This is an optimization exercise on Yosys and OpenROAD, whose aim is small area, not a production implementation.
The RTL was checked by simulation tests, not by an equivalence proof against the original design.
The series may have gaps, and a smaller design here may also do less where the tests do not look.

==> run_1/io_placement.png <==
Bar = 100 um. Pins as bars across the die edge, other pins in gray.
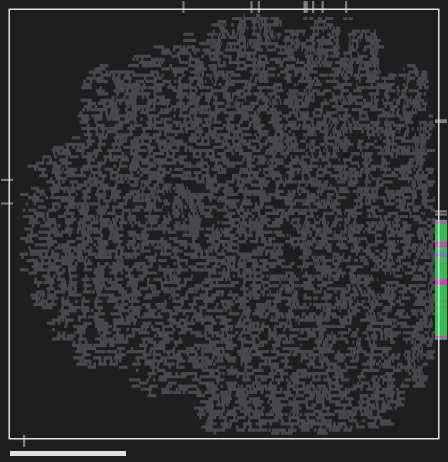
==> run_1/detail.png <==
Bar = 20 um. Region (253, 253) to (303, 303) um. Cells in gray, sequential cells in the stronger gray; small squares are vias.
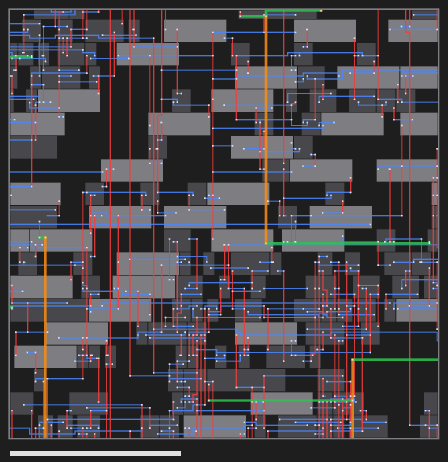
==> run_1/congestion.png <==
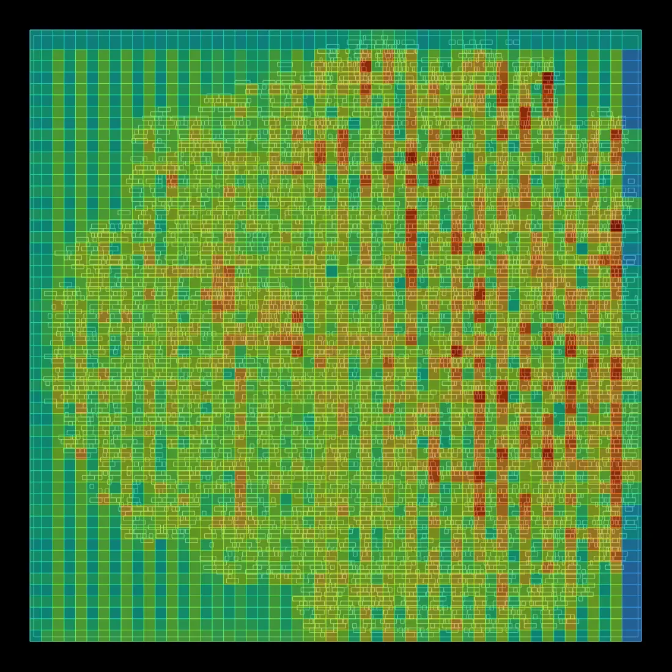
## design/flow/design.v

```verilog
`timescale 1ns / 1ps
module fibonacci_lfsr_64(CLK, nRST, r);
parameter SEED = 64'hFEEDBABEDEADBEEF;
input CLK, nRST;
output reg [63:0] r;
reg [63:0] shift_reg, next_shift_reg;
reg [63:0] next_r;
wire shift_in;
assign shift_in = shift_reg[63] ^ shift_reg[62] ^ shift_reg[60] ^ shift_reg[59];
always @(posedge CLK) begin
    if (!nRST) begin
        shift_reg <= SEED;
        r <= 64'd0;
    end
    else begin
        shift_reg <= next_shift_reg;
        r <= next_r;
    end
end
always @(*) begin
    next_shift_reg <= {shift_reg[62:0], shift_in};
    next_r <= {r[62:0], shift_reg[63]};
end
endmodule
`timescale 1ns / 1ps
module stoch_decorr(CLK, nRST, a, y);
parameter COUNTER_SIZE = 8;
parameter NEW_COUNTER_SIZE = (COUNTER_SIZE != 8) ? 8 : COUNTER_SIZE;
parameter STEP_VAL = 16;
input CLK, nRST;
input a;
output y;
wire [NEW_COUNTER_SIZE-1:0] c;
reg [1:0] buffer, next_buffer;
reg [NEW_COUNTER_SIZE-1:0] counter, next_counter;
wire [63:0] r;
wire shift_in;
wire [NEW_COUNTER_SIZE-1:0] dec;
fibonacci_lfsr_64 lfsr(
    .CLK(CLK),
    .nRST(nRST),
    .r(r)
    );
assign c = (a == 1'b1) ? counter + STEP_VAL : counter;
assign shift_in = (r[NEW_COUNTER_SIZE-1:0] <= counter) ? 1'b1 : 1'b0;
assign y = buffer[1];
assign dec = (y == 1'b1) ? c - STEP_VAL : c;
always @(posedge CLK) begin
    if (!nRST) begin
        counter <= {NEW_COUNTER_SIZE{1'b0}};
        buffer <= 2'd0;
    end
    else begin
        counter <= next_counter;
        buffer <= next_buffer;
    end
end
always @(*) begin
    if ((c < STEP_VAL) & y) next_counter <= {NEW_COUNTER_SIZE{1'b0}};
    else next_counter <= dec;
end
always @(*) begin
    next_buffer <= {buffer[0], shift_in};
end
endmodule
`timescale 1ns / 1ps
module stoch_decorr_mat(CLK, nRST, A, Y);
parameter COUNTER_SIZE = 8;
parameter STEP_VAL = 16;
parameter NUM_ROWS = 2;
parameter NUM_COLS = 2;
input CLK, nRST;
input [(NUM_ROWS*NUM_COLS)-1:0] A;
output [(NUM_ROWS*NUM_COLS)-1:0] Y;
genvar i, j;
generate
    for (i = 0; i < NUM_ROWS; i = i + 1) begin : row
        for (j = 0; j < NUM_COLS; j = j + 1) begin: col
            stoch_decorr #(.COUNTER_SIZE(COUNTER_SIZE), .STEP_VAL(STEP_VAL)) decorr(
                .CLK(CLK),
                .nRST(nRST),
                .a(A[(i*NUM_COLS)+j]),
                .y(Y[(i*NUM_COLS)+j])
                );
        end
    end 
endgenerate
endmodule
`timescale 1ns / 1ps
module stoch_dot_prod(CLK, nRST, u, v, y);
parameter VEC_LEN = 2;
parameter COUNTER_SIZE = 8;
input CLK, nRST;
input [VEC_LEN-1:0] u, v;
output y;
wire [VEC_LEN-1:0] c;
reg signed [COUNTER_SIZE-1:0] sum [0:VEC_LEN-2];
wire signed [COUNTER_SIZE-1:0] new_counter;
reg signed [COUNTER_SIZE-1:0] counter, next_counter;
assign c = u & v;
integer i;
always @(*) begin
    for (i = 0; i < VEC_LEN - 1; i = i + 1) begin
        if (i == 0) sum[i] <= c[i] + c[i + 1];
        else sum[i] <= sum[i - 1] + c[i + 1];
    end
end
assign new_counter = counter + sum[VEC_LEN - 2];
assign y = (new_counter >= $signed({{(COUNTER_SIZE - 1){1'b0}}, 1'b1})) ? 1'b1 : 1'b0;
always @(posedge CLK) begin
    if (!nRST) counter <= {COUNTER_SIZE{1'b0}};
    else counter <= next_counter;
end
always @(*) begin
    next_counter <= new_counter - y;
end
endmodule
`timescale 1ns / 1ps
module stoch_matrix_mult(CLK, nRST, A, B, Y);
parameter NUM_ROWS = 2;
parameter NUM_MID = 2;
parameter NUM_COLS = 2;
input CLK, nRST;
input [(NUM_ROWS*NUM_MID)-1:0] A;
input [(NUM_MID*NUM_COLS)-1:0] B;
output [(NUM_ROWS*NUM_COLS)-1:0] Y;
reg [(NUM_MID*NUM_COLS)-1:0] B_transpose;
always @(*) begin : transpose
    integer m, n;
    for (m = 0; m < NUM_MID; m = m + 1) begin
        for (n = 0; n < NUM_COLS; n = n + 1) begin
            B_transpose[(n*NUM_MID) + m] <= B[(m*NUM_COLS) + n];
        end
    end
end
genvar i, j;
generate
    for (i = 0; i < NUM_ROWS; i = i + 1) begin : row
        for (j = 0; j < NUM_COLS; j = j + 1) begin : col
            stoch_dot_prod #(.VEC_LEN(NUM_MID)) dot_prod(
                .CLK(CLK),
                .nRST(nRST),
                .u(A[(i*NUM_MID) +: NUM_MID]),
                .v(B_transpose[(j*NUM_MID) +: NUM_MID]),
                .y(Y[(i*NUM_COLS)+j])
                );
        end
    end 
endgenerate
endmodule
`timescale 1ns / 1ps
module stoch_square_root(CLK, nRST, a, y);
parameter COUNTER_SIZE = 10;
input CLK, nRST;
input a;
output y;
reg signed [COUNTER_SIZE-1:0] counter, next_counter;
reg b_and;
wire next_b_and;
wire y_decorr;
wire [2:0] a_x4, b_and_x4;
wire signed [COUNTER_SIZE-1:0] new_counter;
wire [63:0] r;
fibonacci_lfsr_64 lfsr(
    .CLK(CLK),
    .nRST(nRST),
    .r(r)
    );
stoch_decorr decorr(
	.CLK(CLK),
	.nRST(nRST),
	.a(y),
	.y(y_decorr)
	);
assign a_x4 = a << 2;
assign b_and_x4 = b_and << 2;
assign new_counter = counter + a_x4 - b_and_x4;
assign y = (next_counter > $signed({{(COUNTER_SIZE-8){1'b0}}, r[8:0]})) ? 1'b1 : 1'b0;
assign next_b_and = y & y_decorr;
always @(posedge CLK) begin
    if (!nRST) begin
        counter <= {COUNTER_SIZE{1'b0}};
        b_and <= 1'b0;
    end
    else begin
        counter <= next_counter;
        b_and <= next_b_and;
    end
end
always @(*) begin
    if (new_counter < $signed({{(COUNTER_SIZE-8){1'b1}}, -8'sd100})) next_counter <= {{(COUNTER_SIZE-8){1'b1}}, -8'sd100};
    else next_counter <= new_counter;
end
endmodule
`timescale 1ns / 1ps
module stoch_l2_norm(CLK, nRST, up, un, y);
parameter COUNTER_SIZE = 8;
parameter SQ_RT_COUNTER_SIZE = (COUNTER_SIZE + 1 < 10) ? 10 : COUNTER_SIZE + 1;
parameter STEP_VAL = 16;
parameter VEC_LEN = 2;
input CLK, nRST;
input [VEC_LEN-1:0] up, un;
output y;
wire [VEC_LEN-1:0] u, u_decorr;
wire y_sq;
assign u = up | un;
stoch_decorr_mat #(.COUNTER_SIZE(COUNTER_SIZE), .STEP_VAL(STEP_VAL), .NUM_ROWS(VEC_LEN), .NUM_COLS(1)) decorr(
	.CLK(CLK),
	.nRST(nRST),
	.A(u),
	.Y(u_decorr)
	);
stoch_dot_prod #(.VEC_LEN(VEC_LEN)) dot_prod (
	.CLK(CLK),
	.nRST(nRST),
	.u(u),
	.v(u_decorr),
	.y(y_sq)
	);
stoch_square_root #(.COUNTER_SIZE(SQ_RT_COUNTER_SIZE)) sq_root(
	.CLK(CLK),
	.nRST(nRST),
	.a(y_sq),
	.y(y)
	);
endmodule
`timescale 1ns / 1ps
module stoch_div(CLK, nRST, a, b, y);
parameter COUNTER_SIZE = 10;
parameter NEW_COUNTER_SIZE = (COUNTER_SIZE < 10) ? 10 : COUNTER_SIZE;
input CLK, nRST;
input a, b;
output y;
reg signed [NEW_COUNTER_SIZE-1:0] counter, next_counter;
reg b_and;
wire next_b_and;
wire [1:0] a_x2, b_and_x2;
wire signed [NEW_COUNTER_SIZE-1:0] new_counter;
wire [63:0] r;
fibonacci_lfsr_64 lfsr(
    .CLK(CLK),
    .nRST(nRST),
    .r(r)
    );
assign a_x2 = a << 1;
assign b_and_x2 = b_and << 1;
assign new_counter = counter + a_x2 - b_and_x2;
assign y = (next_counter > $signed({{(NEW_COUNTER_SIZE-5){1'b0}}, r[5:0]})) ? 1'b1 : 1'b0;
assign next_b_and = y & b;
always @(posedge CLK) begin
    if (!nRST) begin
        counter <= {NEW_COUNTER_SIZE{1'b0}};
        b_and <= 1'b0;
    end
    else begin
        counter <= next_counter;
        b_and <= next_b_and;
    end
end
always @(*) begin
    if (new_counter < -8'sd100) next_counter <= -8'sd100;
    else next_counter <= new_counter;
end
endmodule
`timescale 1ns / 1ps
module stoch_div_mat(CLK, nRST, A, B, Y);
parameter COUNTER_SIZE = 10;
parameter DIV_COUNTER_SIZE = (COUNTER_SIZE + 1 < 10) ? 10 : COUNTER_SIZE + 1;
parameter NUM_ROWS = 2;
parameter NUM_COLS = 2;
input CLK, nRST;
input [(NUM_ROWS*NUM_COLS)-1:0] A, B;
output [(NUM_ROWS*NUM_COLS)-1:0] Y;
genvar i, j;
generate
    for (i = 0; i < NUM_ROWS; i = i + 1) begin : row
        for (j = 0; j < NUM_COLS; j = j + 1) begin: col
            stoch_div #(.COUNTER_SIZE(DIV_COUNTER_SIZE)) div(
                .CLK(CLK),
                .nRST(nRST),
                .a(A[(i*NUM_COLS)+j]),
                .b(B[(i*NUM_COLS)+j]),
                .y(Y[(i*NUM_COLS)+j])
                );
        end
    end 
endgenerate
endmodule
`timescale 1ns / 1ps
module stoch_power_iter(CLK, nRST, A, v, w, sigma, u);
parameter NUM_ROWS = 8;
parameter NUM_COLS = 8;
input CLK, nRST;
input [(NUM_ROWS*NUM_COLS)-1:0] A;
input [NUM_COLS-1:0] v;
output [NUM_ROWS-1:0] w;
output sigma;
output [NUM_ROWS-1:0] u;
stoch_matrix_mult #(.NUM_ROWS(NUM_ROWS), .NUM_MID(NUM_COLS), .NUM_COLS(1)) mv(
    .CLK(CLK),
    .nRST(nRST),
    .A(A),
    .B(v),
    .Y(w)
    );
stoch_l2_norm #(.VEC_LEN(NUM_ROWS)) norm(
    .CLK(CLK),
    .nRST(nRST),
    .up(w),
    .un({NUM_ROWS{1'b0}}),
    .y(sigma)
    );
stoch_div_mat #(.NUM_ROWS(NUM_ROWS), .NUM_COLS(1)) div(
    .CLK(CLK),
    .nRST(nRST),
    .A(w),
    .B({NUM_ROWS{sigma}}),
    .Y(u)
    );
endmodule
```

## design/flow/run.sh

```bash
#!/bin/bash
# synth_recipe.tcl (not shown) runs the flow's synth.tcl, then flattens the netlist and writes it again
# the make line also repeats each setting of config.mk as NAME=value (left out here)
make -C /OpenROAD-flow-scripts/flow DESIGN_CONFIG=/design/flow/config.mk WORK_HOME=/design/flow/orfs CLKGATE_MAP_FILE= SYNTH_SCRIPT=/design/flow/synth_recipe.tcl finish
```

## design/flow/config.mk

```make
export PLATFORM = sky130hd
export DESIGN_NAME = stoch_power_iter
export DESIGN_NICKNAME = stoch_power_iter
export VERILOG_FILES = /design/flow/design.v
export SDC_FILE = /design/flow/constraint.sdc
export NUM_CORES = 4
export LEC_CHECK = 0
export CAP_MARGIN = 20
export CORE_MARGIN = 2
export CORE_UTILIZATION = 40
export SLEW_MARGIN = 20
```

## design/flow/constraint.sdc

```tcl
create_clock -name core_clock -period 25.0 [get_ports {CLK}]
set_input_delay 5.0000 -clock core_clock [delete_from_list [all_inputs] [get_ports {CLK}]]
set_output_delay 5.0000 -clock core_clock [all_outputs]
set_load 0.01 [all_outputs]
```

==> flow_summary.yaml, run 1 <==
sta:
  slew_headroom_pct: 21.3
  layout_min_cycle_time_ns: 22.71
  clock_skew_ns: 0.0209
  finalCritPeriodShare_pct: 90.8
  drv_slew: 0
  worst_pin_slew_ns: 1.18
  fmax_mhz: 44.0
  setup_viol: 0
  hold_violations: 0
  timing.setup.tns_ns: 0
  rsz0062_at_grt: "false"
status:
  outcome: "no timing/DRC/antenna violations"
synth:
  synth_xor_area_share_pct: 3.97
  yosys.area_share.simple_pct: 22.2
  synthesis.nets: 5522
  synth_edf_count: 0
  synth_most_common_cell: "dfxtp_1"
  synth_compound_area_share_pct: 4.72
  synthAdderAreaFrac_pct: 8.46
  syn_area_per_cell_um2: 10.5
  synth_cells: 5122
  synth_cell_types: 81
  synthTopCellsByArea: "dfxtp_1 (56%), nand2b_1 (10%), ha_1 (6.1%), and2_1 (5.0%), fa_1 (2.3%)"
  ys_seq_elements: 1514
  ys.flop_type: "dfxtp_1"
  synth_top_area_cell: "dfxtp_1"
  ys_top_cells_by_count: "dfxtp_1 (1514), nand2b_1 (887), and2_1 (429)"
  synth_top_family_by_area: "simple AND/OR/NAND/NOR gates"
  synth_top_area_share_pct: 56.4
  synthArstFlopShare_pct: 0
  muxShareOfSynthArea_pct: 0.403
  synth_seq_area_share_pct: 56.4
  netlist_area_um2: 53700
  yosys_warnings: 8
finish:
  final_cells: 7064
  diodes: 0
  syn2layout_area_growth_pct: 14.0
  layout_commonest_cell: "dfxtp_1"
  num-nets-final: 5579
  layout_common_cells: "dfxtp_1 (1514), nand2b_1 (887), and2_1 (429)"
  drive_gt1_share_pct: 5.95
worst_setup_path:
  startpoint: "v[0]"
  timing.rr.start: "mv.row[1].col[0].dot_prod.counter[0]$_SDFF_PN0_"
  cp.depth: 46
  worst-endpoint-arrival_ns: 17.71
  worst-r2r-cell-count: 48
  crit_required_ns: 20.00
  crit_path_frequent_cell: "fa_1"
  critPathKind: "in2out"
  crit_end: "sigma"
  path_max_fanout: 11
  r2r-end: "norm.sq_root.decorr.counter[7]$_SDFF_PP0_"
  critical_path_buf_inv_count: 6
  critPathTopFamily: "adder cells"
  cp_slowest_stage_delay_ns: 0.66
  r2r_slack_ns: 12.36
  critPathLaunchType: "primary input"
  slowest_stage: "clkdlybuf4s50_1"
  end_kind: "output port"
clock_tree:
  clk_pin_slew_ns: 0.06
  postCtsHoldBufs: 0
  htree_levels: 4
  cts_buffer_depth: 3
  cts_sinks: 1514
  cts-root-buf: "clkbuf_16"
  clk_latency_ns: 0.76
  cts_resized: 0
  cts_tree: "built"
  cts_setup_buffers: 0
  cts_made_buffers: 155
placement:
  port_buffers: 90
  dp_hpwl_mm: 49.9
  gp_congestion: 0.810
  placed_cells: 6790
die:
  die_height_um: 371
  start_util_pct: 40.3
  num_rows: 134
  ioPinCount: 91
  core_um2: 133000
  die_area_um2: 137000
  die_w_um: 371
grt:
  grt_overflow_total: 0
  antenna_found_initial: 0
  grt_pass1_vias: 30500
  grt_max_degree: 274
  grt_pass1_wl_mm: 144
worst_hold_path:
  hold_depth: 1
  hold_path_class: "reg2reg"
routing:
  antenna_left: 0
  wl_per_cell_um: 11.7
  viasPerCell: 4.41
  routed_wl_mm: 82.8
  drt_iter0_drc: 1422
  drc: 0
  drt_pass1_iterations: 6
  vias: 31200
run:
  cap_viol_max_count: 0
About io_placement.png:
color	port	pins	direction	edge
magenta	v	8	input	right
blue	nRST	1	input	right
green	A	64	input	right
all pins by edge	80 right, 8 top, 2 left, 1 bottom

About detail.png:
color	layer
red	metal 2
orange	metal 4
green	metal 3
blue	metal 1
cells with their middle in the window	138
netlist names of flops here include	div.row.col.div.lfsr.shift_reg (21), div.row.col.div.counter (11), div.row.col.div.lfsr.r (3)
most frequent	dfxtp_1 (35), nand2b_1 (18)
sequential cells in the window	35

About congestion.png:
met3 Use GR: 3.11%
final core occ: 45.9%
GRT Util Overall: 12.4%

## run 1: final cells by class
class                           count  area (um^2)
Clock buffer                      227         4510
Multi-Input combinational cell   3077        21400
Timing Repair Buffer              102         1050
Inverter                          329         1240
Sequential cell                  1514        30300
Tap cell                         1768         2210
Fill cell                       12500        72200
Clock inverter                     47          598
## run 1: stage by stage
stage	setup WS, ns	cell area (um^2)	util (%)	hold WS [ns]
global placement	2.47	56200	42.1	0.387
finish	2.29	61300	45.9	0.387
floorplan	4.14	53700	-	0.386
global route	1.35	61300	45.9	0.392
detailed placement	2.29	56200	42.1	0.391
CTS	2.20	61300	45.9	0.386
## run 1: layer usage
metal | vias up | track usage [%] | part of all wire (%)
li1 | 16300 | - | -
met1 | 14300 | 17.1 | 52
met2 | 365 | 18.5 | 41
met3 | 130 | 3.11 | 4.7
met4 | 0 | 4.66 | 2.3
met5 | - | 0 | 0
==> run_1/clk_routes.png <==
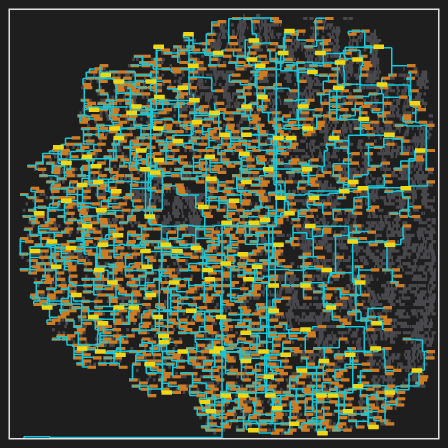

--- run 2 (changed files replaced; the others as in run 1) ---
==> design/flow/design.v <==
`timescale 1ns / 1ps
module fibonacci_lfsr_64(CLK, nRST, r);
parameter SEED = 64'hFEEDBABEDEADBEEF;
input CLK, nRST;
output [8:0] r;
reg [72:0] e;
wire shift_in = e[63] ^ e[62] ^ e[60] ^ e[59];
always @(posedge CLK) begin
    if (!nRST) e <= {9'd0, SEED};
    else e <= {e[71:0], shift_in};
end
assign r = e[72:64];
endmodule
`timescale 1ns / 1ps
module stoch_decorr(CLK, nRST, a, rq, y);
input CLK, nRST;
input a;
input [4:0] rq;      
output y;
reg [3:0] k;
reg [1:0] buffer;
wire [3:0] c = k + {3'd0, a};
wire shift_in = (rq <= {k, 1'b0});
assign y = buffer[1];
always @(posedge CLK) begin
    if (!nRST) begin
        k <= 4'd0;
        buffer <= 2'd0;
    end
    else begin
        k <= (y & (c == 4'd0)) ? 4'd0 : c - {3'd0, y};
        buffer <= {buffer[0], shift_in};
    end
end
endmodule
`timescale 1ns / 1ps
module stoch_decorr_mat(CLK, nRST, A, rq, Y);
parameter N = 2;
input CLK, nRST;
input [N-1:0] A;
input [4:0] rq;
output [N-1:0] Y;
genvar i;
generate
    for (i = 0; i < N; i = i + 1) begin : el
        stoch_decorr decorr(
            .CLK(CLK),
            .nRST(nRST),
            .a(A[i]),
            .rq(rq),
            .y(Y[i])
            );
    end
endgenerate
endmodule
`timescale 1ns / 1ps
module stoch_dot_prod(CLK, nRST, u, v, y);
parameter VEC_LEN = 2;
parameter COUNTER_SIZE = 8;
input CLK, nRST;
input [VEC_LEN-1:0] u, v;
output y;
wire [VEC_LEN-1:0] c = u & v;
reg [COUNTER_SIZE-1:0] counter;
reg [COUNTER_SIZE-1:0] sum;
integer i;
always @(*) begin
    sum = {COUNTER_SIZE{1'b0}};
    for (i = 0; i < VEC_LEN; i = i + 1)
        sum = sum + c[i];
end
wire [COUNTER_SIZE-1:0] new_counter = counter + sum;
assign y = ~new_counter[COUNTER_SIZE-1] & (|new_counter[COUNTER_SIZE-2:0]);
always @(posedge CLK) begin
    if (!nRST) counter <= {COUNTER_SIZE{1'b0}};
    else counter <= new_counter - {{(COUNTER_SIZE-1){1'b0}}, y};
end
endmodule
`timescale 1ns / 1ps
module stoch_matrix_mult(CLK, nRST, A, B, Y);
parameter NUM_ROWS = 2;
parameter NUM_MID = 2;
input CLK, nRST;
input [(NUM_ROWS*NUM_MID)-1:0] A;
input [NUM_MID-1:0] B;
output [NUM_ROWS-1:0] Y;
genvar i;
generate
    for (i = 0; i < NUM_ROWS; i = i + 1) begin : row
        stoch_dot_prod #(.VEC_LEN(NUM_MID)) dot_prod(
            .CLK(CLK),
            .nRST(nRST),
            .u(A[(i*NUM_MID) +: NUM_MID]),
            .v(B),
            .y(Y[i])
            );
    end
endgenerate
endmodule
`timescale 1ns / 1ps
module stoch_square_root(CLK, nRST, a, r, rq, y);
input CLK, nRST;
input a;
input [8:0] r;
input [4:0] rq;
output y;
reg [7:0] m;
reg b_and;
wire y_decorr;
stoch_decorr decorr(
    .CLK(CLK),
    .nRST(nRST),
    .a(y),
    .rq(rq),
    .y(y_decorr)
    );
wire [7:0] new_m = m + {7'd0, a} - {7'd0, b_and};
wire [7:0] next_m = ($signed(new_m) < -8'sd25) ? -8'sd25 : new_m;
assign y = $signed(next_m) > $signed({2'b00, r[8:2]});
always @(posedge CLK) begin
    if (!nRST) begin
        m <= 8'd0;
        b_and <= 1'b0;
    end
    else begin
        m <= next_m;
        b_and <= y & y_decorr;
    end
end
endmodule
`timescale 1ns / 1ps
module stoch_l2_norm(CLK, nRST, u, r, rq, y);
parameter VEC_LEN = 2;
input CLK, nRST;
input [VEC_LEN-1:0] u;
input [8:0] r;
input [4:0] rq;
output y;
wire [VEC_LEN-1:0] u_decorr;
wire y_sq;
stoch_decorr_mat #(.N(VEC_LEN)) decorr(
    .CLK(CLK),
    .nRST(nRST),
    .A(u),
    .rq(rq),
    .Y(u_decorr)
    );
stoch_dot_prod #(.VEC_LEN(VEC_LEN)) dot_prod(
    .CLK(CLK),
    .nRST(nRST),
    .u(u),
    .v(u_decorr),
    .y(y_sq)
    );
stoch_square_root sq_root(
    .CLK(CLK),
    .nRST(nRST),
    .a(y_sq),
    .r(r),
    .rq(rq),
    .y(y)
    );
endmodule
`timescale 1ns / 1ps
module stoch_div(CLK, nRST, a, b, r, y);
input CLK, nRST;
input a, b;
input [4:0] r;       
output y;
reg [9:0] n;
reg b_and;
wire [9:0] new_n = n + {9'd0, a} - {9'd0, b_and};
wire [9:0] next_n = ($signed(new_n) < -10'sd50) ? -10'sd50 : new_n;
assign y = $signed(next_n) > $signed({1'b0, r});
always @(posedge CLK) begin
    if (!nRST) begin
        n <= 10'd0;
        b_and <= 1'b0;
    end
    else begin
        n <= next_n;
        b_and <= y & b;
    end
end
endmodule
`timescale 1ns / 1ps
module stoch_div_mat(CLK, nRST, A, B, r, Y);
parameter N = 2;
input CLK, nRST;
input [N-1:0] A, B;
input [4:0] r;
output [N-1:0] Y;
genvar i;
generate
    for (i = 0; i < N; i = i + 1) begin : el
        stoch_div div(
            .CLK(CLK),
            .nRST(nRST),
            .a(A[i]),
            .b(B[i]),
            .r(r),
            .y(Y[i])
            );
    end
endgenerate
endmodule
`timescale 1ns / 1ps
module stoch_power_iter(CLK, nRST, A, v, w, sigma, u);
parameter NUM_ROWS = 8;
parameter NUM_COLS = 8;
input CLK, nRST;
input [(NUM_ROWS*NUM_COLS)-1:0] A;
input [NUM_COLS-1:0] v;
output [NUM_ROWS-1:0] w;
output sigma;
output [NUM_ROWS-1:0] u;
wire [8:0] r;
wire [4:0] rq = {r[7:4], |r[3:0]};
fibonacci_lfsr_64 lfsr(
    .CLK(CLK),
    .nRST(nRST),
    .r(r)
    );
stoch_matrix_mult #(.NUM_ROWS(NUM_ROWS), .NUM_MID(NUM_COLS)) mv(
    .CLK(CLK),
    .nRST(nRST),
    .A(A),
    .B(v),
    .Y(w)
    );
stoch_l2_norm #(.VEC_LEN(NUM_ROWS)) norm(
    .CLK(CLK),
    .nRST(nRST),
    .u(w),
    .r(r),
    .rq(rq),
    .y(sigma)
    );
stoch_div_mat #(.N(NUM_ROWS)) div(
    .CLK(CLK),
    .nRST(nRST),
    .A(w),
    .B({NUM_ROWS{sigma}}),
    .r(r[5:1]),
    .Y(u)
    );
endmodule
==> run_2/clk_routes.png <==
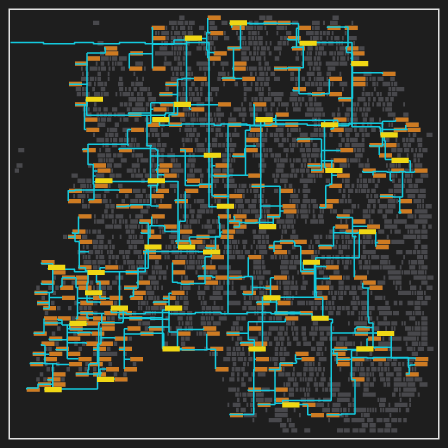
[orange] flip-flops | count: 296
[yellow] clock drivers | count: 37
[cyan] clock wires | length: 4610 um
flops lie	all over the die

==> run_2/detail.png <==
Bar = 20 um. Region (146, 146) to (196, 196) um. Cells in gray, sequential cells in the stronger gray; small squares are vias.
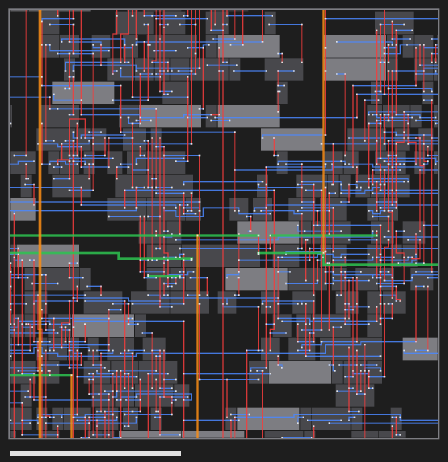
color	layer
orange	metal 4
red	metal 2
blue	metal 1
green	metal 3
netlist names of flops here include	div.el.div.n (12), div.el.div.b_and (2)
sequential cells in the window	14
most frequent	ha_1 (27), inv_1 (22), nor2_1 (19)
cells with their middle in the window	171

==> run 2 against run 1 <==
Still clean; die area shrank 62%; register-to-register slack better by 0.58 ns; flip-flop and latch count is 1218 lower; utilization is 0.093 points lower; sequential share of layout area shrank 24 points; count of clock-buffer cells in the layout shrank 175; clock skew down 0.0086 ns; routed wire length shrank 48%; first-iteration DRC count down 45%; global-route usage increased by 4.4 points; largest cell class is now multi-input combinational cells; highest routed layer unchanged.
==> flow_summary.yaml, run 2 <==
finish:
  fillers: 4840
  final_core_util_pct: 45.8
  layout_commonest_cell: "dfxtp_1"
  regMostFlops: "div.el.div.n"
  layout_common_cells: "dfxtp_1 (296), ha_1 (288), nor2_1 (254)"
  final_cell_area_um2: 22900
  num-nets-final: 2818
  multiInputGateArea_um2: 13000
  syn2layout_area_growth_pct: 13.5
  diodes: 0
  final_cells: 3101
  seq_area_um2: 5930
  drive_gt1_share_pct: 5.15
  largest_reg_flops: 80
grt:
  grt_use_total_pct: 16.7
  grt_overflow_total: 0
  antenna_found_initial: 1
  grt_pass1_wl_mm: 73.8
  grt_max_degree: 92
  grt_pass1_vias: 15600
worst_setup_path:
  cp_slowest_stage_delay_ns: 0.69
  crit_required_ns: 20.00
  startpoint: "v[0]"
  crit_end: "sigma"
  r2r_slack_ns: 12.94
  timing.rr.start: "mv.row[3].dot_prod.counter[0]$_SDFF_PN0_"
  crit_path_frequent_cell: "fa_1"
  r2r-end: "norm.sq_root.decorr.k[2]$_SDFF_PP0_"
  worst-r2r-cell-count: 50
  critical_path_buf_inv_count: 8
  critPathTopFamily: "adder cells"
  slowest_stage: "clkdlybuf4s50_1"
  critPathKind: "in2out"
  worst-endpoint-arrival_ns: 17.43
  end_kind: "output port"
  critPathLaunchType: "primary input"
  cp.depth: 46
  path_max_fanout: 10
die:
  core_um2: 50000
  die_w_um: 229
  ioPinCount: 91
  num_rows: 82
  start_util_pct: 40.4
  die_height_um: 229
  die_area_um2: 52200
clock_tree:
  htree_levels: 2
  cts_tree: "built"
  cts_made_buffers: 37
  clk_pin_slew_ns: 0.06
  cts_sinks: 296
  cts_setup_buffers: 0
  clk_latency_ns: 0.55
  cts_buffer_depth: 3
  postCtsHoldBufs: 0
  cts-root-buf: "clkbuf_16"
  cts_resized: 0
routing:
  routed_wl_mm: 43.0
  drc: 0
  wl_per_cell_um: 13.9
  antenna_left: 0
  drt_pass1_iterations: 7
  drt_iter0_drc: 778
  vias: 15500
  viasPerCell: 5.00
worst_hold_path:
  hold_path_class: "reg2reg"
  hold_depth: 1
  min_from: "lfsr.e[14]$_SDFF_PN0_"
  holdPathEnd: "lfsr.e[15]$_SDFF_PN1_"
placement:
  placed_cells: 3035
  gp_congestion: 0.849
  place_area_um2: 21700
  port_buffers: 90
  place_ws_ns: 2.53
  dp_hpwl_mm: 32.0
run:
  cap_viol_max_count: 0
synth:
  synthTopCellsByArea: "dfxtp_1 (29%), ha_1 (18%), fa_1 (5.4%), nor2_1 (4.7%), xnor2_1 (4.6%)"
  yosys.area_share.simple_pct: 19.8
  synth_xor_area_share_pct: 7.99
  ys_seq_elements: 296
  synth_seq_area_share_pct: 29.4
  synth_most_common_cell: "dfxtp_1"
  ys_top_cells_by_count: "dfxtp_1 (296), ha_1 (288), nor2_1 (254)"
  muxShareOfSynthArea_pct: 1.06
  synth_edf_count: 0
  netlist_area_um2: 20200
  synth_top_area_cell: "dfxtp_1"
  synthAdderAreaFrac_pct: 23.2
  ys.flop_type: "dfxtp_1"
  synthesis.nets: 2739
  synth_top_area_share_pct: 29.4
  syn_area_per_cell_um2: 8.68
  synthArstFlopShare_pct: 0
  synth_cell_types: 75
  yosys_warnings: 5
  synth_compound_area_share_pct: 12.6
  synth_cells: 2323
  synth_top_family_by_area: "adder cells"
sta:
  worst_pin_slew_ns: 0.944
  drv_slew: 0
  fmax_mhz: 44.6
  timing.setup.tns_ns: 0
  hold_violations: 0
  finalCritPeriodShare_pct: 89.7
  slew_headroom_pct: 37.1
  holdWs_ns: 0.401
  clock_skew_ns: 0.0124
  setup_viol: 0
  layout_min_cycle_time_ns: 22.43
  rsz0062_at_grt: "false"
  worst_slack_ns: 2.57
status:
  outcome: "no timing/DRC/antenna violations"
-- run 2: changes by cell type after synthesis, moves of 33 or more --
cell      change
clkbuf_1    -134
inv_1        -88
dfxtp_1    -1218
and2_1      -340
xor2_1       -33
nor2_1       -61
nand2b_1    -805
-- run 2: kinds of logic after synthesis --
family / Yosys count
and+or+nand+nor: 795
AOI/OAI and AO/OA: 383
adders and majority gates: 342
buffers and inverters: 302
DFF: 296
xor gates and xnor gates: 184
muxes: 21
-- run 2: per-layer routing --
| layer | track usage, % | wire length (um) | vias to the layer above |
|---|---|---|---|
| met5 | 0 | 0 | - |
| met4 | 4.90 | 1050 | 0 |
| met3 | 3.41 | 1810 | 66 |
| met2 | 28.1 | 19500 | 187 |
| met1 | 21.7 | 20600 | 7241 |
| li1 | - | - | 8015 |
-- run 2: final cells by class --
| class | count | area share, % |
|---|---|---|
| Tap cell | 672 | 3.67 |
| Inverter | 241 | 3.96 |
| Clock inverter | 14 | 0.601 |
| Multi-Input combinational cell | 1725 | 57.0 |
| Clock buffer | 52 | 4.64 |
| Sequential cell | 296 | 25.9 |
| Timing Repair Buffer | 101 | 4.28 |
==> run_2/io_placement.png <==
Bar = 50 um. Pins as bars across the die edge, other pins in gray.
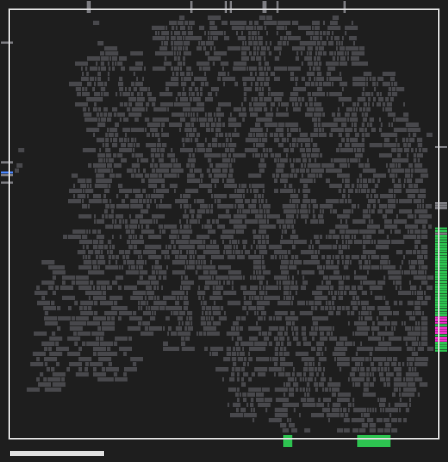

==> run 3: a larger rewrite; changed files in full <==
==> design/flow/design.v <==
`timescale 1ns / 1ps
module fibonacci_lfsr_64(CLK, nRST, r);
parameter SEED = 64'hFEEDBABEDEADBEEF;
localparam [72:0] POL = 73'h0AAAAAAAAAAAAAAAAAA;
localparam [72:0] INIT = {9'd0, SEED} ^ POL;
input CLK, nRST;
output [8:0] r;
reg [72:0] s;
wire shift_in = s[63] ^ s[62] ^ s[60] ^ s[59];
always @(posedge CLK) begin
    if (!nRST) s <= INIT;
    else s <= {~s[71:0], shift_in};
end
assign r = s[72:64] ^ POL[72:64];
endmodule
`timescale 1ns / 1ps
module stoch_decorr(CLK, nRST, a, rq, y);
input CLK, nRST;
input a;
input [4:0] rq;
output y;
reg [3:0] k;
reg buf0_n, buf1;
reg [3:0] nk;
assign y = buf1;
wire [5:0] g;
assign g[1] = rq[0];
genvar i;
generate
    for (i = 1; i < 5; i = i + 1) begin : cmp
        assign g[i+1] = (rq[i] & ~k[i-1]) | (rq[i] & g[i]) | (~k[i-1] & g[i]);
    end
endgenerate
wire shift_in = ~g[5];
always @(*) begin
    case ({a, y})
        2'b10: nk = k ^ {k[2] & k[1] & k[0], k[1] & k[0], k[0], 1'b1};
        2'b01: nk = (k == 4'd0) ? 4'd0 : k ^ {~k[2] & ~k[1] & ~k[0], ~k[1] & ~k[0], ~k[0], 1'b1};
        2'b11: nk = (k == 4'd15) ? 4'd0 : k;
        default: nk = k;
    endcase
end
always @(posedge CLK) begin
    if (!nRST) begin
        k <= 4'd0;
        buf0_n <= 1'b1;
        buf1 <= 1'b0;
    end
    else begin
        k <= nk;
        buf0_n <= ~shift_in;
        buf1 <= ~buf0_n;
    end
end
endmodule
`timescale 1ns / 1ps
module stoch_decorr_mat(CLK, nRST, A, rq, Y);
parameter N = 2;
input CLK, nRST;
input [N-1:0] A;
input [4:0] rq;
output [N-1:0] Y;
genvar i;
generate
    for (i = 0; i < N; i = i + 1) begin : el
        stoch_decorr decorr(
            .CLK(CLK),
            .nRST(nRST),
            .a(A[i]),
            .rq(rq),
            .y(Y[i])
            );
    end
endgenerate
endmodule
`timescale 1ns / 1ps
module stoch_fa(a, b, c, s, co);
input a, b, c;
output s, co;
assign s = a ^ b ^ c;
assign co = (a & b) | (a & c) | (b & c);
endmodule
module stoch_dot_prod(CLK, nRST, u, v, y);
input CLK, nRST;
input [7:0] u, v;
output y;
wire [7:0] c = u & v;
reg [7:0] q;
wire [7:0] nw;
wire s1, s2, s3, s5, k1, k2, k3, k4, k5, k6, k7;
wire [7:3] cy;
stoch_fa fa1(c[0], c[1], c[2], s1, k1);
stoch_fa fa2(c[3], c[4], c[5], s2, k2);
stoch_fa fa3(c[6], c[7], q[0], s3, k3);
stoch_fa fa4(s1, s2, s3, nw[0], k4);
stoch_fa fa5(k1, k2, k3, s5, k5);
stoch_fa fa6(s5, k4, q[1], nw[1], k6);
stoch_fa fa7(k5, k6, q[2], nw[2], k7);
assign cy[3] = k7;
genvar i;
generate
    for (i = 3; i < 8; i = i + 1) begin : inc
        assign nw[i] = q[i] ^ cy[i];
        if (i < 7) assign cy[i+1] = q[i] & cy[i];
    end
endgenerate
assign y = ~nw[7] & (|nw[6:0]);
wire [7:0] bw;
wire [7:0] nxt;
assign bw[0] = y;
generate
    for (i = 0; i < 7; i = i + 1) begin : dec
        assign nxt[i] = nw[i] ^ bw[i];
        assign bw[i+1] = bw[i] & ~nw[i];
    end
endgenerate
assign nxt[7] = nw[7];
always @(posedge CLK) begin
    if (!nRST) q <= 8'd0;
    else q <= nxt;
end
endmodule
`timescale 1ns / 1ps
module stoch_matrix_mult(CLK, nRST, A, B, Y);
parameter NUM_ROWS = 2;
parameter NUM_MID = 2;
input CLK, nRST;
input [(NUM_ROWS*NUM_MID)-1:0] A;
input [NUM_MID-1:0] B;
output [NUM_ROWS-1:0] Y;
genvar i;
generate
    for (i = 0; i < NUM_ROWS; i = i + 1) begin : row
        stoch_dot_prod dot_prod(
            .CLK(CLK),
            .nRST(nRST),
            .u(A[(i*NUM_MID) +: NUM_MID]),
            .v(B),
            .y(Y[i])
            );
    end
endgenerate
endmodule
`timescale 1ns / 1ps
module stoch_square_root(CLK, nRST, a, r, rq, y);
input CLK, nRST;
input a;
input [8:0] r;
input [4:0] rq;
output y;
reg [7:0] m;
reg b_and;
wire y_decorr;
stoch_decorr decorr(
    .CLK(CLK),
    .nRST(nRST),
    .a(y),
    .rq(rq),
    .y(y_decorr)
    );
wire inc = a & ~b_and;
wire dec = ~a & b_and;
wire is_max = ~m[7] & (&m[6:0]);           
wire is_min = m[7] & ~m[4] & ~m[3];        
wire [8:0] all1, all0;
assign all1[0] = 1'b1;
assign all0[0] = 1'b1;
genvar i;
generate
    for (i = 0; i < 8; i = i + 1) begin : chain
        assign all1[i+1] = all1[i] & m[i];
        assign all0[i+1] = all0[i] & ~m[i];
    end
endgenerate
wire [7:0] t = ({8{inc}} & all1[7:0]) | ({8{dec & ~is_min}} & all0[7:0]);
wire [7:0] next_m = (inc & is_max) ? 8'hE7 : (m ^ t);
wire [7:0] g;
assign g[0] = 1'b0;
generate
    for (i = 0; i < 7; i = i + 1) begin : cmp
        assign g[i+1] = (next_m[i] & ~r[i+2]) | (next_m[i] & g[i]) | (~r[i+2] & g[i]);
    end
endgenerate
assign y = ~next_m[7] & g[7];
always @(posedge CLK) begin
    if (!nRST) begin
        m <= 8'd0;
        b_and <= 1'b0;
    end
    else begin
        m <= next_m;
        b_and <= y & y_decorr;
    end
end
endmodule
`timescale 1ns / 1ps
module stoch_l2_norm(CLK, nRST, u, r, rq, y);
parameter VEC_LEN = 2;
input CLK, nRST;
input [VEC_LEN-1:0] u;
input [8:0] r;
input [4:0] rq;
output y;
wire [VEC_LEN-1:0] u_decorr;
wire y_sq;
stoch_decorr_mat #(.N(VEC_LEN)) decorr(
    .CLK(CLK),
    .nRST(nRST),
    .A(u),
    .rq(rq),
    .Y(u_decorr)
    );
stoch_dot_prod dot_prod(
    .CLK(CLK),
    .nRST(nRST),
    .u(u),
    .v(u_decorr),
    .y(y_sq)
    );
stoch_square_root sq_root(
    .CLK(CLK),
    .nRST(nRST),
    .a(y_sq),
    .r(r),
    .rq(rq),
    .y(y)
    );
endmodule
`timescale 1ns / 1ps
module stoch_div(CLK, nRST, a, b, r, y);
input CLK, nRST;
input a, b;
input [4:0] r;       
output y;
reg [9:0] n;
reg b_and;
wire inc = a & ~b_and;
wire dec = ~a & b_and;
wire is_max = ~n[9] & (&n[8:0]);                   
wire is_min = n[9] & ~n[5] & ~n[4] & ~n[0];        
wire [10:0] all1, all0;
assign all1[0] = 1'b1;
assign all0[0] = 1'b1;
genvar i;
generate
    for (i = 0; i < 10; i = i + 1) begin : chain
        assign all1[i+1] = all1[i] & n[i];
        assign all0[i+1] = all0[i] & ~n[i];
    end
endgenerate
wire [9:0] t = ({10{inc}} & all1[9:0]) | ({10{dec & ~is_min}} & all0[9:0]);
wire [9:0] next_n = (inc & is_max) ? 10'h3CE : (n ^ t);
wire [5:0] g;
assign g[0] = 1'b0;
generate
    for (i = 0; i < 5; i = i + 1) begin : cmp
        assign g[i+1] = (next_n[i] & ~r[i]) | (next_n[i] & g[i]) | (~r[i] & g[i]);
    end
endgenerate
assign y = ~next_n[9] & ((|next_n[8:5]) | g[5]);
always @(posedge CLK) begin
    if (!nRST) begin
        n <= 10'd0;
        b_and <= 1'b0;
    end
    else begin
        n <= next_n;
        b_and <= y & b;
    end
end
endmodule
`timescale 1ns / 1ps
module stoch_div_mat(CLK, nRST, A, B, r, Y);
parameter N = 2;
input CLK, nRST;
input [N-1:0] A, B;
input [4:0] r;
output [N-1:0] Y;
genvar i;
generate
    for (i = 0; i < N; i = i + 1) begin : el
        stoch_div div(
            .CLK(CLK),
            .nRST(nRST),
            .a(A[i]),
            .b(B[i]),
            .r(r),
            .y(Y[i])
            );
    end
endgenerate
endmodule
`timescale 1ns / 1ps
module stoch_power_iter(CLK, nRST, A, v, w, sigma, u);
parameter NUM_ROWS = 8;
parameter NUM_COLS = 8;
input CLK, nRST;
input [(NUM_ROWS*NUM_COLS)-1:0] A;
input [NUM_COLS-1:0] v;
output [NUM_ROWS-1:0] w;
output sigma;
output [NUM_ROWS-1:0] u;
wire [8:0] r;
wire [4:0] rq = {r[7:4], |r[3:0]};
fibonacci_lfsr_64 lfsr(
    .CLK(CLK),
    .nRST(nRST),
    .r(r)
    );
stoch_matrix_mult #(.NUM_ROWS(NUM_ROWS), .NUM_MID(NUM_COLS)) mv(
    .CLK(CLK),
    .nRST(nRST),
    .A(A),
    .B(v),
    .Y(w)
    );
stoch_l2_norm #(.VEC_LEN(NUM_ROWS)) norm(
    .CLK(CLK),
    .nRST(nRST),
    .u(w),
    .r(r),
    .rq(rq),
    .y(sigma)
    );
stoch_div_mat #(.N(NUM_ROWS)) div(
    .CLK(CLK),
    .nRST(nRST),
    .A(w),
    .B({NUM_ROWS{sigma}}),
    .r(r[5:1]),
    .Y(u)
    );
endmodule
==> run_3/io_placement.png <==
Bar = 50 um. Pins as bars across the die edge, other pins in gray.
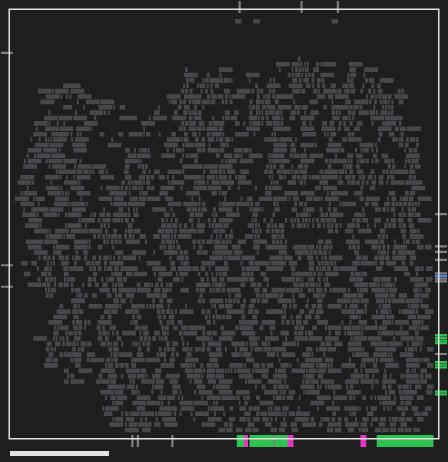
color	port	pins	direction	edge
green	A	64	input	55 bottom, 9 right
magenta	v	8	input	bottom
blue	nRST	1	input	right
Die X: 216 um
I/O Buffers: 90
die height: 216 um

==> run 3 against run 2 <==
Non-clock buffer count decreased by 4; critical path depth down 8; final cell count decreased by 11%; via count fell by 4.4%; critical endpoint unchanged; critical path type unchanged; synthesized cell count shrank 9.1%; sequential share of layout area is 3.1 points higher.
==> flow_summary.yaml, run 3 <==
routing:
  routed_wl_mm: 44.5
  wl_met1_mm: 21.2
  drc: 0
  wl_per_cell_um: 16.2
  drt_pass1_iterations: 7
  routed-wl-met3_mm: 1.83
  wl_met2_mm: 20.4
  top_layer: "met4"
  drt_iter0_drc: 1050
  vias: 14800
  antenna_left: 0
finish:
  multi_input_cells: 1523
  inverters: 179
  num-nets-final: 2396
  regMostFlops: "div.el.div.n"
  layout_common_cells: "dfxtp_1 (296), nor2_1 (279), inv_1 (173)"
  multi_input_area_share_pct: 53.6
  final_core_util_pct: 46.0
  largest_reg_flops: 80
  clk_share_pct: 5.86
  drive_gt1_share_pct: 5.56
  syn2layout_area_growth_pct: 13.1
  multiInputGateArea_um2: 10900
  seq_area_um2: 5930
  final_cells: 2749
  seq_share_pct: 29.0
  seq_cell_count: 296
  layout_commonest_cell: "dfxtp_1"
  final_cell_area_um2: 20400
  clock_buffers: 50
  fillers: 4299
  n_all_buffers: 97
grt:
  use_met1_pct: 25.9
  antenna_found_initial: 0
  grt_busiest_layer: "met2"
synth:
  synthesis.nets: 2376
  synthAdderAreaFrac_pct: 16.9
  netlist_area_um2: 18100
  yosys_warnings: 5
  synth_seq_area_share_pct: 32.8
  synth_cells: 2112
  synthArstFlopShare_pct: 0
  synth_most_common_cell: "dfxtp_1"
  synth_compound_area_share_pct: 17.2
  synth_top_family_by_area: "simple AND/OR/NAND/NOR gates"
  ys_top_cells_by_count: "dfxtp_1 (296), nor2_1 (279), inv_1 (174)"
worst_setup_path:
  crit_required_ns: 20.00
  end_kind: "output port"
  critPathTopFamily: "adder cells"
  slowest_stage: "clkdlybuf4s50_1"
  critical_path_buf_inv_count: 10
  crit_path_frequent_cell: "ha_1"
  worst-endpoint-arrival_ns: 15.55
  critPathLaunchType: "primary input"
  cp_slowest_stage_delay_ns: 0.69
clock_tree:
  cts_tree: "built"
  cts_buffer_depth: 3
  cts_setup_buffers: 0
  cts_sinks: 296
  cts_resized: 0
status:
  outcome: "no timing/DRC/antenna violations"
sta:
  drv_slew: 0
  layout_min_cycle_time_ns: 20.55
  rsz0062_at_grt: "false"
  worst_pin_slew_ns: 1.00
  slew_headroom_pct: 33.1
  finalCritPeriodShare_pct: 82.2
  holdWs_ns: 0.363
  setup_viol: 0
  timing.setup.tns_ns: 0
  worst_slack_ns: 4.45
worst_hold_path:
  hold_path_class: "reg2reg"
placement:
  place_ws_ns: 4.48
  gp_congestion: 0.877
die:
  ioPinCount: 91
  core_um2: 44400
  die_area_um2: 46900
==> run_3/congestion.png <==
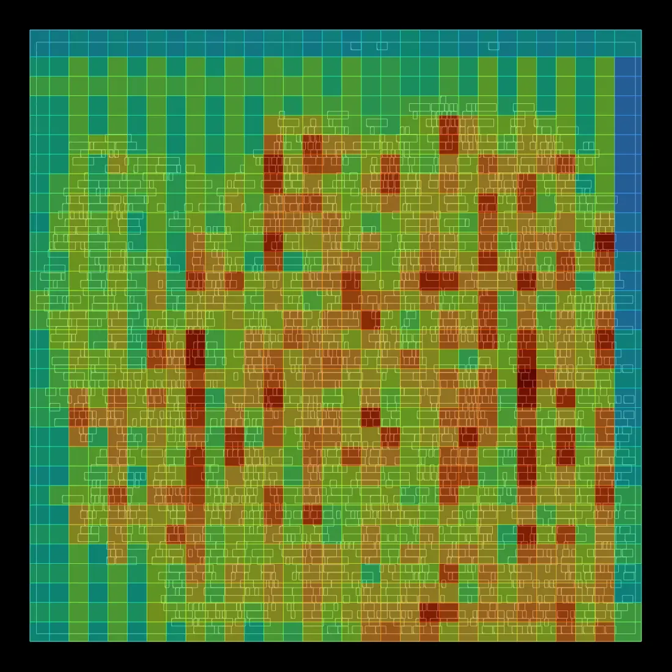
GRT Util Overall: 19.1%
met3 Use GR: 2.47%
met2 Use GR: 31.7%

-- run 3: cell count changes in the layout (fill, tap and decap cells not counted), moves of 21 or more --
cell | before | now
xnor2_1 | 106 | 56
nand2b_1 | 82 | 21
o21a_1 | 32 | 11
or2_2 | 40 | 4
xor2_1 | 78 | 26
nor2_1 | 254 | 279
a21o_1 | 42 | 13
a21oi_1 | 110 | 85
inv_1 | 240 | 173
ha_1 | 288 | 130
maj3_1 | 0 | 22
-- run 3: path summary, 6_finish.rpt --
path,from,endpoint,slack [ns],depth (start not counted)
min reg2reg,lfsr.s[5]$_SDFF_PN0_,lfsr.s[6]$_SDFF_PN1_,0.36,1
max,v[3],sigma,4.45,38
min,lfsr.s[5]$_SDFF_PN0_,lfsr.s[6]$_SDFF_PN1_,0.36,1
max reg2reg,mv.row[7].dot_prod.q[0]$_SDFF_PN0_,norm.sq_root.decorr.k[2]$_SDFFE_PN0P_,14.58,40
==> run_3/flops_by_reg.png <==
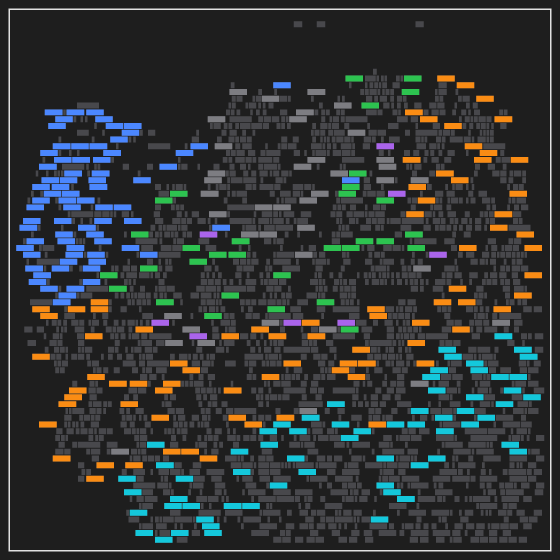

--- run 4 (diff from run 3) ---
==> design/flow/flow/run.sh (new file) <==
#!/bin/bash
# Own layout flow: the standard synthesis, then the combinational logic
# (everything but the flip-flops, which keep their names and cells) is mapped
# again by ABC for area; then the standard layout with smaller port
# buffers and a lighter clock tree.
set -euo pipefail
W=$(pwd)
R=$W/orfs/results/$FLOW_PLATFORM/stoch_power_iter/base

bash standard.sh synth > $W/log_synth.txt 2>&1

cp $R/1_2_yosys.v $W/std_synth.v
STD_NETLIST=$W/std_synth.v OUT_NETLIST=$W/remap.v ABC_SCRIPT=$W/flow/remap.abc \
    LIB=$FLOW_HOME/platforms/$FLOW_PLATFORM/lib/sky130_fd_sc_hd__tt_025C_1v80.lib \
    yosys -c $W/flow/remap.tcl > $W/log_remap.txt 2>&1
cp $W/remap.v $R/1_2_yosys.v
rm -f $R/1_synth.odb $R/1_synth.sdc

bash standard.sh \
    "BUFFER_PORTS_ARGS=-buffer_cell sky130_fd_sc_hd__buf_1" \
    finish > $W/log_layout.txt 2>&1
==> design/flow/flow/remap.abc (new file) <==
&get -n
&st
&syn2
&dch -f
&nf -R 1000
&put
==> design/flow/flow/remap.tcl (new file) <==
# Re-map the combinational cells of the standard synthesis with ABC.
# Flip-flops stay as they are (same instances, names and cell types).
yosys read_liberty -ignore_miss_func $::env(LIB)
yosys read_verilog $::env(STD_NETLIST)
yosys hierarchy -top $::env(FLOW_TOP)
yosys setattr -mod -set keep_hierarchy 1 sky130_fd_sc_hd__dfxtp_1 sky130_fd_sc_hd__fa_1
yosys flatten
yosys opt_clean
yosys stat
yosys abc -liberty $::env(LIB) -dont_use *probe* -dont_use *lpflow* -script $::env(ABC_SCRIPT)
yosys opt_clean -purge
yosys hilomap -singleton -hicell sky130_fd_sc_hd__conb_1 HI -locell sky130_fd_sc_hd__conb_1 LO
yosys stat -liberty $::env(LIB)
yosys select $::env(FLOW_TOP)
yosys write_verilog -noattr -nohex -nodec -selected $::env(OUT_NETLIST)
==> design/flow/standard.sh (new file) <==
#!/bin/bash
# synth_recipe.tcl (not shown) runs the flow's synth.tcl, then flattens the netlist and writes it again
# the make line also repeats each setting of config.mk as NAME=value (left out here)
make -C /OpenROAD-flow-scripts/flow DESIGN_CONFIG=/design/flow/config.mk WORK_HOME=/design/flow/orfs CLKGATE_MAP_FILE= SYNTH_SCRIPT=/design/flow/synth_recipe.tcl "${@:-finish}"
removed: design/flow/run.sh
==> run_4/flops_by_reg.png <==
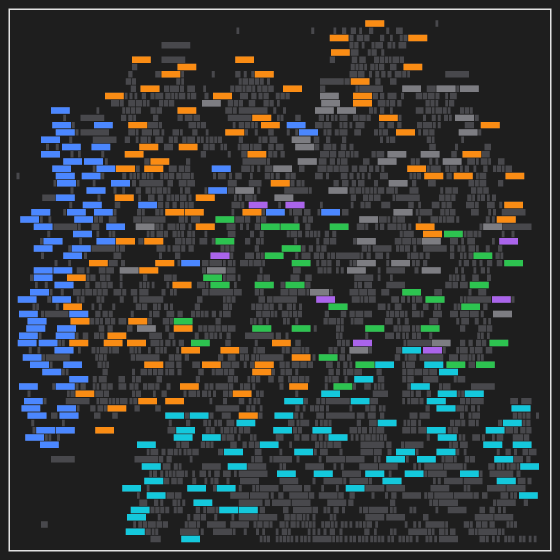
color	netlist name	placed flops
blue	lfsr.s	73
purple	norm.decorr.el.decorr.buf1	8
orange	div.el.div.n	80
green	norm.decorr.el.decorr.k	32
cyan	mv.row.dot_prod.q	64
not colored	39

==> run_4/io_placement.png <==
Bar = 50 um. Pins as bars across the die edge, other pins in gray.
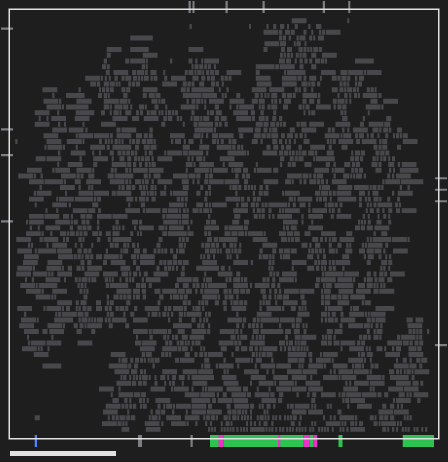
color	port	pins	direction	edge
magenta	v	8	input	bottom
green	A	64	input	bottom
blue	nRST	1	input	bottom
Die X: 202 um
die height: 202 um

==> run 4 against run 3 <==
Final cell count is 4.3% lower; first-iteration DRC count fell by 21%; largest cell class unchanged; count of clock-buffer cells in the layout fell by 2; critical path depth is 2 lower; global-route usage fell by 0.29 points; via count decreased by 5.3%; utilization rose by 0.81 points; sequential share of layout area grew 3.7 points.
==> flow_summary.yaml, run 4 <==
routing:
  drt_iter0_drc: 831
  wl_met1_mm: 18.2
  routed-wl-met3_mm: 1.71
  top_layer: "met4"
  vias: 14000
  drc: 0
  routed_wl_mm: 38.4
  wl_met2_mm: 17.7
  drt_pass1_iterations: 5
  wl_per_cell_um: 14.6
  antenna_left: 0
finish:
  layout_commonest_cell: "nor2_1"
  largest_reg_flops: 80
  syn2layout_area_growth_pct: 15.4
  layout_common_cells: "nor2_1 (317), dfxtp_1 (296), nand2_1 (212)"
  regMostFlops: "div.el.div.n"
  final_cells: 2631
  fillers: 3842
  multiInputGateArea_um2: 9380
  drive_gt1_share_pct: 3.69
  num-nets-final: 2220
  seq_area_um2: 5930
grt:
  antenna_found_initial: 0
  use_met3_pct: 2.87
  grt_use_total_pct: 18.8
  grt_max_degree: 88
  grt_busiest_layer: "met2"
  gr-usage-met2_pct: 31.0
  use_met1_pct: 25.5
die:
  core_um2: 38700
  ioPinCount: 91
  die_area_um2: 40900
sta:
  worst_slack_ns: 5.57
  hold_violations: 0
  rsz0062_at_grt: "false"
  finalCritPeriodShare_pct: 77.7
  setup_viol: 0
  timing.setup.tns_ns: 0
  layout_min_cycle_time_ns: 19.43
  drv_slew: 0
synth:
  yosys_warnings: 5
  synth_cells: 1944
  synthesis.nets: 2078
  netlist_area_um2: 15700
worst_setup_path:
  end_kind: "output port"
  critPathTopFamily: "adder cells"
  critPathLaunchType: "primary input"
  slowest_stage: "o221ai_1"
  crit_path_frequent_cell: "fa_1"
  crit_required_ns: 20.00
  worst-endpoint-arrival_ns: 14.43
  cp_slowest_stage_delay_ns: 0.65
  critical_path_buf_inv_count: 9
worst_hold_path:
  hold_path_class: "reg2reg"
placement:
  place_ws_ns: 5.33
  gp_congestion: 0.894
  port_buffers: 90
clock_tree:
  cts_resized: 0
  cts_buffer_depth: 3
  cts_setup_buffers: 0
  cts_tree: "built"
status:
  outcome: "no timing/DRC/antenna violations"
## run 4: final cells by class
type	instances	area share (%)
clock buffer	48	5.66
clock inverter	17	1.58
inverter	112	2.33
multi-input combinational	1536	51.7
sequential	296	32.7
tap	518	3.57
timing repair buffer	104	2.46
## run 4: metrics by stage
step | cell area (um^2) | utilization (%) | hold WS (ns)
floorplan | 15700 | - | 0.350
global placement | 16800 | 43.4 | 0.354
detailed placement | 16800 | 43.4 | 0.355
CTS | 18100 | 46.8 | 0.368
global route | 18100 | 46.8 | 0.377
finish | 18100 | 46.8 | 0.365
## run 4: final timing paths
path / from / endpoint / slack (ns) / cells past startpoint
setup / recovery: v[3] / sigma / 5.57 / 36
hold / removal: lfsr.s[61]$_SDFF_PN0_ / lfsr.s[62]$_SDFF_PN1_ / 0.36 / 1
setup reg to reg: mv.row[6].dot_prod.q[0]$_SDFF_PN0_ / norm.sq_root.decorr.k[1]$_SDFFE_PN0P_ / 15.17 / 34
hold reg to reg: lfsr.s[61]$_SDFF_PN0_ / lfsr.s[62]$_SDFF_PN1_ / 0.36 / 1
==> run_4/clk_routes.png <==
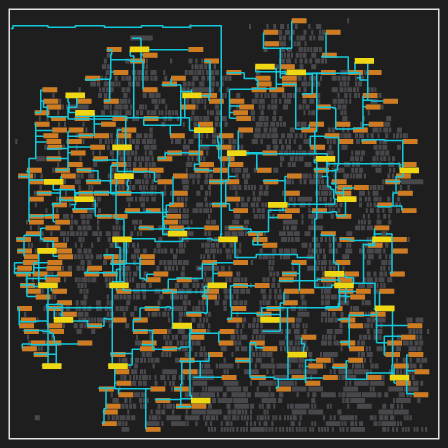

--- run 5 (diff from run 4) ---
--- a/design/flow/flow/run.sh
+++ b/design/flow/flow/run.sh
@@ -18,4 +18,5 @@
 
 bash standard.sh \
     "BUFFER_PORTS_ARGS=-buffer_cell sky130_fd_sc_hd__buf_1" \
+    "CTS_ARGS=-sink_clustering_enable -repair_clock_nets -dont_use_dummy_load -buf_list sky130_fd_sc_hd__clkbuf_2" \
     finish > $W/log_layout.txt 2>&1
==> run_5/clk_routes.png <==
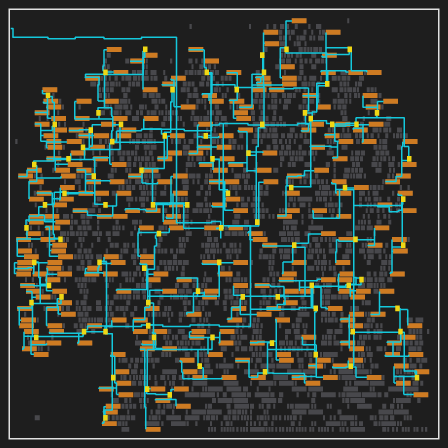
[cyan] clock wires | length: 4550 um
[orange] flip-flops | count: 296
[yellow] clock drivers | count: 83
flops lie	all over the die
latest clock arrival within the worst-skew pair: 0.93 ns

==> run 5 against run 4 <==
Clock skew rose by 0.072 ns; fmax grew 0.11%; final cell count rose by 0.76%; utilization down 2.3 points; non-clock buffer count is the same; highest routed layer unchanged; hold slack worse by 0.014 ns; cell area decreased by 4.9%; critical path type unchanged; flip-flop and latch count unchanged.
==> flow_summary.yaml, run 5 <==
status:
  outcome: "no timing/DRC/antenna violations"
worst_setup_path:
  path_max_fanout: 11
  cp_slowest_stage_delay_ns: 0.66
  crit_path_frequent_cell: "fa_1"
  crit_end: "sigma"
  startpoint: "v[3]"
  timing.rr.start: "mv.row[7].dot_prod.q[0]$_SDFF_PN0_"
  crit_required_ns: 20.00
  worst-r2r-cell-count: 35
  r2r_slack_ns: 15.16
  slowest_stage: "o221ai_1"
  worst-endpoint-arrival_ns: 14.41
  end_kind: "output port"
  critPathLaunchType: "primary input"
  r2r-end: "norm.sq_root.decorr.k[1]$_SDFFE_PN0P_"
routing:
  drc: 0
  drt_pass1_iterations: 5
  drt_iter0_drc: 807
  vias: 14200
  viasPerCell: 5.35
  antenna_left: 0
  routed_wl_mm: 38.5
  wl_per_cell_um: 14.5
finish:
  multi_input_area_share_pct: 54.4
  largest_reg_flops: 80
  dominant_cells: "multi-input combinational cells"
  clk_share_pct: 2.41
  regMostFlops: "div.el.div.n"
  drive_gt1_share_pct: 4.69
  buffer_area_share_pct: 2.59
  n_all_buffers: 104
  multiInputGateArea_um2: 9380
  fillers: 3993
  clock_buffers: 83
  num-nets-final: 2267
  seq_area_um2: 5930
  layout_common_cells: "nor2_1 (317), dfxtp_1 (296), nand2_1 (212)"
  seq_share_pct: 34.4
  seq_cell_count: 296
  syn2layout_area_growth_pct: 9.70
  multi_input_cells: 1536
  inverters: 112
  layout_commonest_cell: "nor2_1"
synth:
  netlist_area_um2: 15700
  synth_cells: 1944
  synthesis.nets: 2078
  yosys_warnings: 5
worst_hold_path:
  min_from: "norm.decorr.el[5].decorr.buf0_n$_SDFF_PN1_"
  hold_path_class: "reg2reg"
  holdPathEnd: "norm.decorr.el[5].decorr.buf1$_SDFF_PN0_"
  hold_depth: 1
clock_tree:
  cts_resized: 0
  cts_setup_buffers: 0
  cts_buffer_depth: 3
  cts_tree: "built"
placement:
  port_buffers: 90
  gp_congestion: 0.894
  place_ws_ns: 5.33
grt:
  grt_use_total_pct: 19.0
  antenna_found_initial: 2
  grt_overflow_total: 0
  grt_max_degree: 88
sta:
  rsz0062_at_grt: "false"
  layout_min_cycle_time_ns: 19.41
  fmax_mhz: 51.5
  timing.setup.tns_ns: 0
  worst_slack_ns: 5.59
  hold_violations: 0
  slew_headroom_pct: 38.6
  finalCritPeriodShare_pct: 77.7
  drv_slew: 0
  setup_viol: 0
die:
  die_area_um2: 40900
  die_height_um: 202
  tap_cells: 518
  ioPinCount: 91
  core_um2: 38700
  die_w_um: 202
==> run_5/io_placement.png <==
Bar = 50 um. Pins as bars across the die edge, other pins in gray.
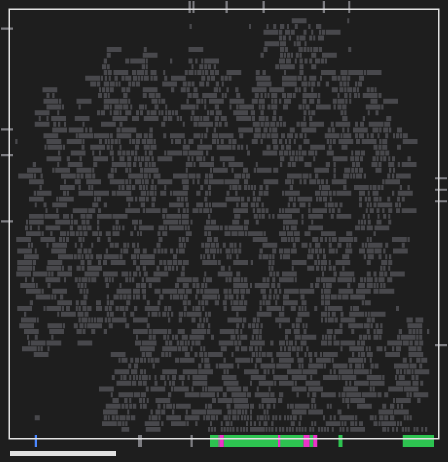
color	port	pins	direction	edge
green	A	64	input	bottom
blue	nRST	1	input	bottom
magenta	v	8	input	bottom

[run 5: metrics by stage]
step           cells  hold WS [ns]  utilization, %  cell area [um^2]
4_1_cts         2649         0.351            44.5             17200
3_3_place_gp    2566         0.354            43.4             16800
5_1_grt         2651         0.368            44.5             17200
3_5_place_dp    2566         0.355            43.4             16800
2_1_floorplan   1944         0.350               -             15700
6_report        2651         0.351            44.5             17200
[run 5: worst max-delay path, delay by kind of cell]
kind	cells	cell delay (ns)
multiplexers	1	0.16
adder cells (fa/ha/maj)	7	3.01
buffers and inverters	9	1.31
XOR/XNOR	2	0.40
AND/OR/NAND/NOR	10	2.74
AO/OA/AOI/OAI	6	1.79
[run 5: routing by layer]
metal,GRT usage [%],up-vias,wire [um]
li1,-,7158,-
met1,24.9,6687,18200
met2,30.9,248,17700
met3,3.89,85,1620
met4,7.46,0,987
met5,0,-,0
==> run_5/flops_by_reg.png <==
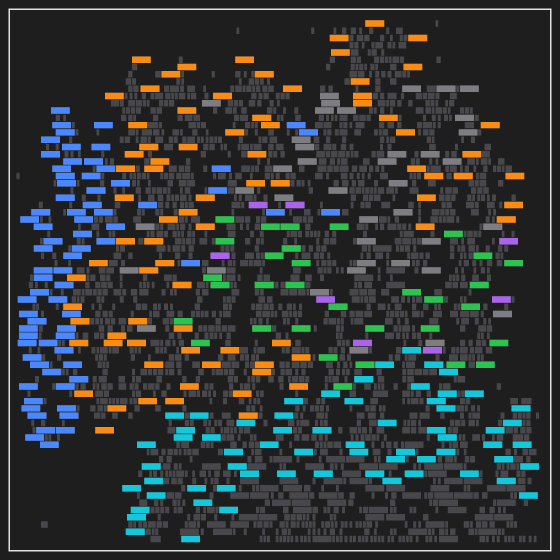

--- run 6 (diff from run 5) ---
--- a/design/flow/config.mk
+++ b/design/flow/config.mk
@@ -7,5 +7,6 @@
 export LEC_CHECK = 0
 export CAP_MARGIN = 20
 export CORE_MARGIN = 2
-export CORE_UTILIZATION = 40
+export CORE_UTILIZATION = 65
+export PLACE_DENSITY = 0.75
 export SLEW_MARGIN = 20
==> run_6/flops_by_reg.png <==
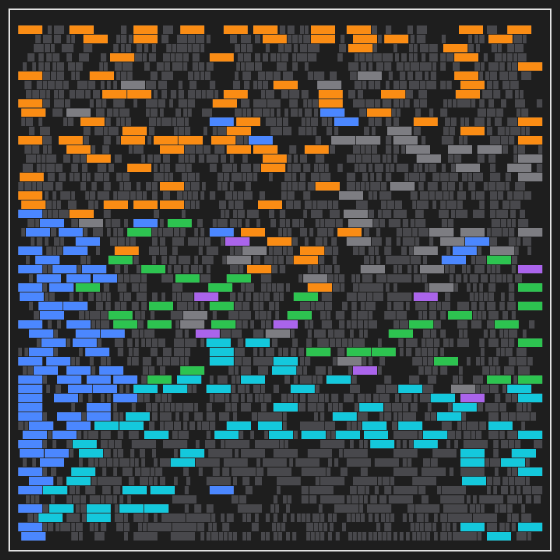
color	netlist name	placed flops
purple	norm.decorr.el.decorr.buf1	8
green	norm.decorr.el.decorr.k	32
cyan	mv.row.dot_prod.q	64
blue	lfsr.s	73
orange	div.el.div.n	80

==> run_6/detail.png <==
Bar = 20 um. Region (95, 95) to (145, 145) um. Cells in gray, sequential cells in the stronger gray; small squares are vias.
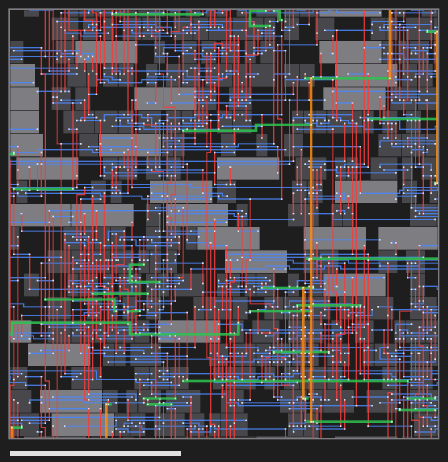
color	layer
orange	metal 4
green	metal 3
red	metal 2
blue	metal 1
cells with their middle in the window	230
netlist names of flops here include	div.el.div.n (7), norm.sq_root.decorr.k (4), norm.sq_root.m (4)
most frequent	nor2_1 (28), o21ai_0 (23), dfxtp_1 (23)
sequential cells in the window	23

==> run 6 against run 5 <==
Cell area down 1.8%; utilization up 27 points; critical endpoint unchanged; global-route usage up 9.2 points; final cell count down 8.0%; highest routed layer unchanged; flip-flop and latch count unchanged; register-to-register slack worse by 0.38 ns; fmax down 0.49%; clock skew up 0.078 ns; area after synthesis unchanged; die area down 38%.
==> flow_summary.yaml, run 6 <==
worst_setup_path:
  crit_required_ns: 20.00
  critPathTopFamily: "adder cells"
  cp_slowest_stage_delay_ns: 0.82
  critPathLaunchType: "primary input"
  critPathKind: "in2out"
  crit_path_frequent_cell: "fa_1"
  critical_path_buf_inv_count: 7
  end_kind: "output port"
  path_max_fanout: 11
  worst-endpoint-arrival_ns: 14.51
  slowest_stage: "o21ai_0"
routing:
  drt_iter0_drc: 1176
  wl_per_cell_um: 14.7
  wl_met2_mm: 16.9
  routed_wl_mm: 36.0
  vias: 14400
  top_layer: "met4"
  drc: 0
  drt_pass1_iterations: 6
  wl_met1_mm: 16.4
  antenna_left: 0
  viasPerCell: 5.88
  routed-wl-met3_mm: 1.80
sta:
  drv_slew: 0
  hold_violations: 0
  rsz0062_at_grt: "false"
  worst_slack_ns: 5.49
  fmax_mhz: 51.3
  clock_skew_ns: 0.171
  finalCritPeriodShare_pct: 78.0
  holdWs_ns: 0.317
  slew_headroom_pct: 30.6
  timing.setup.tns_ns: 0
  setup_viol: 0
  layout_min_cycle_time_ns: 19.51
  worst_pin_slew_ns: 1.03
clock_tree:
  cts_tree: "built"
  cts_buffer_depth: 3
  htree_levels: 3
  clk_latency_ns: 0.85
  cts_sinks: 296
  cts_made_buffers: 76
  postCtsHoldBufs: 0
  clk_pin_slew_ns: 0.10
  cts_setup_buffers: 0
  cts-root-buf: "clkbuf_2"
  cts_resized: 0
finish:
  layout_commonest_cell: "nor2_1"
  num-nets-final: 2256
  drive_gt1_share_pct: 4.20
  layout_common_cells: "nor2_1 (317), dfxtp_1 (296), nand2_1 (212)"
  final_cells: 2440
  regMostFlops: "div.el.div.n"
  final_cell_area_um2: 16900
  syn2layout_area_growth_pct: 7.69
  largest_reg_flops: 80
  final_core_util_pct: 71.7
  fillers: 2047
die:
  ioPinCount: 91
  start_util_pct: 66.6
  die_height_um: 160
  die_w_um: 160
  num_rows: 56
  core_um2: 23600
  die_area_um2: 25400
synth:
  synth_cells: 1944
  netlist_area_um2: 15700
  syn_area_per_cell_um2: 8.09
  yosys_warnings: 5
  synthesis.nets: 2078
placement:
  place_area_um2: 16500
  placed_cells: 2363
  place_ws_ns: 5.69
  port_buffers: 90
  gp_congestion: 0.881
  dp_hpwl_mm: 25.0
grt:
  antenna_found_initial: 1
  grt_pass1_vias: 13900
  grt_pass1_wl_mm: 61.7
  grt_overflow_total: 0
  grt_max_degree: 97
  grt_use_total_pct: 28.3
run:
  cap_viol_max_count: 0
worst_hold_path:
  hold_path_class: "reg2reg"
status:
  outcome: "no timing/DRC/antenna violations"
run 6: layer usage:
layer  global-route usage, %  up-vias
li1                        -     7147
met1                    36.0     6733
met2                    48.2      395
met3                    5.39       84
met4                    9.88        0
met5                       0        -
run 6: layout make-up:
class / instances / area [um^2] / share of cell area, %
Inverter: 112 / 423 / 2.50
Antenna cell: 1 / 2.50 / 0.0148
Clock buffer: 76 / 380 / 2.25
Multi-Input combinational cell: 1536 / 9380 / 55.4
Tap cell: 319 / 399 / 2.36
Sequential cell: 296 / 5930 / 35.0
Timing Repair Buffer: 100 / 417 / 2.46
run 6: path summary, 6_finish.rpt:
path                                                         start                               endpoint  slack [ns]  cells after the start
worst max register to register  mv.row[0].dot_prod.q[0]$_SDFF_PN0_  norm.sq_root.decorr.k[2]$_SDFFE_PN0P_       14.78                     37
worst min-delay path                         lfsr.s[11]$_SDFF_PN0_                  lfsr.s[12]$_SDFF_PN1_        0.32                      1
worst max-delay path                                          v[0]                                  sigma        5.49                     35
worst min register to register               lfsr.s[11]$_SDFF_PN0_                  lfsr.s[12]$_SDFF_PN1_        0.32                      1
==> run_6/clk_routes.png <==
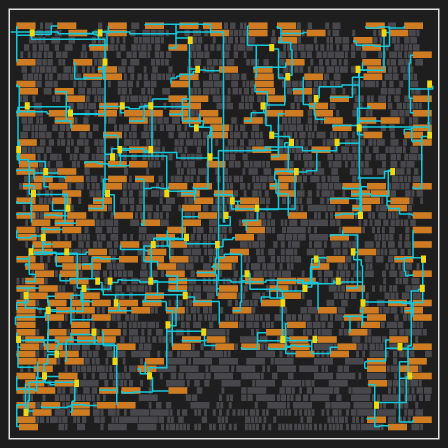

--- run 7 (diff from run 6) ---
--- a/design/flow/design.v
+++ b/design/flow/design.v
@@ -17,11 +17,10 @@
 module stoch_decorr(CLK, nRST, a, rq, y);
 input CLK, nRST;
 input a;
-input [4:0] rq;
+input [4:0] rq;      
 output y;
 reg [3:0] k;
 reg buf0_n, buf1;
-reg [3:0] nk;
 assign y = buf1;
 wire [5:0] g;
 assign g[1] = rq[0];
@@ -32,14 +31,14 @@
     end
 endgenerate
 wire shift_in = ~g[5];
-always @(*) begin
-    case ({a, y})
-        2'b10: nk = k ^ {k[2] & k[1] & k[0], k[1] & k[0], k[0], 1'b1};
-        2'b01: nk = (k == 4'd0) ? 4'd0 : k ^ {~k[2] & ~k[1] & ~k[0], ~k[1] & ~k[0], ~k[0], 1'b1};
-        2'b11: nk = (k == 4'd15) ? 4'd0 : k;
-        default: nk = k;
-    endcase
-end
+wire en = a ? (~y | (&k)) : (y & (|k));
+wire [4:0] t;
+assign t[0] = en;
+generate
+    for (i = 0; i < 4; i = i + 1) begin : cnt
+        assign t[i+1] = t[i] & ~(k[i] ^ a);
+    end
+endgenerate
 always @(posedge CLK) begin
     if (!nRST) begin
         k <= 4'd0;
@@ -47,7 +46,7 @@
         buf1 <= 1'b0;
     end
     else begin
-        k <= nk;
+        k <= k ^ t[3:0];
         buf0_n <= ~shift_in;
         buf1 <= ~buf0_n;
     end
==> design/flow/flow/remap.abc (replaced) <==
strash
&get -n
&st
&syn2
&deepsyn -T 60
&dch -f
&put
amap
topo
--- a/design/flow/config.mk
+++ b/design/flow/config.mk
@@ -7,6 +7,5 @@
 export LEC_CHECK = 0
 export CAP_MARGIN = 20
 export CORE_MARGIN = 2
-export CORE_UTILIZATION = 65
-export PLACE_DENSITY = 0.75
+export CORE_UTILIZATION = 40
 export SLEW_MARGIN = 20
==> run_7/clk_routes.png <==
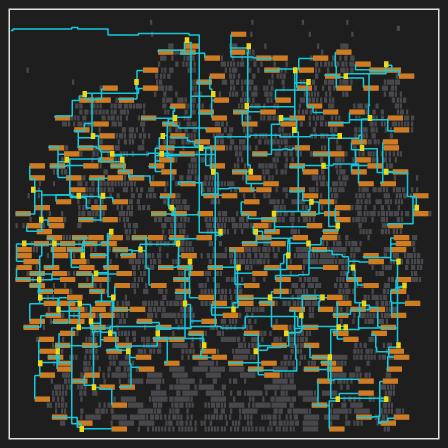
[yellow] clock drivers | count: 81
[cyan] clock wires | length: 4520 um
[orange] flip-flops | count: 296
flops lie	all over the die
latest clock arrival within the worst-skew pair: 0.91 ns
Layout Skew: 0.0722 ns

==> run_7/io_placement.png <==
Bar = 50 um. Pins as bars across the die edge, other pins in gray.
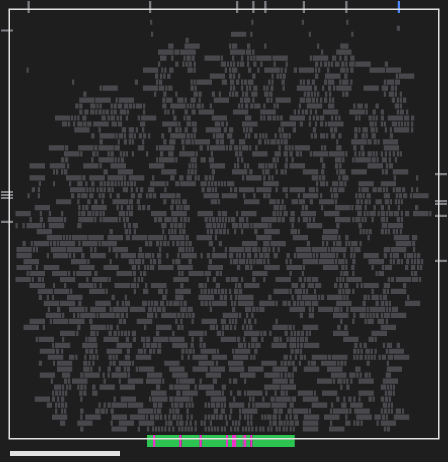
color	port	pins	direction	edge
green	A	64	input	bottom
blue	nRST	1	input	top
magenta	v	8	input	bottom
die height: 195 um
Die X: 195 um

==> run 7 against run 6 <==
First-iteration DRC count decreased by 41%; count of clock-buffer cells in the layout increased by 5; highest routed layer unchanged; fmax increased by 2.4%; still clean on timing, DRC and antenna; critical path type unchanged.
==> flow_summary.yaml, run 7 <==
worst_hold_path:
  holdPathEnd: "norm.decorr.el[1].decorr.buf1$_SDFF_PN0_"
  hold_path_class: "reg2reg"
  hold_depth: 1
  min_from: "norm.decorr.el[1].decorr.buf0_n$_SDFF_PN1_"
die:
  ioPinCount: 91
  die_area_um2: 37900
  core_um2: 35700
  num_rows: 69
  start_util_pct: 40.8
  tap_cells: 461
sta:
  finalCritPeriodShare_pct: 76.2
  fmax_mhz: 52.5
  drv_slew: 0
  worst_pin_slew_ns: 1.23
  slew_headroom_pct: 18.1
  layout_min_cycle_time_ns: 19.05
  rsz0062_at_grt: "false"
  hold_violations: 0
  timing.setup.tns_ns: 0
  setup_viol: 0
grt:
  grt_overflow_total: 0
  grt_use_total_pct: 18.3
  grt_pass1_wl_mm: 57.8
  grt_max_degree: 98
  grt_pass1_vias: 12600
  antenna_found_initial: 2
clock_tree:
  cts_buffer_depth: 3
  cts_sinks: 296
  cts_made_buffers: 81
  cts_tree: "built"
  postCtsHoldBufs: 0
  clk_pin_slew_ns: 0.10
  htree_levels: 3
  cts-root-buf: "clkbuf_2"
  cts_resized: 0
  cts_setup_buffers: 0
synth:
  yosys_warnings: 5
  netlist_area_um2: 14500
  synthesis.nets: 2016
  syn_area_per_cell_um2: 7.74
  synth_cells: 1879
placement:
  port_buffers: 90
  dp_hpwl_mm: 23.6
  gp_congestion: 0.897
routing:
  vias: 13100
  drt_iter0_drc: 688
  antenna_left: 0
  drc: 0
  viasPerCell: 5.18
  routed_wl_mm: 33.9
  wl_per_cell_um: 13.4
  drt_pass1_iterations: 5
finish:
  diodes: 5
  buffer_area_share_pct: 2.73
  seq_share_pct: 37.1
  seq_area_um2: 5930
  dominant_cells: "multi-input combinational cells"
  largest_reg_flops: 80
  layout_commonest_cell: "nor2_1"
  syn2layout_area_growth_pct: 9.99
  clock_buffers: 81
  n_all_buffers: 103
  multiInputGateArea_um2: 7730
  seq_cell_count: 296
  multi_input_area_share_pct: 48.4
  final_core_util_pct: 44.8
  inverters: 238
  layout_common_cells: "nor2_1 (436), dfxtp_1 (296), clkinv_1 (237)"
  drive_gt1_share_pct: 4.75
  multi_input_cells: 1345
  fillers: 3609
  clk_share_pct: 2.54
  regMostFlops: "div.el.div.n"
  num-nets-final: 2202
worst_setup_path:
  timing.rr.start: "mv.row[6].dot_prod.q[0]$_SDFF_PN0_"
  cp_slowest_stage_delay_ns: 0.75
  crit_required_ns: 20.00
  r2r-end: "norm.sq_root.decorr.k[3]$_SDFF_PN0_"
  cp.depth: 35
  end_kind: "output port"
  worst-endpoint-arrival_ns: 14.05
  crit_path_frequent_cell: "fa_1"
  slowest_stage: "o21ai_0"
  r2r_slack_ns: 15.19
  critical_path_buf_inv_count: 7
  startpoint: "v[3]"
  worst-r2r-cell-count: 39
  critPathTopFamily: "adder cells"
  critPathKind: "in2out"
  path_max_fanout: 9
  critPathLaunchType: "primary input"
  crit_end: "sigma"
run:
  cap_viol_max_count: 0
status:
  outcome: "no timing/DRC/antenna violations"
-- run 7: changes by cell type in the layout (fill, tap and decap cells not counted), moves of 25 or more --
cell and change:
clkinv_1 +126, nor2_1 +119, and2_0 -89, xnor2_1 -57, xor2_1 -44, nor2b_1 +39, a211oi_1 +30, o21ai_0 -28
and3_1 -27, maj3_1 -25
-- run 7: metrics by stage --
stage	hold WS (ns)	std cells	worst slack [ns]	cell area [um^2]
floorplan	0.350	1879	6.82	14500
global placement	0.352	2443	6.29	15600
detailed placement	0.356	2443	6.08	15600
CTS	0.352	2524	6.05	16000
global route	0.365	2529	5.21	16000
finish	0.341	2529	5.95	16000
-- run 7: per-layer routing --
layer  GRT usage, %  vias up  share of wire [%]
li1               -     6803                  -
met1           24.2     5945                 47
met2           29.1      268                 45
met3           4.29       82                5.1
met4           7.18        0                2.8
met5              0        -                  0
==> run_7/detail.png <==
Bar = 20 um. Region (121, 121) to (171, 171) um. Cells in gray, sequential cells in the stronger gray; small squares are vias.
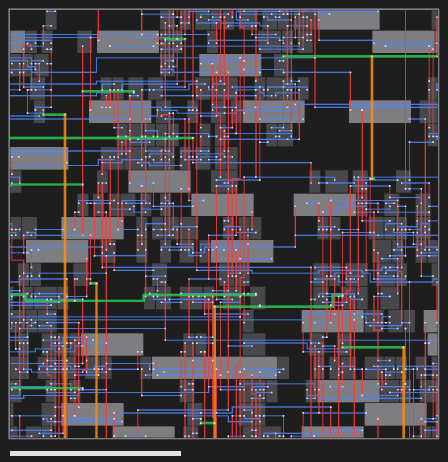

--- run 8 (diff from run 7) ---
==> design/flow/flow/run.sh (replaced) <==
#!/bin/bash
# Own layout flow: the standard synthesis, then the combinational logic
# (everything but the flip-flops and full adders; the flip-flops keep their
# names and cells) is mapped again by ABC for area, with four random seeds in
# parallel, keeping the smallest result; then the standard layout with
# small port buffers and a clock tree of small buffers without dummy loads.
set -euo pipefail
W=$(pwd)
R=$W/orfs/results/$FLOW_PLATFORM/stoch_power_iter/base
LIB=$FLOW_HOME/platforms/$FLOW_PLATFORM/lib/sky130_fd_sc_hd__tt_025C_1v80.lib

bash standard.sh synth > $W/log_synth.txt 2>&1

cp $R/1_2_yosys.v $W/std_synth.v
for s in 1 2 3 4; do
    sed "s/@SEED@/$s/" $W/flow/remap.abc > $W/remap_$s.abc
    STD_NETLIST=$W/std_synth.v OUT_NETLIST=$W/remap_$s.v ABC_SCRIPT=$W/remap_$s.abc LIB=$LIB \
        yosys -c $W/flow/remap.tcl > $W/log_remap_$s.txt 2>&1 &
done
wait
best=""
best_area=""
for s in 1 2 3 4; do
    a=$(grep "Chip area for top module" $W/log_remap_$s.txt | tail -1 | awk '{print $NF}')
    [[ -n "$a" && -s $W/remap_$s.v ]] || continue
    if [[ -z "$best" ]] || awk -v a="$a" -v b="$best_area" 'BEGIN { exit !(a < b) }'; then
        best=$s
        best_area=$a
    fi
done
[[ -n "$best" ]]
echo "remap: seed $best, area $best_area" > $W/log_remap_choice.txt
cp $W/remap_$best.v $R/1_2_yosys.v
rm -f $R/1_synth.odb $R/1_synth.sdc

bash standard.sh \
    "BUFFER_PORTS_ARGS=-buffer_cell sky130_fd_sc_hd__buf_1" \
    "CTS_ARGS=-sink_clustering_enable -repair_clock_nets -dont_use_dummy_load -buf_list sky130_fd_sc_hd__clkbuf_2" \
    finish > $W/log_layout.txt 2>&1
==> design/flow/flow/remap.abc (replaced) <==
strash
&get -n
&st
&syn2
&deepsyn -T 60 -S @SEED@
&dch -f
&put
amap
topo
==> run_8/detail.png <==
Bar = 20 um. Region (121, 121) to (171, 171) um. Cells in gray, sequential cells in the stronger gray; small squares are vias.
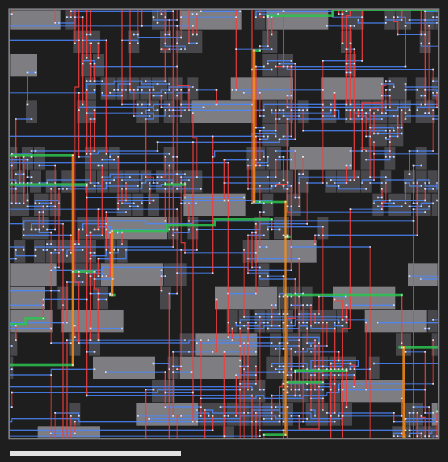
color	layer
orange	metal 4
green	metal 3
red	metal 2
blue	metal 1
cells with their middle in the window	183
sequential cells in the window	24
netlist names of flops here include	div.el.div.n (11), norm.sq_root.decorr.k (4), lfsr.s (2)
most frequent	nor2_1 (43), clkinv_1 (30), dfxtp_1 (24)

==> run 8 against run 7 <==
First-iteration DRC count decreased by 17%; via count decreased by 0.87%; cell area decreased by 0.30%; critical path depth increased by 13; register-to-register slack got worse by 1.0 ns; clock skew increased by 0.065 ns; sequential share of layout area increased by 0.11 points; non-clock buffer count increased by 1; die area decreased by 0.30%; fmax decreased by 4.2%; still clean.
==> flow_summary.yaml, run 8 <==
worst_setup_path:
  worst-endpoint-arrival_ns: 14.89
  critical_path_buf_inv_count: 13
  crit_path_frequent_cell: "clkinv_1"
  end_kind: "output port"
  path_max_fanout: 8
  crit_required_ns: 20.00
  cp_slowest_stage_delay_ns: 0.56
  critPathTopFamily: "adder cells"
  slowest_stage: "fa_1"
  critPathKind: "in2out"
  critPathLaunchType: "primary input"
finish:
  fillers: 3625
  layout_commonest_cell: "nor2_1"
  multiInputGateArea_um2: 7710
  seq_area_um2: 5930
  regMostFlops: "div.el.div.n"
  drive_gt1_share_pct: 4.83
  num-nets-final: 2189
  layout_common_cells: "nor2_1 (412), dfxtp_1 (296), clkinv_1 (229)"
  final_cells: 2513
  syn2layout_area_growth_pct: 10.0
  largest_reg_flops: 80
  final_cell_area_um2: 15900
worst_hold_path:
  hold_path_class: "reg2reg"
sta:
  worst_slack_ns: 5.11
  fmax_mhz: 50.3
  layout_min_cycle_time_ns: 19.89
  drv_slew: 0
  finalCritPeriodShare_pct: 79.6
  holdWs_ns: 0.346
  slew_headroom_pct: 31.9
  timing.setup.tns_ns: 0
  hold_violations: 0
  setup_viol: 0
  rsz0062_at_grt: "false"
  clock_skew_ns: 0.138
  worst_pin_slew_ns: 1.02
grt:
  grt_pass1_wl_mm: 57.9
  grt_pass1_vias: 12700
  antenna_found_initial: 2
  grt_max_degree: 74
  grt_overflow_total: 0
clock_tree:
  postCtsHoldBufs: 0
  htree_levels: 3
  cts_made_buffers: 82
  cts_buffer_depth: 3
  cts-root-buf: "clkbuf_2"
  clk_pin_slew_ns: 0.09
  cts_resized: 0
  cts_tree: "built"
  clk_latency_ns: 0.90
  cts_sinks: 296
  cts_setup_buffers: 0
die:
  num_rows: 69
  die_height_um: 194
  core_um2: 35700
  die_w_um: 194
  start_util_pct: 40.6
  ioPinCount: 91
  die_area_um2: 37800
routing:
  vias: 13000
  antenna_left: 0
  drt_pass1_iterations: 17
  viasPerCell: 5.17
  routed_wl_mm: 33.5
  wl_per_cell_um: 13.3
  drt_iter0_drc: 572
  drc: 0
synth:
  yosys_warnings: 5
  syn_area_per_cell_um2: 7.77
  netlist_area_um2: 14500
  synth_cells: 1864
  synthesis.nets: 2001
run:
  cap_viol_max_count: 0
placement:
  place_ws_ns: 5.17
  port_buffers: 90
  place_area_um2: 15500
  placed_cells: 2429
  gp_congestion: 0.886
  dp_hpwl_mm: 23.6
status:
  outcome: "no timing/DRC/antenna violations"
==> run_8/congestion.png <==
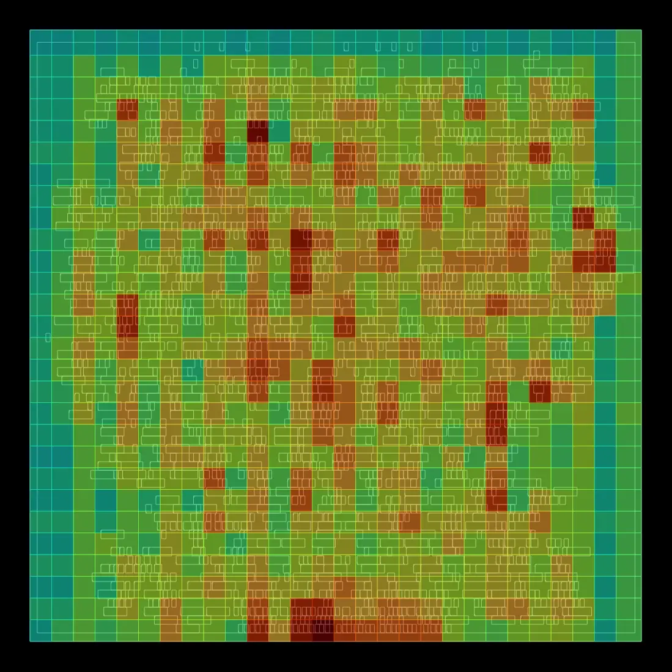
GRT Util Overall: 18.4%
final core occ: 44.7%
met2 Use GR: 30.5%
met3 Use GR: 3.70%
busiest grt layer: met2

## run 8: path summary, 6_finish.rpt
check	startpoint	end	slack (ns)	depth (start not counted)
worst max register to register	mv.row[5].dot_prod.q[0]$_SDFF_PN0_	norm.sq_root.decorr.k[3]$_SDFF_PN0_	14.15	47
worst max-delay path	v[3]	sigma	5.11	48
worst min-delay path	norm.decorr.el[6].decorr.buf0_n$_SDFF_PN1_	norm.decorr.el[6].decorr.buf1$_SDFF_PN0_	0.35	1
worst min register to register	norm.decorr.el[6].decorr.buf0_n$_SDFF_PN1_	norm.decorr.el[6].decorr.buf1$_SDFF_PN0_	0.35	1
## run 8: final cells by class
cell class	count	share of cell area [%]
well taps	461	3.62
repair buffers	104	2.79
clock buffers	82	2.57
multi-input cells	1338	48.4
inverters	230	5.45
diodes	2	0.0314
flip-flops and latches	296	37.2
## run 8: routing by layer
layer,track usage (%),up-vias,share of wire [%],wire length [um]
li1,-,6784,-,-
met1,23.5,5913,48,16000
met2,30.5,208,46,15400
met3,3.70,79,3.8,1260
met4,7.32,0,2.6,864
met5,0,-,0,0
==> run_8/clk_routes.png <==
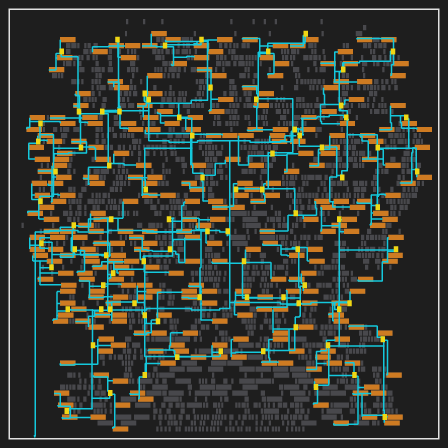

--- run 9 (diff from run 8) ---
==> design/flow/flow/run.sh (replaced) <==
#!/bin/bash
# Own layout flow.
# 1. the standard synthesis (its registers and names are kept).
# 2. Area-oriented re-synthesis: every module of the design is synthesised on
#    its own with ABC's deep resynthesis, with eight random seeds; for each
#    module the smallest result is kept; the design is then flattened. Its
#    flip-flops get the standard synthesis's names (same Yosys naming), which
#    is checked, and a Yosys equivalence proof against the standard netlist
#    must pass. If either check fails, the standard netlist's combinational
#    logic is re-mapped by ABC instead (remap.tcl), or, failing that, the
#    standard netlist is used as it is.
# 3. the standard layout, with small port buffers and a clock tree of
#    small buffers without dummy loads.
set -uo pipefail
W=$(pwd)
R=$W/orfs/results/$FLOW_PLATFORM/stoch_power_iter/base
LIB=$FLOW_HOME/platforms/$FLOW_PLATFORM/lib/sky130_fd_sc_hd__tt_025C_1v80.lib
export LIB

bash standard.sh synth > $W/log_synth.txt 2>&1 || exit 1
cp $R/1_2_yosys.v $W/std_synth.v

use_netlist() {
    cp "$1" $R/1_2_yosys.v
    rm -f $R/1_synth.odb $R/1_synth.sdc
    echo "netlist: $1" >> $W/log_choice.txt
}

ff_names() {
    grep -o 'sky130_fd_sc_hd__dfxtp_1 [^ ]*' "$1" | sort
}

check_netlist() {
    # same flip-flops (names and cells) as the standard synthesis, and equivalent
    ff_names $W/std_synth.v > $W/ff_std.txt
    ff_names "$1" > $W/ff_new.txt
    cmp -s $W/ff_std.txt $W/ff_new.txt || { echo "$1: flip-flops differ" >> $W/log_choice.txt; return 1; }
    STD_NETLIST=$W/std_synth.v NETLIST="$1" OUT_EQ="$1.eq.txt" \
        timeout 1200 yosys -c $W/flow/eq.tcl > "$1.eq.log" 2>&1 \
        || { echo "$1: equivalence not proven" >> $W/log_choice.txt; return 1; }
    return 0
}

# 2. per-module synthesis, eight seeds, four at a time
for wave in "1 2 3 4" "5 6 7 8"; do
    for s in $wave; do
        sed "s/@SEED@/$s/" $W/flow/pm.abc > $W/pm_$s.abc
        DESIGN=$W/design.v FAMAP=$W/flow/fa_map.v ABC_SCRIPT=$W/pm_$s.abc \
            OUT_STAT=$W/pm_stat_$s.txt OUT_NETLIST=$W/pm_net_$s.v \
            timeout 1200 yosys -c $W/flow/pm.tcl > $W/log_pm_$s.txt 2>&1 &
    done
    wait
done
args=()
for s in 1 2 3 4 5 6 7 8; do
    [[ -s $W/pm_stat_$s.txt && -s $W/pm_net_$s.v ]] && args+=($W/pm_stat_$s.txt $W/pm_net_$s.v)
done
done_ok=0
if (( ${#args[@]} > 0 )) && python3 $W/flow/assemble.py $W/pm_asm.v "${args[@]}" > $W/log_assemble.txt 2>&1; then
    IN_NETLIST=$W/pm_asm.v OUT_STAT=$W/pm_flat_stat.txt OUT_NETLIST=$W/pm_flat.v \
        yosys -c $W/flow/flat.tcl > $W/log_flat.txt 2>&1 \
        && check_netlist $W/pm_flat.v && use_netlist $W/pm_flat.v && done_ok=1
fi

# fallback: re-map the standard netlist's combinational logic
if (( ! done_ok )); then
    for s in 1 2 3 4; do
        sed "s/@SEED@/$s/" $W/flow/remap.abc > $W/remap_$s.abc
        STD_NETLIST=$W/std_synth.v OUT_NETLIST=$W/remap_$s.v ABC_SCRIPT=$W/remap_$s.abc \
            timeout 1200 yosys -c $W/flow/remap.tcl > $W/log_remap_$s.txt 2>&1 &
    done
    wait
    best=""
    best_area=""
    for s in 1 2 3 4; do
        a=$(grep "Chip area for top module" $W/log_remap_$s.txt | tail -1 | awk '{print $NF}')
        [[ -n "$a" && -s $W/remap_$s.v ]] || continue
        if [[ -z "$best" ]] || awk -v a="$a" -v b="$best_area" 'BEGIN { exit !(a < b) }'; then
            best=$s
            best_area=$a
        fi
    done
    if [[ -n "$best" ]] && check_netlist $W/remap_$best.v; then
        use_netlist $W/remap_$best.v
        done_ok=1
    fi
fi
(( done_ok )) || echo "netlist: standard synthesis" >> $W/log_choice.txt

bash standard.sh \
    "BUFFER_PORTS_ARGS=-buffer_cell sky130_fd_sc_hd__buf_1" \
    "CTS_ARGS=-sink_clustering_enable -repair_clock_nets -dont_use_dummy_load -buf_list sky130_fd_sc_hd__clkbuf_2" \
    finish > $W/log_layout.txt 2>&1
==> design/flow/flow/assemble.py (new file) <==
#!/usr/bin/env python3
"""Build one hierarchical netlist from several per-module syntheses of the same
design, taking for each module the smallest implementation.
usage: assemble.py OUT.v STAT1 NET1 [STAT2 NET2 ...]"""
import re
import sys

out = sys.argv[1]
pairs = list(zip(sys.argv[2::2], sys.argv[3::2]))


def stat_areas(path):
    areas = {}
    for line in open(path):
        m = re.match(r"\s*Chip area for module '(.*)': ([0-9.]+)", line)
        if m:
            name = m.group(1)
            if name.startswith("\\"):
                name = name[1:]
            areas[name] = float(m.group(2))
    return areas


def modules(path):
    text = open(path).read()
    mods = {}
    for m in re.finditer(r"^module\s+(\S+)\s*\(.*?^endmodule\s*$", text, re.M | re.S):
        name = m.group(1)
        if name.startswith("\\"):
            name = name[1:]
        mods[name] = m.group(0)
    return mods


runs = [(stat_areas(s), modules(n)) for s, n in pairs]
names = set(runs[0][1])
for _, mods in runs:
    if set(mods) != names:
        sys.exit("runs differ in their modules")
total = 0.0
with open(out, "w") as f:
    for name in sorted(names):
        best = min(range(len(runs)), key=lambda i: runs[i][0].get(name, 0.0))
        area = runs[best][0].get(name, 0.0)
        total += area
        print(f"{name}: run {best + 1}, area {area:.1f}")
        f.write(runs[best][1][name] + "\n")
==> design/flow/flow/eq.tcl (new file) <==
# Prove that NETLIST does what the standard synthesis STD_NETLIST does.
yosys read_liberty -ignore_miss_func $::env(LIB)
yosys read_verilog $::env(STD_NETLIST)
yosys rename $::env(FLOW_TOP) gold
yosys read_verilog $::env(NETLIST)
yosys rename $::env(FLOW_TOP) gate
yosys flatten gold gate
yosys opt_clean
yosys equiv_make gold gate eq
yosys hierarchy -top eq
yosys equiv_simple -seq 2
yosys equiv_induct
yosys tee -o $::env(OUT_EQ) equiv_status -assert
==> design/flow/flow/fa_map.v (new file) <==
module stoch_fa(a, b, c, s, co);
input a, b, c;
output s, co;
sky130_fd_sc_hd__fa_1 fa(.A(a), .B(b), .CIN(c), .SUM(s), .COUT(co));
endmodule
==> design/flow/flow/flat.tcl (new file) <==
yosys read_liberty -lib $::env(LIB)
yosys read_verilog $::env(IN_NETLIST)
yosys hierarchy -check -top $::env(FLOW_TOP)
yosys flatten
yosys splitnets
yosys opt_clean -purge
yosys hilomap -singleton -hicell sky130_fd_sc_hd__conb_1 HI -locell sky130_fd_sc_hd__conb_1 LO
yosys tee -o $::env(OUT_STAT) stat -liberty $::env(LIB)
yosys write_verilog -noattr -nohex -nodec $::env(OUT_NETLIST)
==> design/flow/flow/pm.abc (new file) <==
strash
&get -n
&st
&syn2
&deepsyn -T 30 -S @SEED@
&dch -f
&put
amap
topo
==> design/flow/flow/pm.tcl (new file) <==
# Per-module synthesis of the design for area: each module is mapped on its
# own by ABC (with the seed in ABC_SCRIPT); full adders are the library cell.
set LIB $::env(LIB)
yosys read_liberty -lib $LIB
yosys read_verilog $::env(DESIGN)
yosys delete stoch_fa
yosys read_verilog $::env(FAMAP)
yosys hierarchy -check -top $::env(FLOW_TOP)
yosys synth -top $::env(FLOW_TOP) -nofsm -noshare -noabc
yosys rename -wire
yosys dfflibmap -liberty $LIB -dont_use *lpflow*
yosys opt
yosys abc -liberty $LIB -dont_use *probe* -dont_use *lpflow* -script $::env(ABC_SCRIPT)
yosys opt_clean -purge
yosys tee -o $::env(OUT_STAT) stat -liberty $LIB
yosys write_verilog -noattr -nohex -nodec $::env(OUT_NETLIST)
==> run_9/clk_routes.png <==
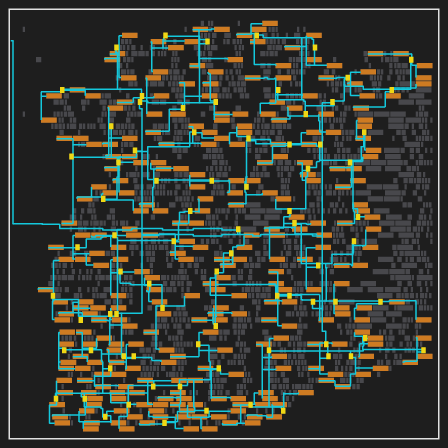
[cyan] clock wires | length: 4310 um
[yellow] clock drivers | count: 79
[orange] flip-flops | count: 296
flops lie	all over the die
routed clock nets	80
latest clock arrival within the worst-skew pair: 0.93 ns
Layout Skew: 0.147 ns

==> run_9/io_placement.png <==
Bar = 50 um. Pins as bars across the die edge, other pins in gray.
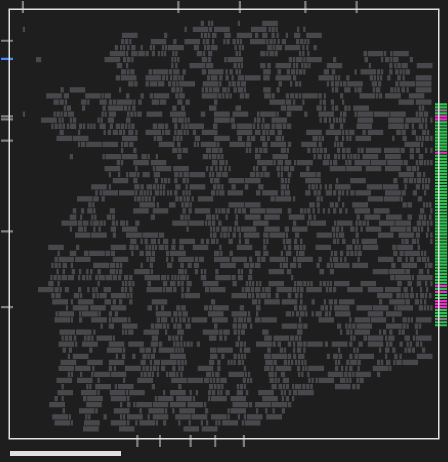
color	port	pins	direction	edge
magenta	v	8	input	right
green	A	64	input	right
blue	nRST	1	input	left

==> run 9 against run 8 <==
Clock skew grew 0.0089 ns; largest cell class unchanged; critical path depth shrank 15; utilization is essentially flat; still clean; via count shrank 4.5%; area after synthesis shrank 2.1%.
==> flow_summary.yaml, run 9 <==
status:
  outcome: "no timing/DRC/antenna violations"
grt:
  grt_overflow_total: 0
  grt_pass1_vias: 11500
  antenna_found_initial: 1
  grt_pass1_wl_mm: 52.2
  use_met1_pct: 22.3
  grt_max_degree: 63
  grt_use_total_pct: 17.2
  grt_busiest_layer: "met2"
  use_met3_pct: 4.18
  gr-usage-met2_pct: 27.4
die:
  die_w_um: 192
  die_height_um: 192
  num_rows: 68
  ioPinCount: 91
  die_area_um2: 37000
  start_util_pct: 40.9
  core_um2: 34700
sta:
  worst_pin_slew_ns: 0.926
  setup_viol: 0
  hold_violations: 0
  fmax_mhz: 53.4
  timing.setup.tns_ns: 0
  finalCritPeriodShare_pct: 75.0
  worst_slack_ns: 6.26
  rsz0062_at_grt: "false"
  slew_headroom_pct: 38.2
  drv_slew: 0
  holdWs_ns: 0.282
  layout_min_cycle_time_ns: 18.74
clock_tree:
  cts_sinks: 296
  cts_resized: 0
  cts_setup_buffers: 0
  cts_made_buffers: 79
  cts_tree: "built"
  postCtsHoldBufs: 0
  htree_levels: 3
  cts-root-buf: "clkbuf_2"
  clk_pin_slew_ns: 0.09
  cts_buffer_depth: 3
placement:
  port_buffers: 90
  place_area_um2: 15100
  gp_congestion: 0.834
  placed_cells: 2283
  place_ws_ns: 6.23
  dp_hpwl_mm: 22.1
routing:
  wl_per_cell_um: 13.2
  top_layer: "met4"
  antenna_left: 0
  wl_met2_mm: 13.5
  routed-wl-met3_mm: 2.02
  drt_iter0_drc: 831
  vias: 12400
  routed_wl_mm: 31.3
  drt_pass1_iterations: 6
  viasPerCell: 5.25
  drc: 0
  wl_met1_mm: 15.0
worst_setup_path:
  path_max_fanout: 13
  end_kind: "output port"
  worst-endpoint-arrival_ns: 13.74
  crit_path_frequent_cell: "fa_1"
  crit_required_ns: 20.00
  slowest_stage: "o211a_1"
  cp_slowest_stage_delay_ns: 0.55
  critPathLaunchType: "primary input"
  critPathKind: "in2out"
finish:
  largest_reg_flops: 80
  layout_common_cells: "dfxtp_1 (296), nor2_1 (277), nand2_1 (197)"
  regMostFlops: "div.el.div.n"
  num-nets-final: 2046
  final_cells: 2363
  final_cell_area_um2: 15500
  syn2layout_area_growth_pct: 9.44
  layout_commonest_cell: "dfxtp_1"
  drive_gt1_share_pct: 4.40
  final_core_util_pct: 44.7
synth:
  yosys_warnings: 5
  netlist_area_um2: 14200
  synthesis.nets: 1871
  synth_cells: 1734
  syn_area_per_cell_um2: 8.18
worst_hold_path:
  hold_path_class: "reg2reg"
run:
  cap_viol_max_count: 0
==> run 9: final timing paths <==
kind                                           start                                   to  slack [ns]  depth (start not counted)
setup / recovery                                v[0]                                sigma        6.26                         33
setup reg to reg  mv.row[0].dot_prod.q[0]$_SDFF_PN0_  norm.sq_root.decorr.k[2]$_SDFF_PN0_       15.74                         36
hold / removal                 lfsr.s[32]$_SDFF_PN0_                lfsr.s[33]$_SDFF_PN0_        0.28                          1
hold reg to reg                lfsr.s[32]$_SDFF_PN0_                lfsr.s[33]$_SDFF_PN0_        0.28                          1
==> run 9: critical path: cells and delay by family <==
| family | cells | cell delay, ns |
|---|---|---|
| compound gates | 9 | 2.02 |
| simple gates | 13 | 2.50 |
| buf+inv | 3 | 0.49 |
| fa+ha+maj | 8 | 3.70 |
==> run 9: layout make-up <==
type	instances	area (um^2)
clock buffer	79	395
inverter	150	563
antenna	1	2.50
multi-input combinational	1288	7700
tap	455	569
fill	3454	19200
sequential	296	5930
timing repair buffer	94	372
==> run_9/detail.png <==
Bar = 20 um. Region (119, 119) to (169, 169) um. Cells in gray, sequential cells in the stronger gray; small squares are vias.
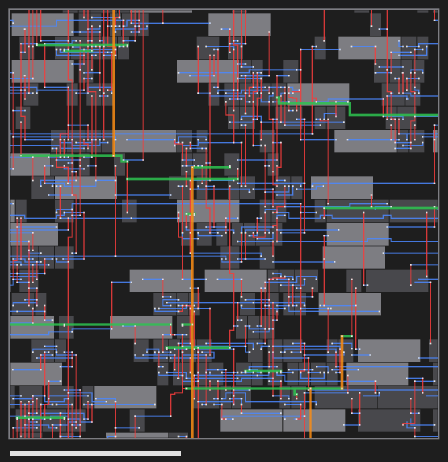

--- run 10 (diff from run 9) ---
--- a/design/flow/flow/flat.tcl
+++ b/design/flow/flow/flat.tcl
@@ -2,6 +2,8 @@
 yosys read_verilog $::env(IN_NETLIST)
 yosys hierarchy -check -top $::env(FLOW_TOP)
 yosys flatten
+# share identical gates of different module instances (not flip-flops)
+yosys opt_merge -share_all t:sky130_fd_sc_hd__dfxtp_1 %n
 yosys splitnets
 yosys opt_clean -purge
 yosys hilomap -singleton -hicell sky130_fd_sc_hd__conb_1 HI -locell sky130_fd_sc_hd__conb_1 LO
==> run_10/detail.png <==
Bar = 20 um. Region (119, 119) to (169, 169) um. Cells in gray, sequential cells in the stronger gray; small squares are vias.
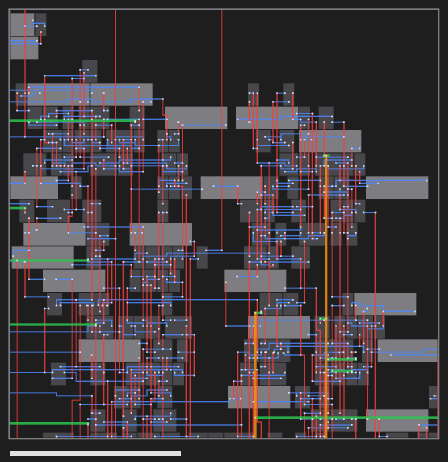
color	layer
red	metal 2
orange	metal 4
green	metal 3
blue	metal 1
sequential cells in the window	19
most frequent	nor2_1 (23), nand2_1 (19), dfxtp_1 (19)
cells with their middle in the window	138
netlist names of flops here include	div.el.div.n (19)

==> run 10 against run 9 <==
Fmax fell by 0.48%; routed wire length is 1.5% higher; global-route usage up 0.54 points; synthesized cell count decreased by 1.0%; first-iteration DRC count shrank 25%; still clean on timing, DRC and antenna; final cell count down 0.63%.
==> flow_summary.yaml, run 10 <==
clock_tree:
  cts-root-buf: "clkbuf_2"
  clk_pin_slew_ns: 0.10
  cts_setup_buffers: 0
  cts_made_buffers: 80
  cts_sinks: 296
  cts_buffer_depth: 3
  clk_latency_ns: 0.87
  cts_resized: 0
  cts_tree: "built"
  htree_levels: 3
  postCtsHoldBufs: 0
sta:
  fmax_mhz: 53.1
  hold_violations: 0
  finalCritPeriodShare_pct: 75.3
  slew_headroom_pct: 32.3
  setup_viol: 0
  drv_slew: 0
  timing.setup.tns_ns: 0
  rsz0062_at_grt: "false"
  worst_pin_slew_ns: 1.02
  clock_skew_ns: 0.110
  worst_slack_ns: 6.17
  holdWs_ns: 0.343
  layout_min_cycle_time_ns: 18.83
synth:
  synthesis.nets: 1853
  synth_cells: 1716
  netlist_area_um2: 14100
  syn_area_per_cell_um2: 8.23
  yosys_warnings: 5
finish:
  final_cell_area_um2: 15500
  seq_area_um2: 5930
  drive_gt1_share_pct: 4.60
  regMostFlops: "div.el.div.n"
  final_core_util_pct: 44.7
  layout_commonest_cell: "dfxtp_1"
  multiInputGateArea_um2: 7700
  largest_reg_flops: 80
  layout_common_cells: "dfxtp_1 (296), nor2_1 (277), nand2_1 (197)"
  syn2layout_area_growth_pct: 9.61
  num-nets-final: 2030
  fillers: 3414
  final_cells: 2348
worst_setup_path:
  worst-endpoint-arrival_ns: 13.83
  timing.rr.start: "mv.row[4].dot_prod.q[0]$_SDFF_PN0_"
  crit_path_frequent_cell: "fa_1"
  cp_slowest_stage_delay_ns: 0.60
  critPathKind: "in2out"
  crit_required_ns: 20.00
  path_max_fanout: 13
  end_kind: "output port"
  r2r-end: "norm.sq_root.decorr.k[2]$_SDFF_PN0_"
  slowest_stage: "o211a_1"
  critPathLaunchType: "primary input"
  r2r_slack_ns: 15.57
  worst-r2r-cell-count: 36
die:
  die_height_um: 192
  die_w_um: 192
  die_area_um2: 36800
  core_um2: 34600
  start_util_pct: 40.8
  num_rows: 68
  ioPinCount: 91
routing:
  antenna_left: 0
  drc: 0
  wl_per_cell_um: 13.5
  vias: 12400
  drt_pass1_iterations: 5
  viasPerCell: 5.29
  drt_iter0_drc: 621
  routed_wl_mm: 31.7
worst_hold_path:
  hold_depth: 1
  min_from: "norm.decorr.el[5].decorr.buf0_n$_SDFF_PN1_"
  hold_path_class: "reg2reg"
  holdPathEnd: "norm.decorr.el[5].decorr.buf1$_SDFF_PN0_"
placement:
  place_ws_ns: 6.21
  place_area_um2: 15100
  placed_cells: 2266
  gp_congestion: 0.856
  port_buffers: 90
  dp_hpwl_mm: 22.2
grt:
  grt_pass1_wl_mm: 53.7
  grt_overflow_total: 0
  grt_max_degree: 129
  grt_pass1_vias: 11900
  antenna_found_initial: 2
status:
  outcome: "no timing/DRC/antenna violations"
run:
  cap_viol_max_count: 0
==> run_10/congestion.png <==
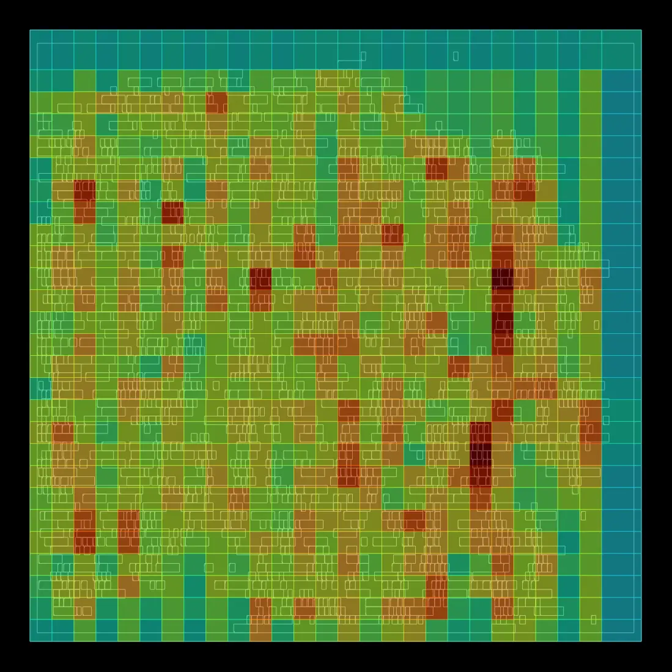
GRT Util Overall: 17.7%
met3 Use GR: 3.93%

## run 10: cell type report
type | instances | area share (%)
Clock buffer | 80 | 2.59
Multi-Input combinational cell | 1288 | 49.7
Timing Repair Buffer | 95 | 2.43
Inverter | 132 | 3.23
Sequential cell | 296 | 38.3
Tap cell | 455 | 3.68
Antenna cell | 2 | 0.0323
## run 10: worst max-delay path by stage
stage          slack, ns  endpoint  from  cells after the start
2_1_floorplan       7.55     sigma  v[0]                     31
3_5_place_dp        6.21     sigma  v[0]                     33
3_3_place_gp        6.43     sigma  v[0]                     33
5_1_grt             5.42     sigma  v[0]                     34
4_1_cts             6.19     sigma  v[0]                     33
6_report            6.17     sigma  v[7]                     34
## run 10: per-layer routing
layer	GRT usage [%]	routed length [um]	vias to the layer above
met4	7.25	797	0
met2	29.2	14500	311
met3	3.93	1760	64
met1	22.5	14700	5645
met5	0	0	-
li1	-	-	6412
## run 10: critical path: cells and delay by family
family          cells  cell delay, ns
fa+ha+maj           8            3.58
simple gates       13            2.29
compound gates      9            2.23
buf+inv             4            0.72
--- run 11 (diff from run 10) ---
--- a/design/flow/flow/run.sh
+++ b/design/flow/flow/run.sh
@@ -2,7 +2,8 @@
 # Own layout flow.
 # 1. the standard synthesis (its registers and names are kept).
 # 2. Area-oriented re-synthesis: every module of the design is synthesised on
-#    its own with ABC's deep resynthesis, with eight random seeds; for each
+#    its own with ABC's deep resynthesis (eight random seeds, two mappers:
+#    sixteen runs); for each
 #    module the smallest result is kept; the design is then flattened. Its
 #    flip-flops get the standard synthesis's names (same Yosys naming), which
 #    is checked, and a Yosys equivalence proof against the standard netlist
@@ -41,19 +42,20 @@
     return 0
 }
 
-# 2. per-module synthesis, eight seeds, four at a time
-for wave in "1 2 3 4" "5 6 7 8"; do
-    for s in $wave; do
-        sed "s/@SEED@/$s/" $W/flow/pm.abc > $W/pm_$s.abc
-        DESIGN=$W/design.v FAMAP=$W/flow/fa_map.v ABC_SCRIPT=$W/pm_$s.abc \
-            OUT_STAT=$W/pm_stat_$s.txt OUT_NETLIST=$W/pm_net_$s.v \
-            timeout 1200 yosys -c $W/flow/pm.tcl > $W/log_pm_$s.txt 2>&1 &
+# 2. per-module synthesis: sixteen runs (eight seeds, two mappers), four at a time
+for wave in "1 2 3 4" "5 6 7 8" "9 10 11 12" "13 14 15 16"; do
+    for c in $wave; do
+        if (( c <= 8 )); then m=amap; else m=nf; fi
+        sed "s/@SEED@/$(( (c - 1) % 8 + 1 ))/" $W/flow/pm_$m.abc > $W/pm_$c.abc
+        DESIGN=$W/design.v FAMAP=$W/flow/fa_map.v ABC_SCRIPT=$W/pm_$c.abc \
+            OUT_STAT=$W/pm_stat_$c.txt OUT_NETLIST=$W/pm_net_$c.v \
+            timeout 1200 yosys -c $W/flow/pm.tcl > $W/log_pm_$c.txt 2>&1 &
     done
     wait
 done
 args=()
-for s in 1 2 3 4 5 6 7 8; do
-    [[ -s $W/pm_stat_$s.txt && -s $W/pm_net_$s.v ]] && args+=($W/pm_stat_$s.txt $W/pm_net_$s.v)
+for c in $(seq 1 16); do
+    [[ -s $W/pm_stat_$c.txt && -s $W/pm_net_$c.v ]] && args+=($W/pm_stat_$c.txt $W/pm_net_$c.v)
 done
 done_ok=0
 if (( ${#args[@]} > 0 )) && python3 $W/flow/assemble.py $W/pm_asm.v "${args[@]}" > $W/log_assemble.txt 2>&1; then
==> design/flow/flow/pm_amap.abc (new file) <==
strash
&get -n
&st
&syn2
&deepsyn -T 30 -S @SEED@
&dch -f
&put
amap
topo
==> design/flow/flow/pm_nf.abc (new file) <==
strash
&get -n
&st
&syn2
&deepsyn -T 30 -S @SEED@
&dch -f
&nf -R 1000
&put
topo
removed: design/flow/flow/pm.abc
==> run_11/clk_routes.png <==
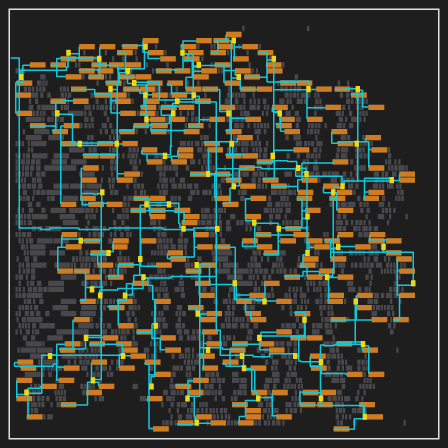
[cyan] clock wires | length: 4080 um
[orange] flip-flops | count: 296
[yellow] clock drivers | count: 80
routed clock nets	81
flops lie	all over the die

==> run 11 against run 10 <==
Global-route usage stayed put; routed wire length stayed put; critical endpoint unchanged.
==> flow_summary.yaml, run 11 <==
placement:
  place_area_um2: 15100
  gp_congestion: 0.856
  dp_hpwl_mm: 22.2
  place_ws_ns: 6.21
worst_setup_path:
  worst-endpoint-arrival_ns: 13.83
  cp_slowest_stage_delay_ns: 0.60
  end_kind: "output port"
  slowest_stage: "o211a_1"
  critPathKind: "in2out"
  path_max_fanout: 13
sta:
  rsz0062_at_grt: "false"
  drv_slew: 0
  fmax_mhz: 53.1
  layout_min_cycle_time_ns: 18.83
  worst_slack_ns: 6.17
  finalCritPeriodShare_pct: 75.3
  clock_skew_ns: 0.110
worst_hold_path:
  hold_path_class: "reg2reg"
clock_tree:
  cts_tree: "built"
  cts_resized: 0
  clk_latency_ns: 0.87
  cts_sinks: 296
  cts_buffer_depth: 3
  cts-root-buf: "clkbuf_2"
  clk_pin_slew_ns: 0.10
  cts_setup_buffers: 0
  htree_levels: 3
  postCtsHoldBufs: 0
finish:
  num-nets-final: 2030
  layout_commonest_cell: "dfxtp_1"
  seq_area_um2: 5930
  layout_common_cells: "dfxtp_1 (296), nor2_1 (277), nand2_1 (197)"
  regMostFlops: "div.el.div.n"
  fillers: 3414
  drive_gt1_share_pct: 4.60
  multiInputGateArea_um2: 7700
routing:
  drt_iter0_drc: 621
  wl_met2_mm: 14.5
  wl_met1_mm: 14.7
  drc: 0
  wl_per_cell_um: 13.5
  antenna_left: 0
  routed-wl-met3_mm: 1.76
  vias: 12400
  viasPerCell: 5.29
  top_layer: "met4"
grt:
  use_met1_pct: 22.5
  antenna_found_initial: 2
  use_met3_pct: 3.93
  grt_overflow_total: 0
  grt_max_degree: 129
  grt_pass1_wl_mm: 53.7
  grt_busiest_layer: "met2"
die:
  die_height_um: 192
  start_util_pct: 40.8
  die_area_um2: 36800
  die_w_um: 192
  ioPinCount: 91
synth:
  syn_area_per_cell_um2: 8.23
  netlist_area_um2: 14100
  synth_cells: 1716
status:
  outcome: "no timing/DRC/antenna violations"
==> run_11/io_placement.png <==
Bar = 50 um. Pins as bars across the die edge, other pins in gray.
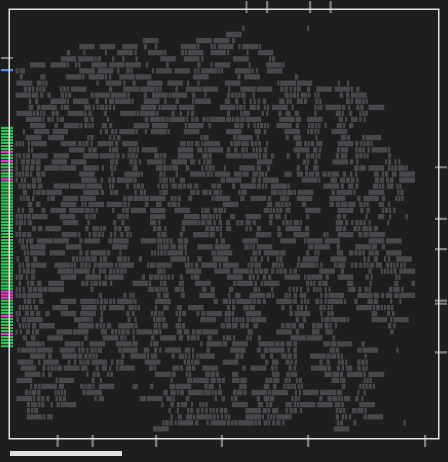
color	port	pins	direction	edge
magenta	v	8	input	left
green	A	64	input	left
blue	nRST	1	input	left
all pins by edge	75 left, 6 right, 6 bottom, 4 top

run 11: final timing paths:
check	end	start	depth (start not counted)	slack, ns
worst min-delay path	norm.decorr.el[5].decorr.buf1$_SDFF_PN0_	norm.decorr.el[5].decorr.buf0_n$_SDFF_PN1_	1	0.34
worst max register to register	norm.sq_root.decorr.k[2]$_SDFF_PN0_	mv.row[4].dot_prod.q[0]$_SDFF_PN0_	36	15.57
worst min register to register	norm.decorr.el[5].decorr.buf1$_SDFF_PN0_	norm.decorr.el[5].decorr.buf0_n$_SDFF_PN1_	1	0.34
worst max-delay path	sigma	v[7]	34	6.17
run 11: through the flow:
step                      cells  util, %  hold slack [ns]
after detailed placement   2266     43.5            0.348
after global placement     2266     43.5            0.345
after floorplan            1716        -            0.343
after global routing       2348     44.7            0.363
final                      2348     44.7            0.343
after CTS                  2346     44.7            0.312
run 11: final cells by class:
type	count	area share, %
clock buffers	80	2.59
repair buffers	95	2.43
inverters	132	3.23
multi-input cells	1288	49.7
well taps	455	3.68
flip-flops and latches	296	38.3
diodes	2	0.0323
==> run_11/flops_by_reg.png <==
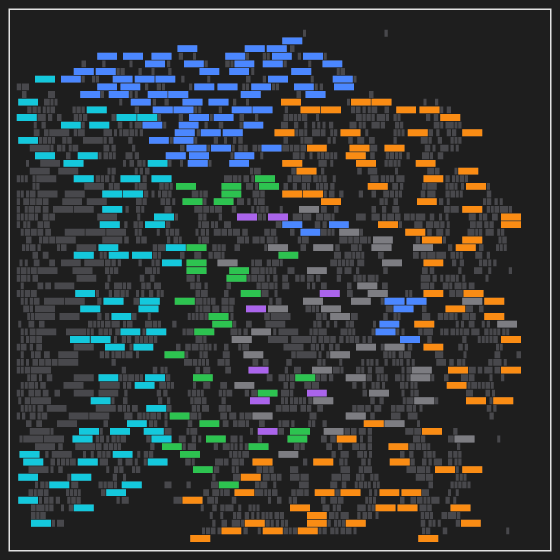

--- run 12 (diff from run 11) ---
--- a/design/flow/config.mk
+++ b/design/flow/config.mk
@@ -7,5 +7,6 @@
 export LEC_CHECK = 0
 export CAP_MARGIN = 20
 export CORE_MARGIN = 2
-export CORE_UTILIZATION = 40
+export CORE_UTILIZATION = 60
+export PLACE_DENSITY = 0.7
 export SLEW_MARGIN = 20
==> run_12/flops_by_reg.png <==
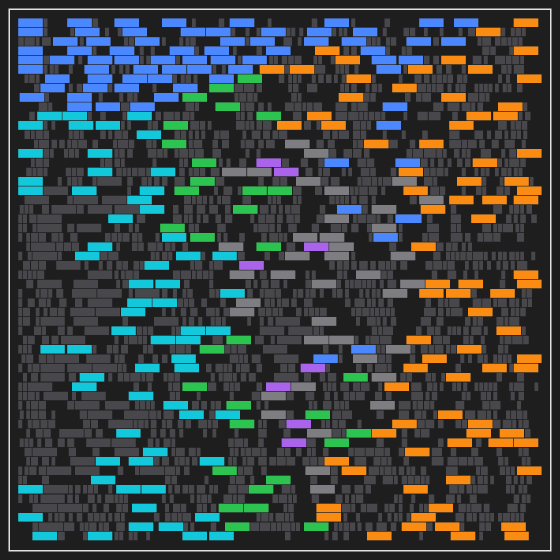
color	netlist name	placed flops
purple	norm.decorr.el.decorr.buf1	8
orange	div.el.div.n	80
blue	lfsr.s	73
cyan	mv.row.dot_prod.q	64
green	norm.decorr.el.decorr.k	32
not colored	39
FF/Latch Area: 5930 um^2
final core occ: 65.7%

==> run_12/detail.png <==
Bar = 20 um. Region (93, 93) to (143, 143) um. Cells in gray, sequential cells in the stronger gray; small squares are vias.
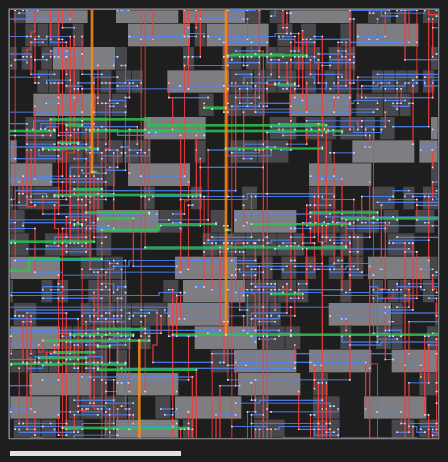
color	layer
red	metal 2
green	metal 3
blue	metal 1
orange	metal 4
cells with their middle in the window	217
most frequent	dfxtp_1 (35), nor2_1 (29), nand2_1 (27)
sequential cells in the window	36
netlist names of flops here include	div.el.div.n (21), lfsr.s (9), norm.sq_root.decorr.k (4)

==> run 12 against run 11 <==
Hold slack got worse by 0.071 ns; first-iteration DRC count increased by 36%; via count is 0.53% higher; highest routed layer unchanged; clock skew rose by 0.036 ns; area after synthesis did not move; fmax up 1.1%; register-to-register slack better by 0.23 ns.
==> flow_summary.yaml, run 12 <==
routing:
  drt_iter0_drc: 844
  antenna_left: 0
  wl_per_cell_um: 13.7
  viasPerCell: 5.66
  routed_wl_mm: 30.3
  drc: 0
  vias: 12500
  drt_pass1_iterations: 6
worst_hold_path:
  hold_path_class: "reg2reg"
  hold_depth: 1
  min_from: "lfsr.s[48]$_SDFF_PN1_"
  holdPathEnd: "lfsr.s[49]$_SDFF_PN1_"
finish:
  regMostFlops: "div.el.div.n"
  largest_reg_flops: 80
  layout_common_cells: "dfxtp_1 (295), nor2_1 (277), nand2_1 (197)"
  final_cells: 2208
  layout_commonest_cell: "dfxtp_1"
  num-nets-final: 2027
  drive_gt1_share_pct: 4.50
  syn2layout_area_growth_pct: 8.27
  final_cell_area_um2: 15300
worst_setup_path:
  worst-endpoint-arrival_ns: 13.63
  critPathTopFamily: "adder cells"
  crit_path_frequent_cell: "fa_1"
  cp_slowest_stage_delay_ns: 0.50
  critical_path_buf_inv_count: 3
  timing.rr.start: "mv.row[5].dot_prod.q[0]$_SDFF_PN0_"
  r2r-end: "norm.sq_root.decorr.k[2]$_SDFF_PN0_"
  path_max_fanout: 13
  end_kind: "output port"
  crit_required_ns: 20.00
  worst-r2r-cell-count: 38
  critPathKind: "in2out"
  slowest_stage: "fa_1"
  r2r_slack_ns: 15.80
  critPathLaunchType: "primary input"
sta:
  finalCritPeriodShare_pct: 74.5
  setup_viol: 0
  fmax_mhz: 53.7
  clock_skew_ns: 0.146
  holdWs_ns: 0.272
  worst_slack_ns: 6.37
  slew_headroom_pct: 37.6
  layout_min_cycle_time_ns: 18.63
  rsz0062_at_grt: "false"
  worst_pin_slew_ns: 0.936
  drv_slew: 0
  timing.setup.tns_ns: 0
  hold_violations: 0
die:
  ioPinCount: 91
  start_util_pct: 60.7
  core_um2: 23300
  num_rows: 56
  die_area_um2: 24800
  die_w_um: 157
  die_height_um: 157
clock_tree:
  cts_tree: "built"
  cts_made_buffers: 78
  clk_pin_slew_ns: 0.09
  clk_latency_ns: 0.84
  cts_sinks: 296
  htree_levels: 3
  cts_setup_buffers: 0
  cts-root-buf: "clkbuf_2"
  cts_resized: 0
  postCtsHoldBufs: 0
  cts_buffer_depth: 3
grt:
  grt_pass1_wl_mm: 51.1
  antenna_found_initial: 1
  grt_max_degree: 99
  grt_pass1_vias: 11500
  grt_overflow_total: 0
  grt_use_total_pct: 25.0
synth:
  syn_area_per_cell_um2: 8.23
  yosys_warnings: 5
  synth_cells: 1716
  netlist_area_um2: 14100
  synthesis.nets: 1853
placement:
  placed_cells: 2129
  port_buffers: 90
  dp_hpwl_mm: 21.2
  gp_congestion: 0.854
  place_ws_ns: 6.37
  place_area_um2: 14900
status:
  outcome: "no timing/DRC/antenna violations"
run:
  cap_viol_max_count: 0
[run 12: cell count changes in the layout (fill, tap and decap cells not counted)]
cell / previous run / this run
clkbuf_2: 80 / 78
buf_4: 5 / 4
dfxtp_1: 296 / 295
dfxtp_2: 0 / 1
diode_2: 2 / 1
[run 12: worst max path at each step]
| stage | from | end | slack (ns) | cells past startpoint |
|---|---|---|---|---|
| finish | v[2] | sigma | 6.37 | 33 |
| global route | v[2] | sigma | 5.77 | 33 |
| CTS | v[0] | sigma | 6.35 | 34 |
| detailed placement | v[0] | sigma | 6.37 | 33 |
| global placement | v[0] | sigma | 6.56 | 33 |
| floorplan | v[0] | sigma | 7.55 | 31 |
[run 12: layout make-up]
class                           instances  area (um^2)
Tap cell                              319          399
Inverter                              132          500
Multi-Input combinational cell       1288         7700
Clock buffer                           78          390
Sequential cell                       296         5930
Fill cell                            2104         7980
Timing Repair Buffer                   94          369
Antenna cell                            1         2.50
[run 12: metal layers]
metal	GRT usage, %	wire [um]
met1	32.8	14300
met2	41.8	13800
met3	4.93	1660
met4	7.79	577
met5	0	0

separate check: timing with driven ports:
Ports are ideal in the flow. The routed layouts listed here were re-timed in OpenROAD.
Step 1, drivers: a clkbuf_16 drives CLK and a buf_2 each remaining input, both assumed.
Step 2 also shifts input and output timing later by t, the mid clock arrival at the registers, as if the neighbouring blocks saw the same clock.
Three values: ideal ports, drivers, drivers and shift; two values: the first two.
run | shift t [ns] | setup slack, ns | worst data-port slew with drivers (ns)
run 1 | 0.817 | 2.288 / 2.262 / 2.262 | 0.08
run 2 | 0.603 | 2.568 / 2.534 / 2.534 | 0.05
run 3 | 0.570 | 4.447 / 4.424 / 4.424 | 0.06
run 4 | 0.579 | 5.566 / 5.543 / 5.543 | 0.05
run 5 | 0.934 | 5.587 / 5.565 / 5.565 | 0.05
run 6 | 0.828 | 5.492 / 5.472 / 5.472 | 0.04
run 7 | 0.923 | 5.953 / 5.925 / 5.925 | 0.04
run 8 | 0.883 | 5.111 / 5.089 / 5.089 | 0.04
run 9 | 0.894 | 6.261 / 6.240 / 6.240 | 0.04
run 10 | 0.865 | 6.170 / 6.149 / 6.149 | 0.04
run 11 | 0.865 | 6.170 / 6.149 / 6.149 | 0.04
run 12 | 0.814 | 6.373 / 6.350 / 6.350 | 0.04
After both steps every run listed still meets setup and hold. The setup slack of run 2, which loses most, moves by -0.034 ns with the drivers and by -0.034 ns with both steps.
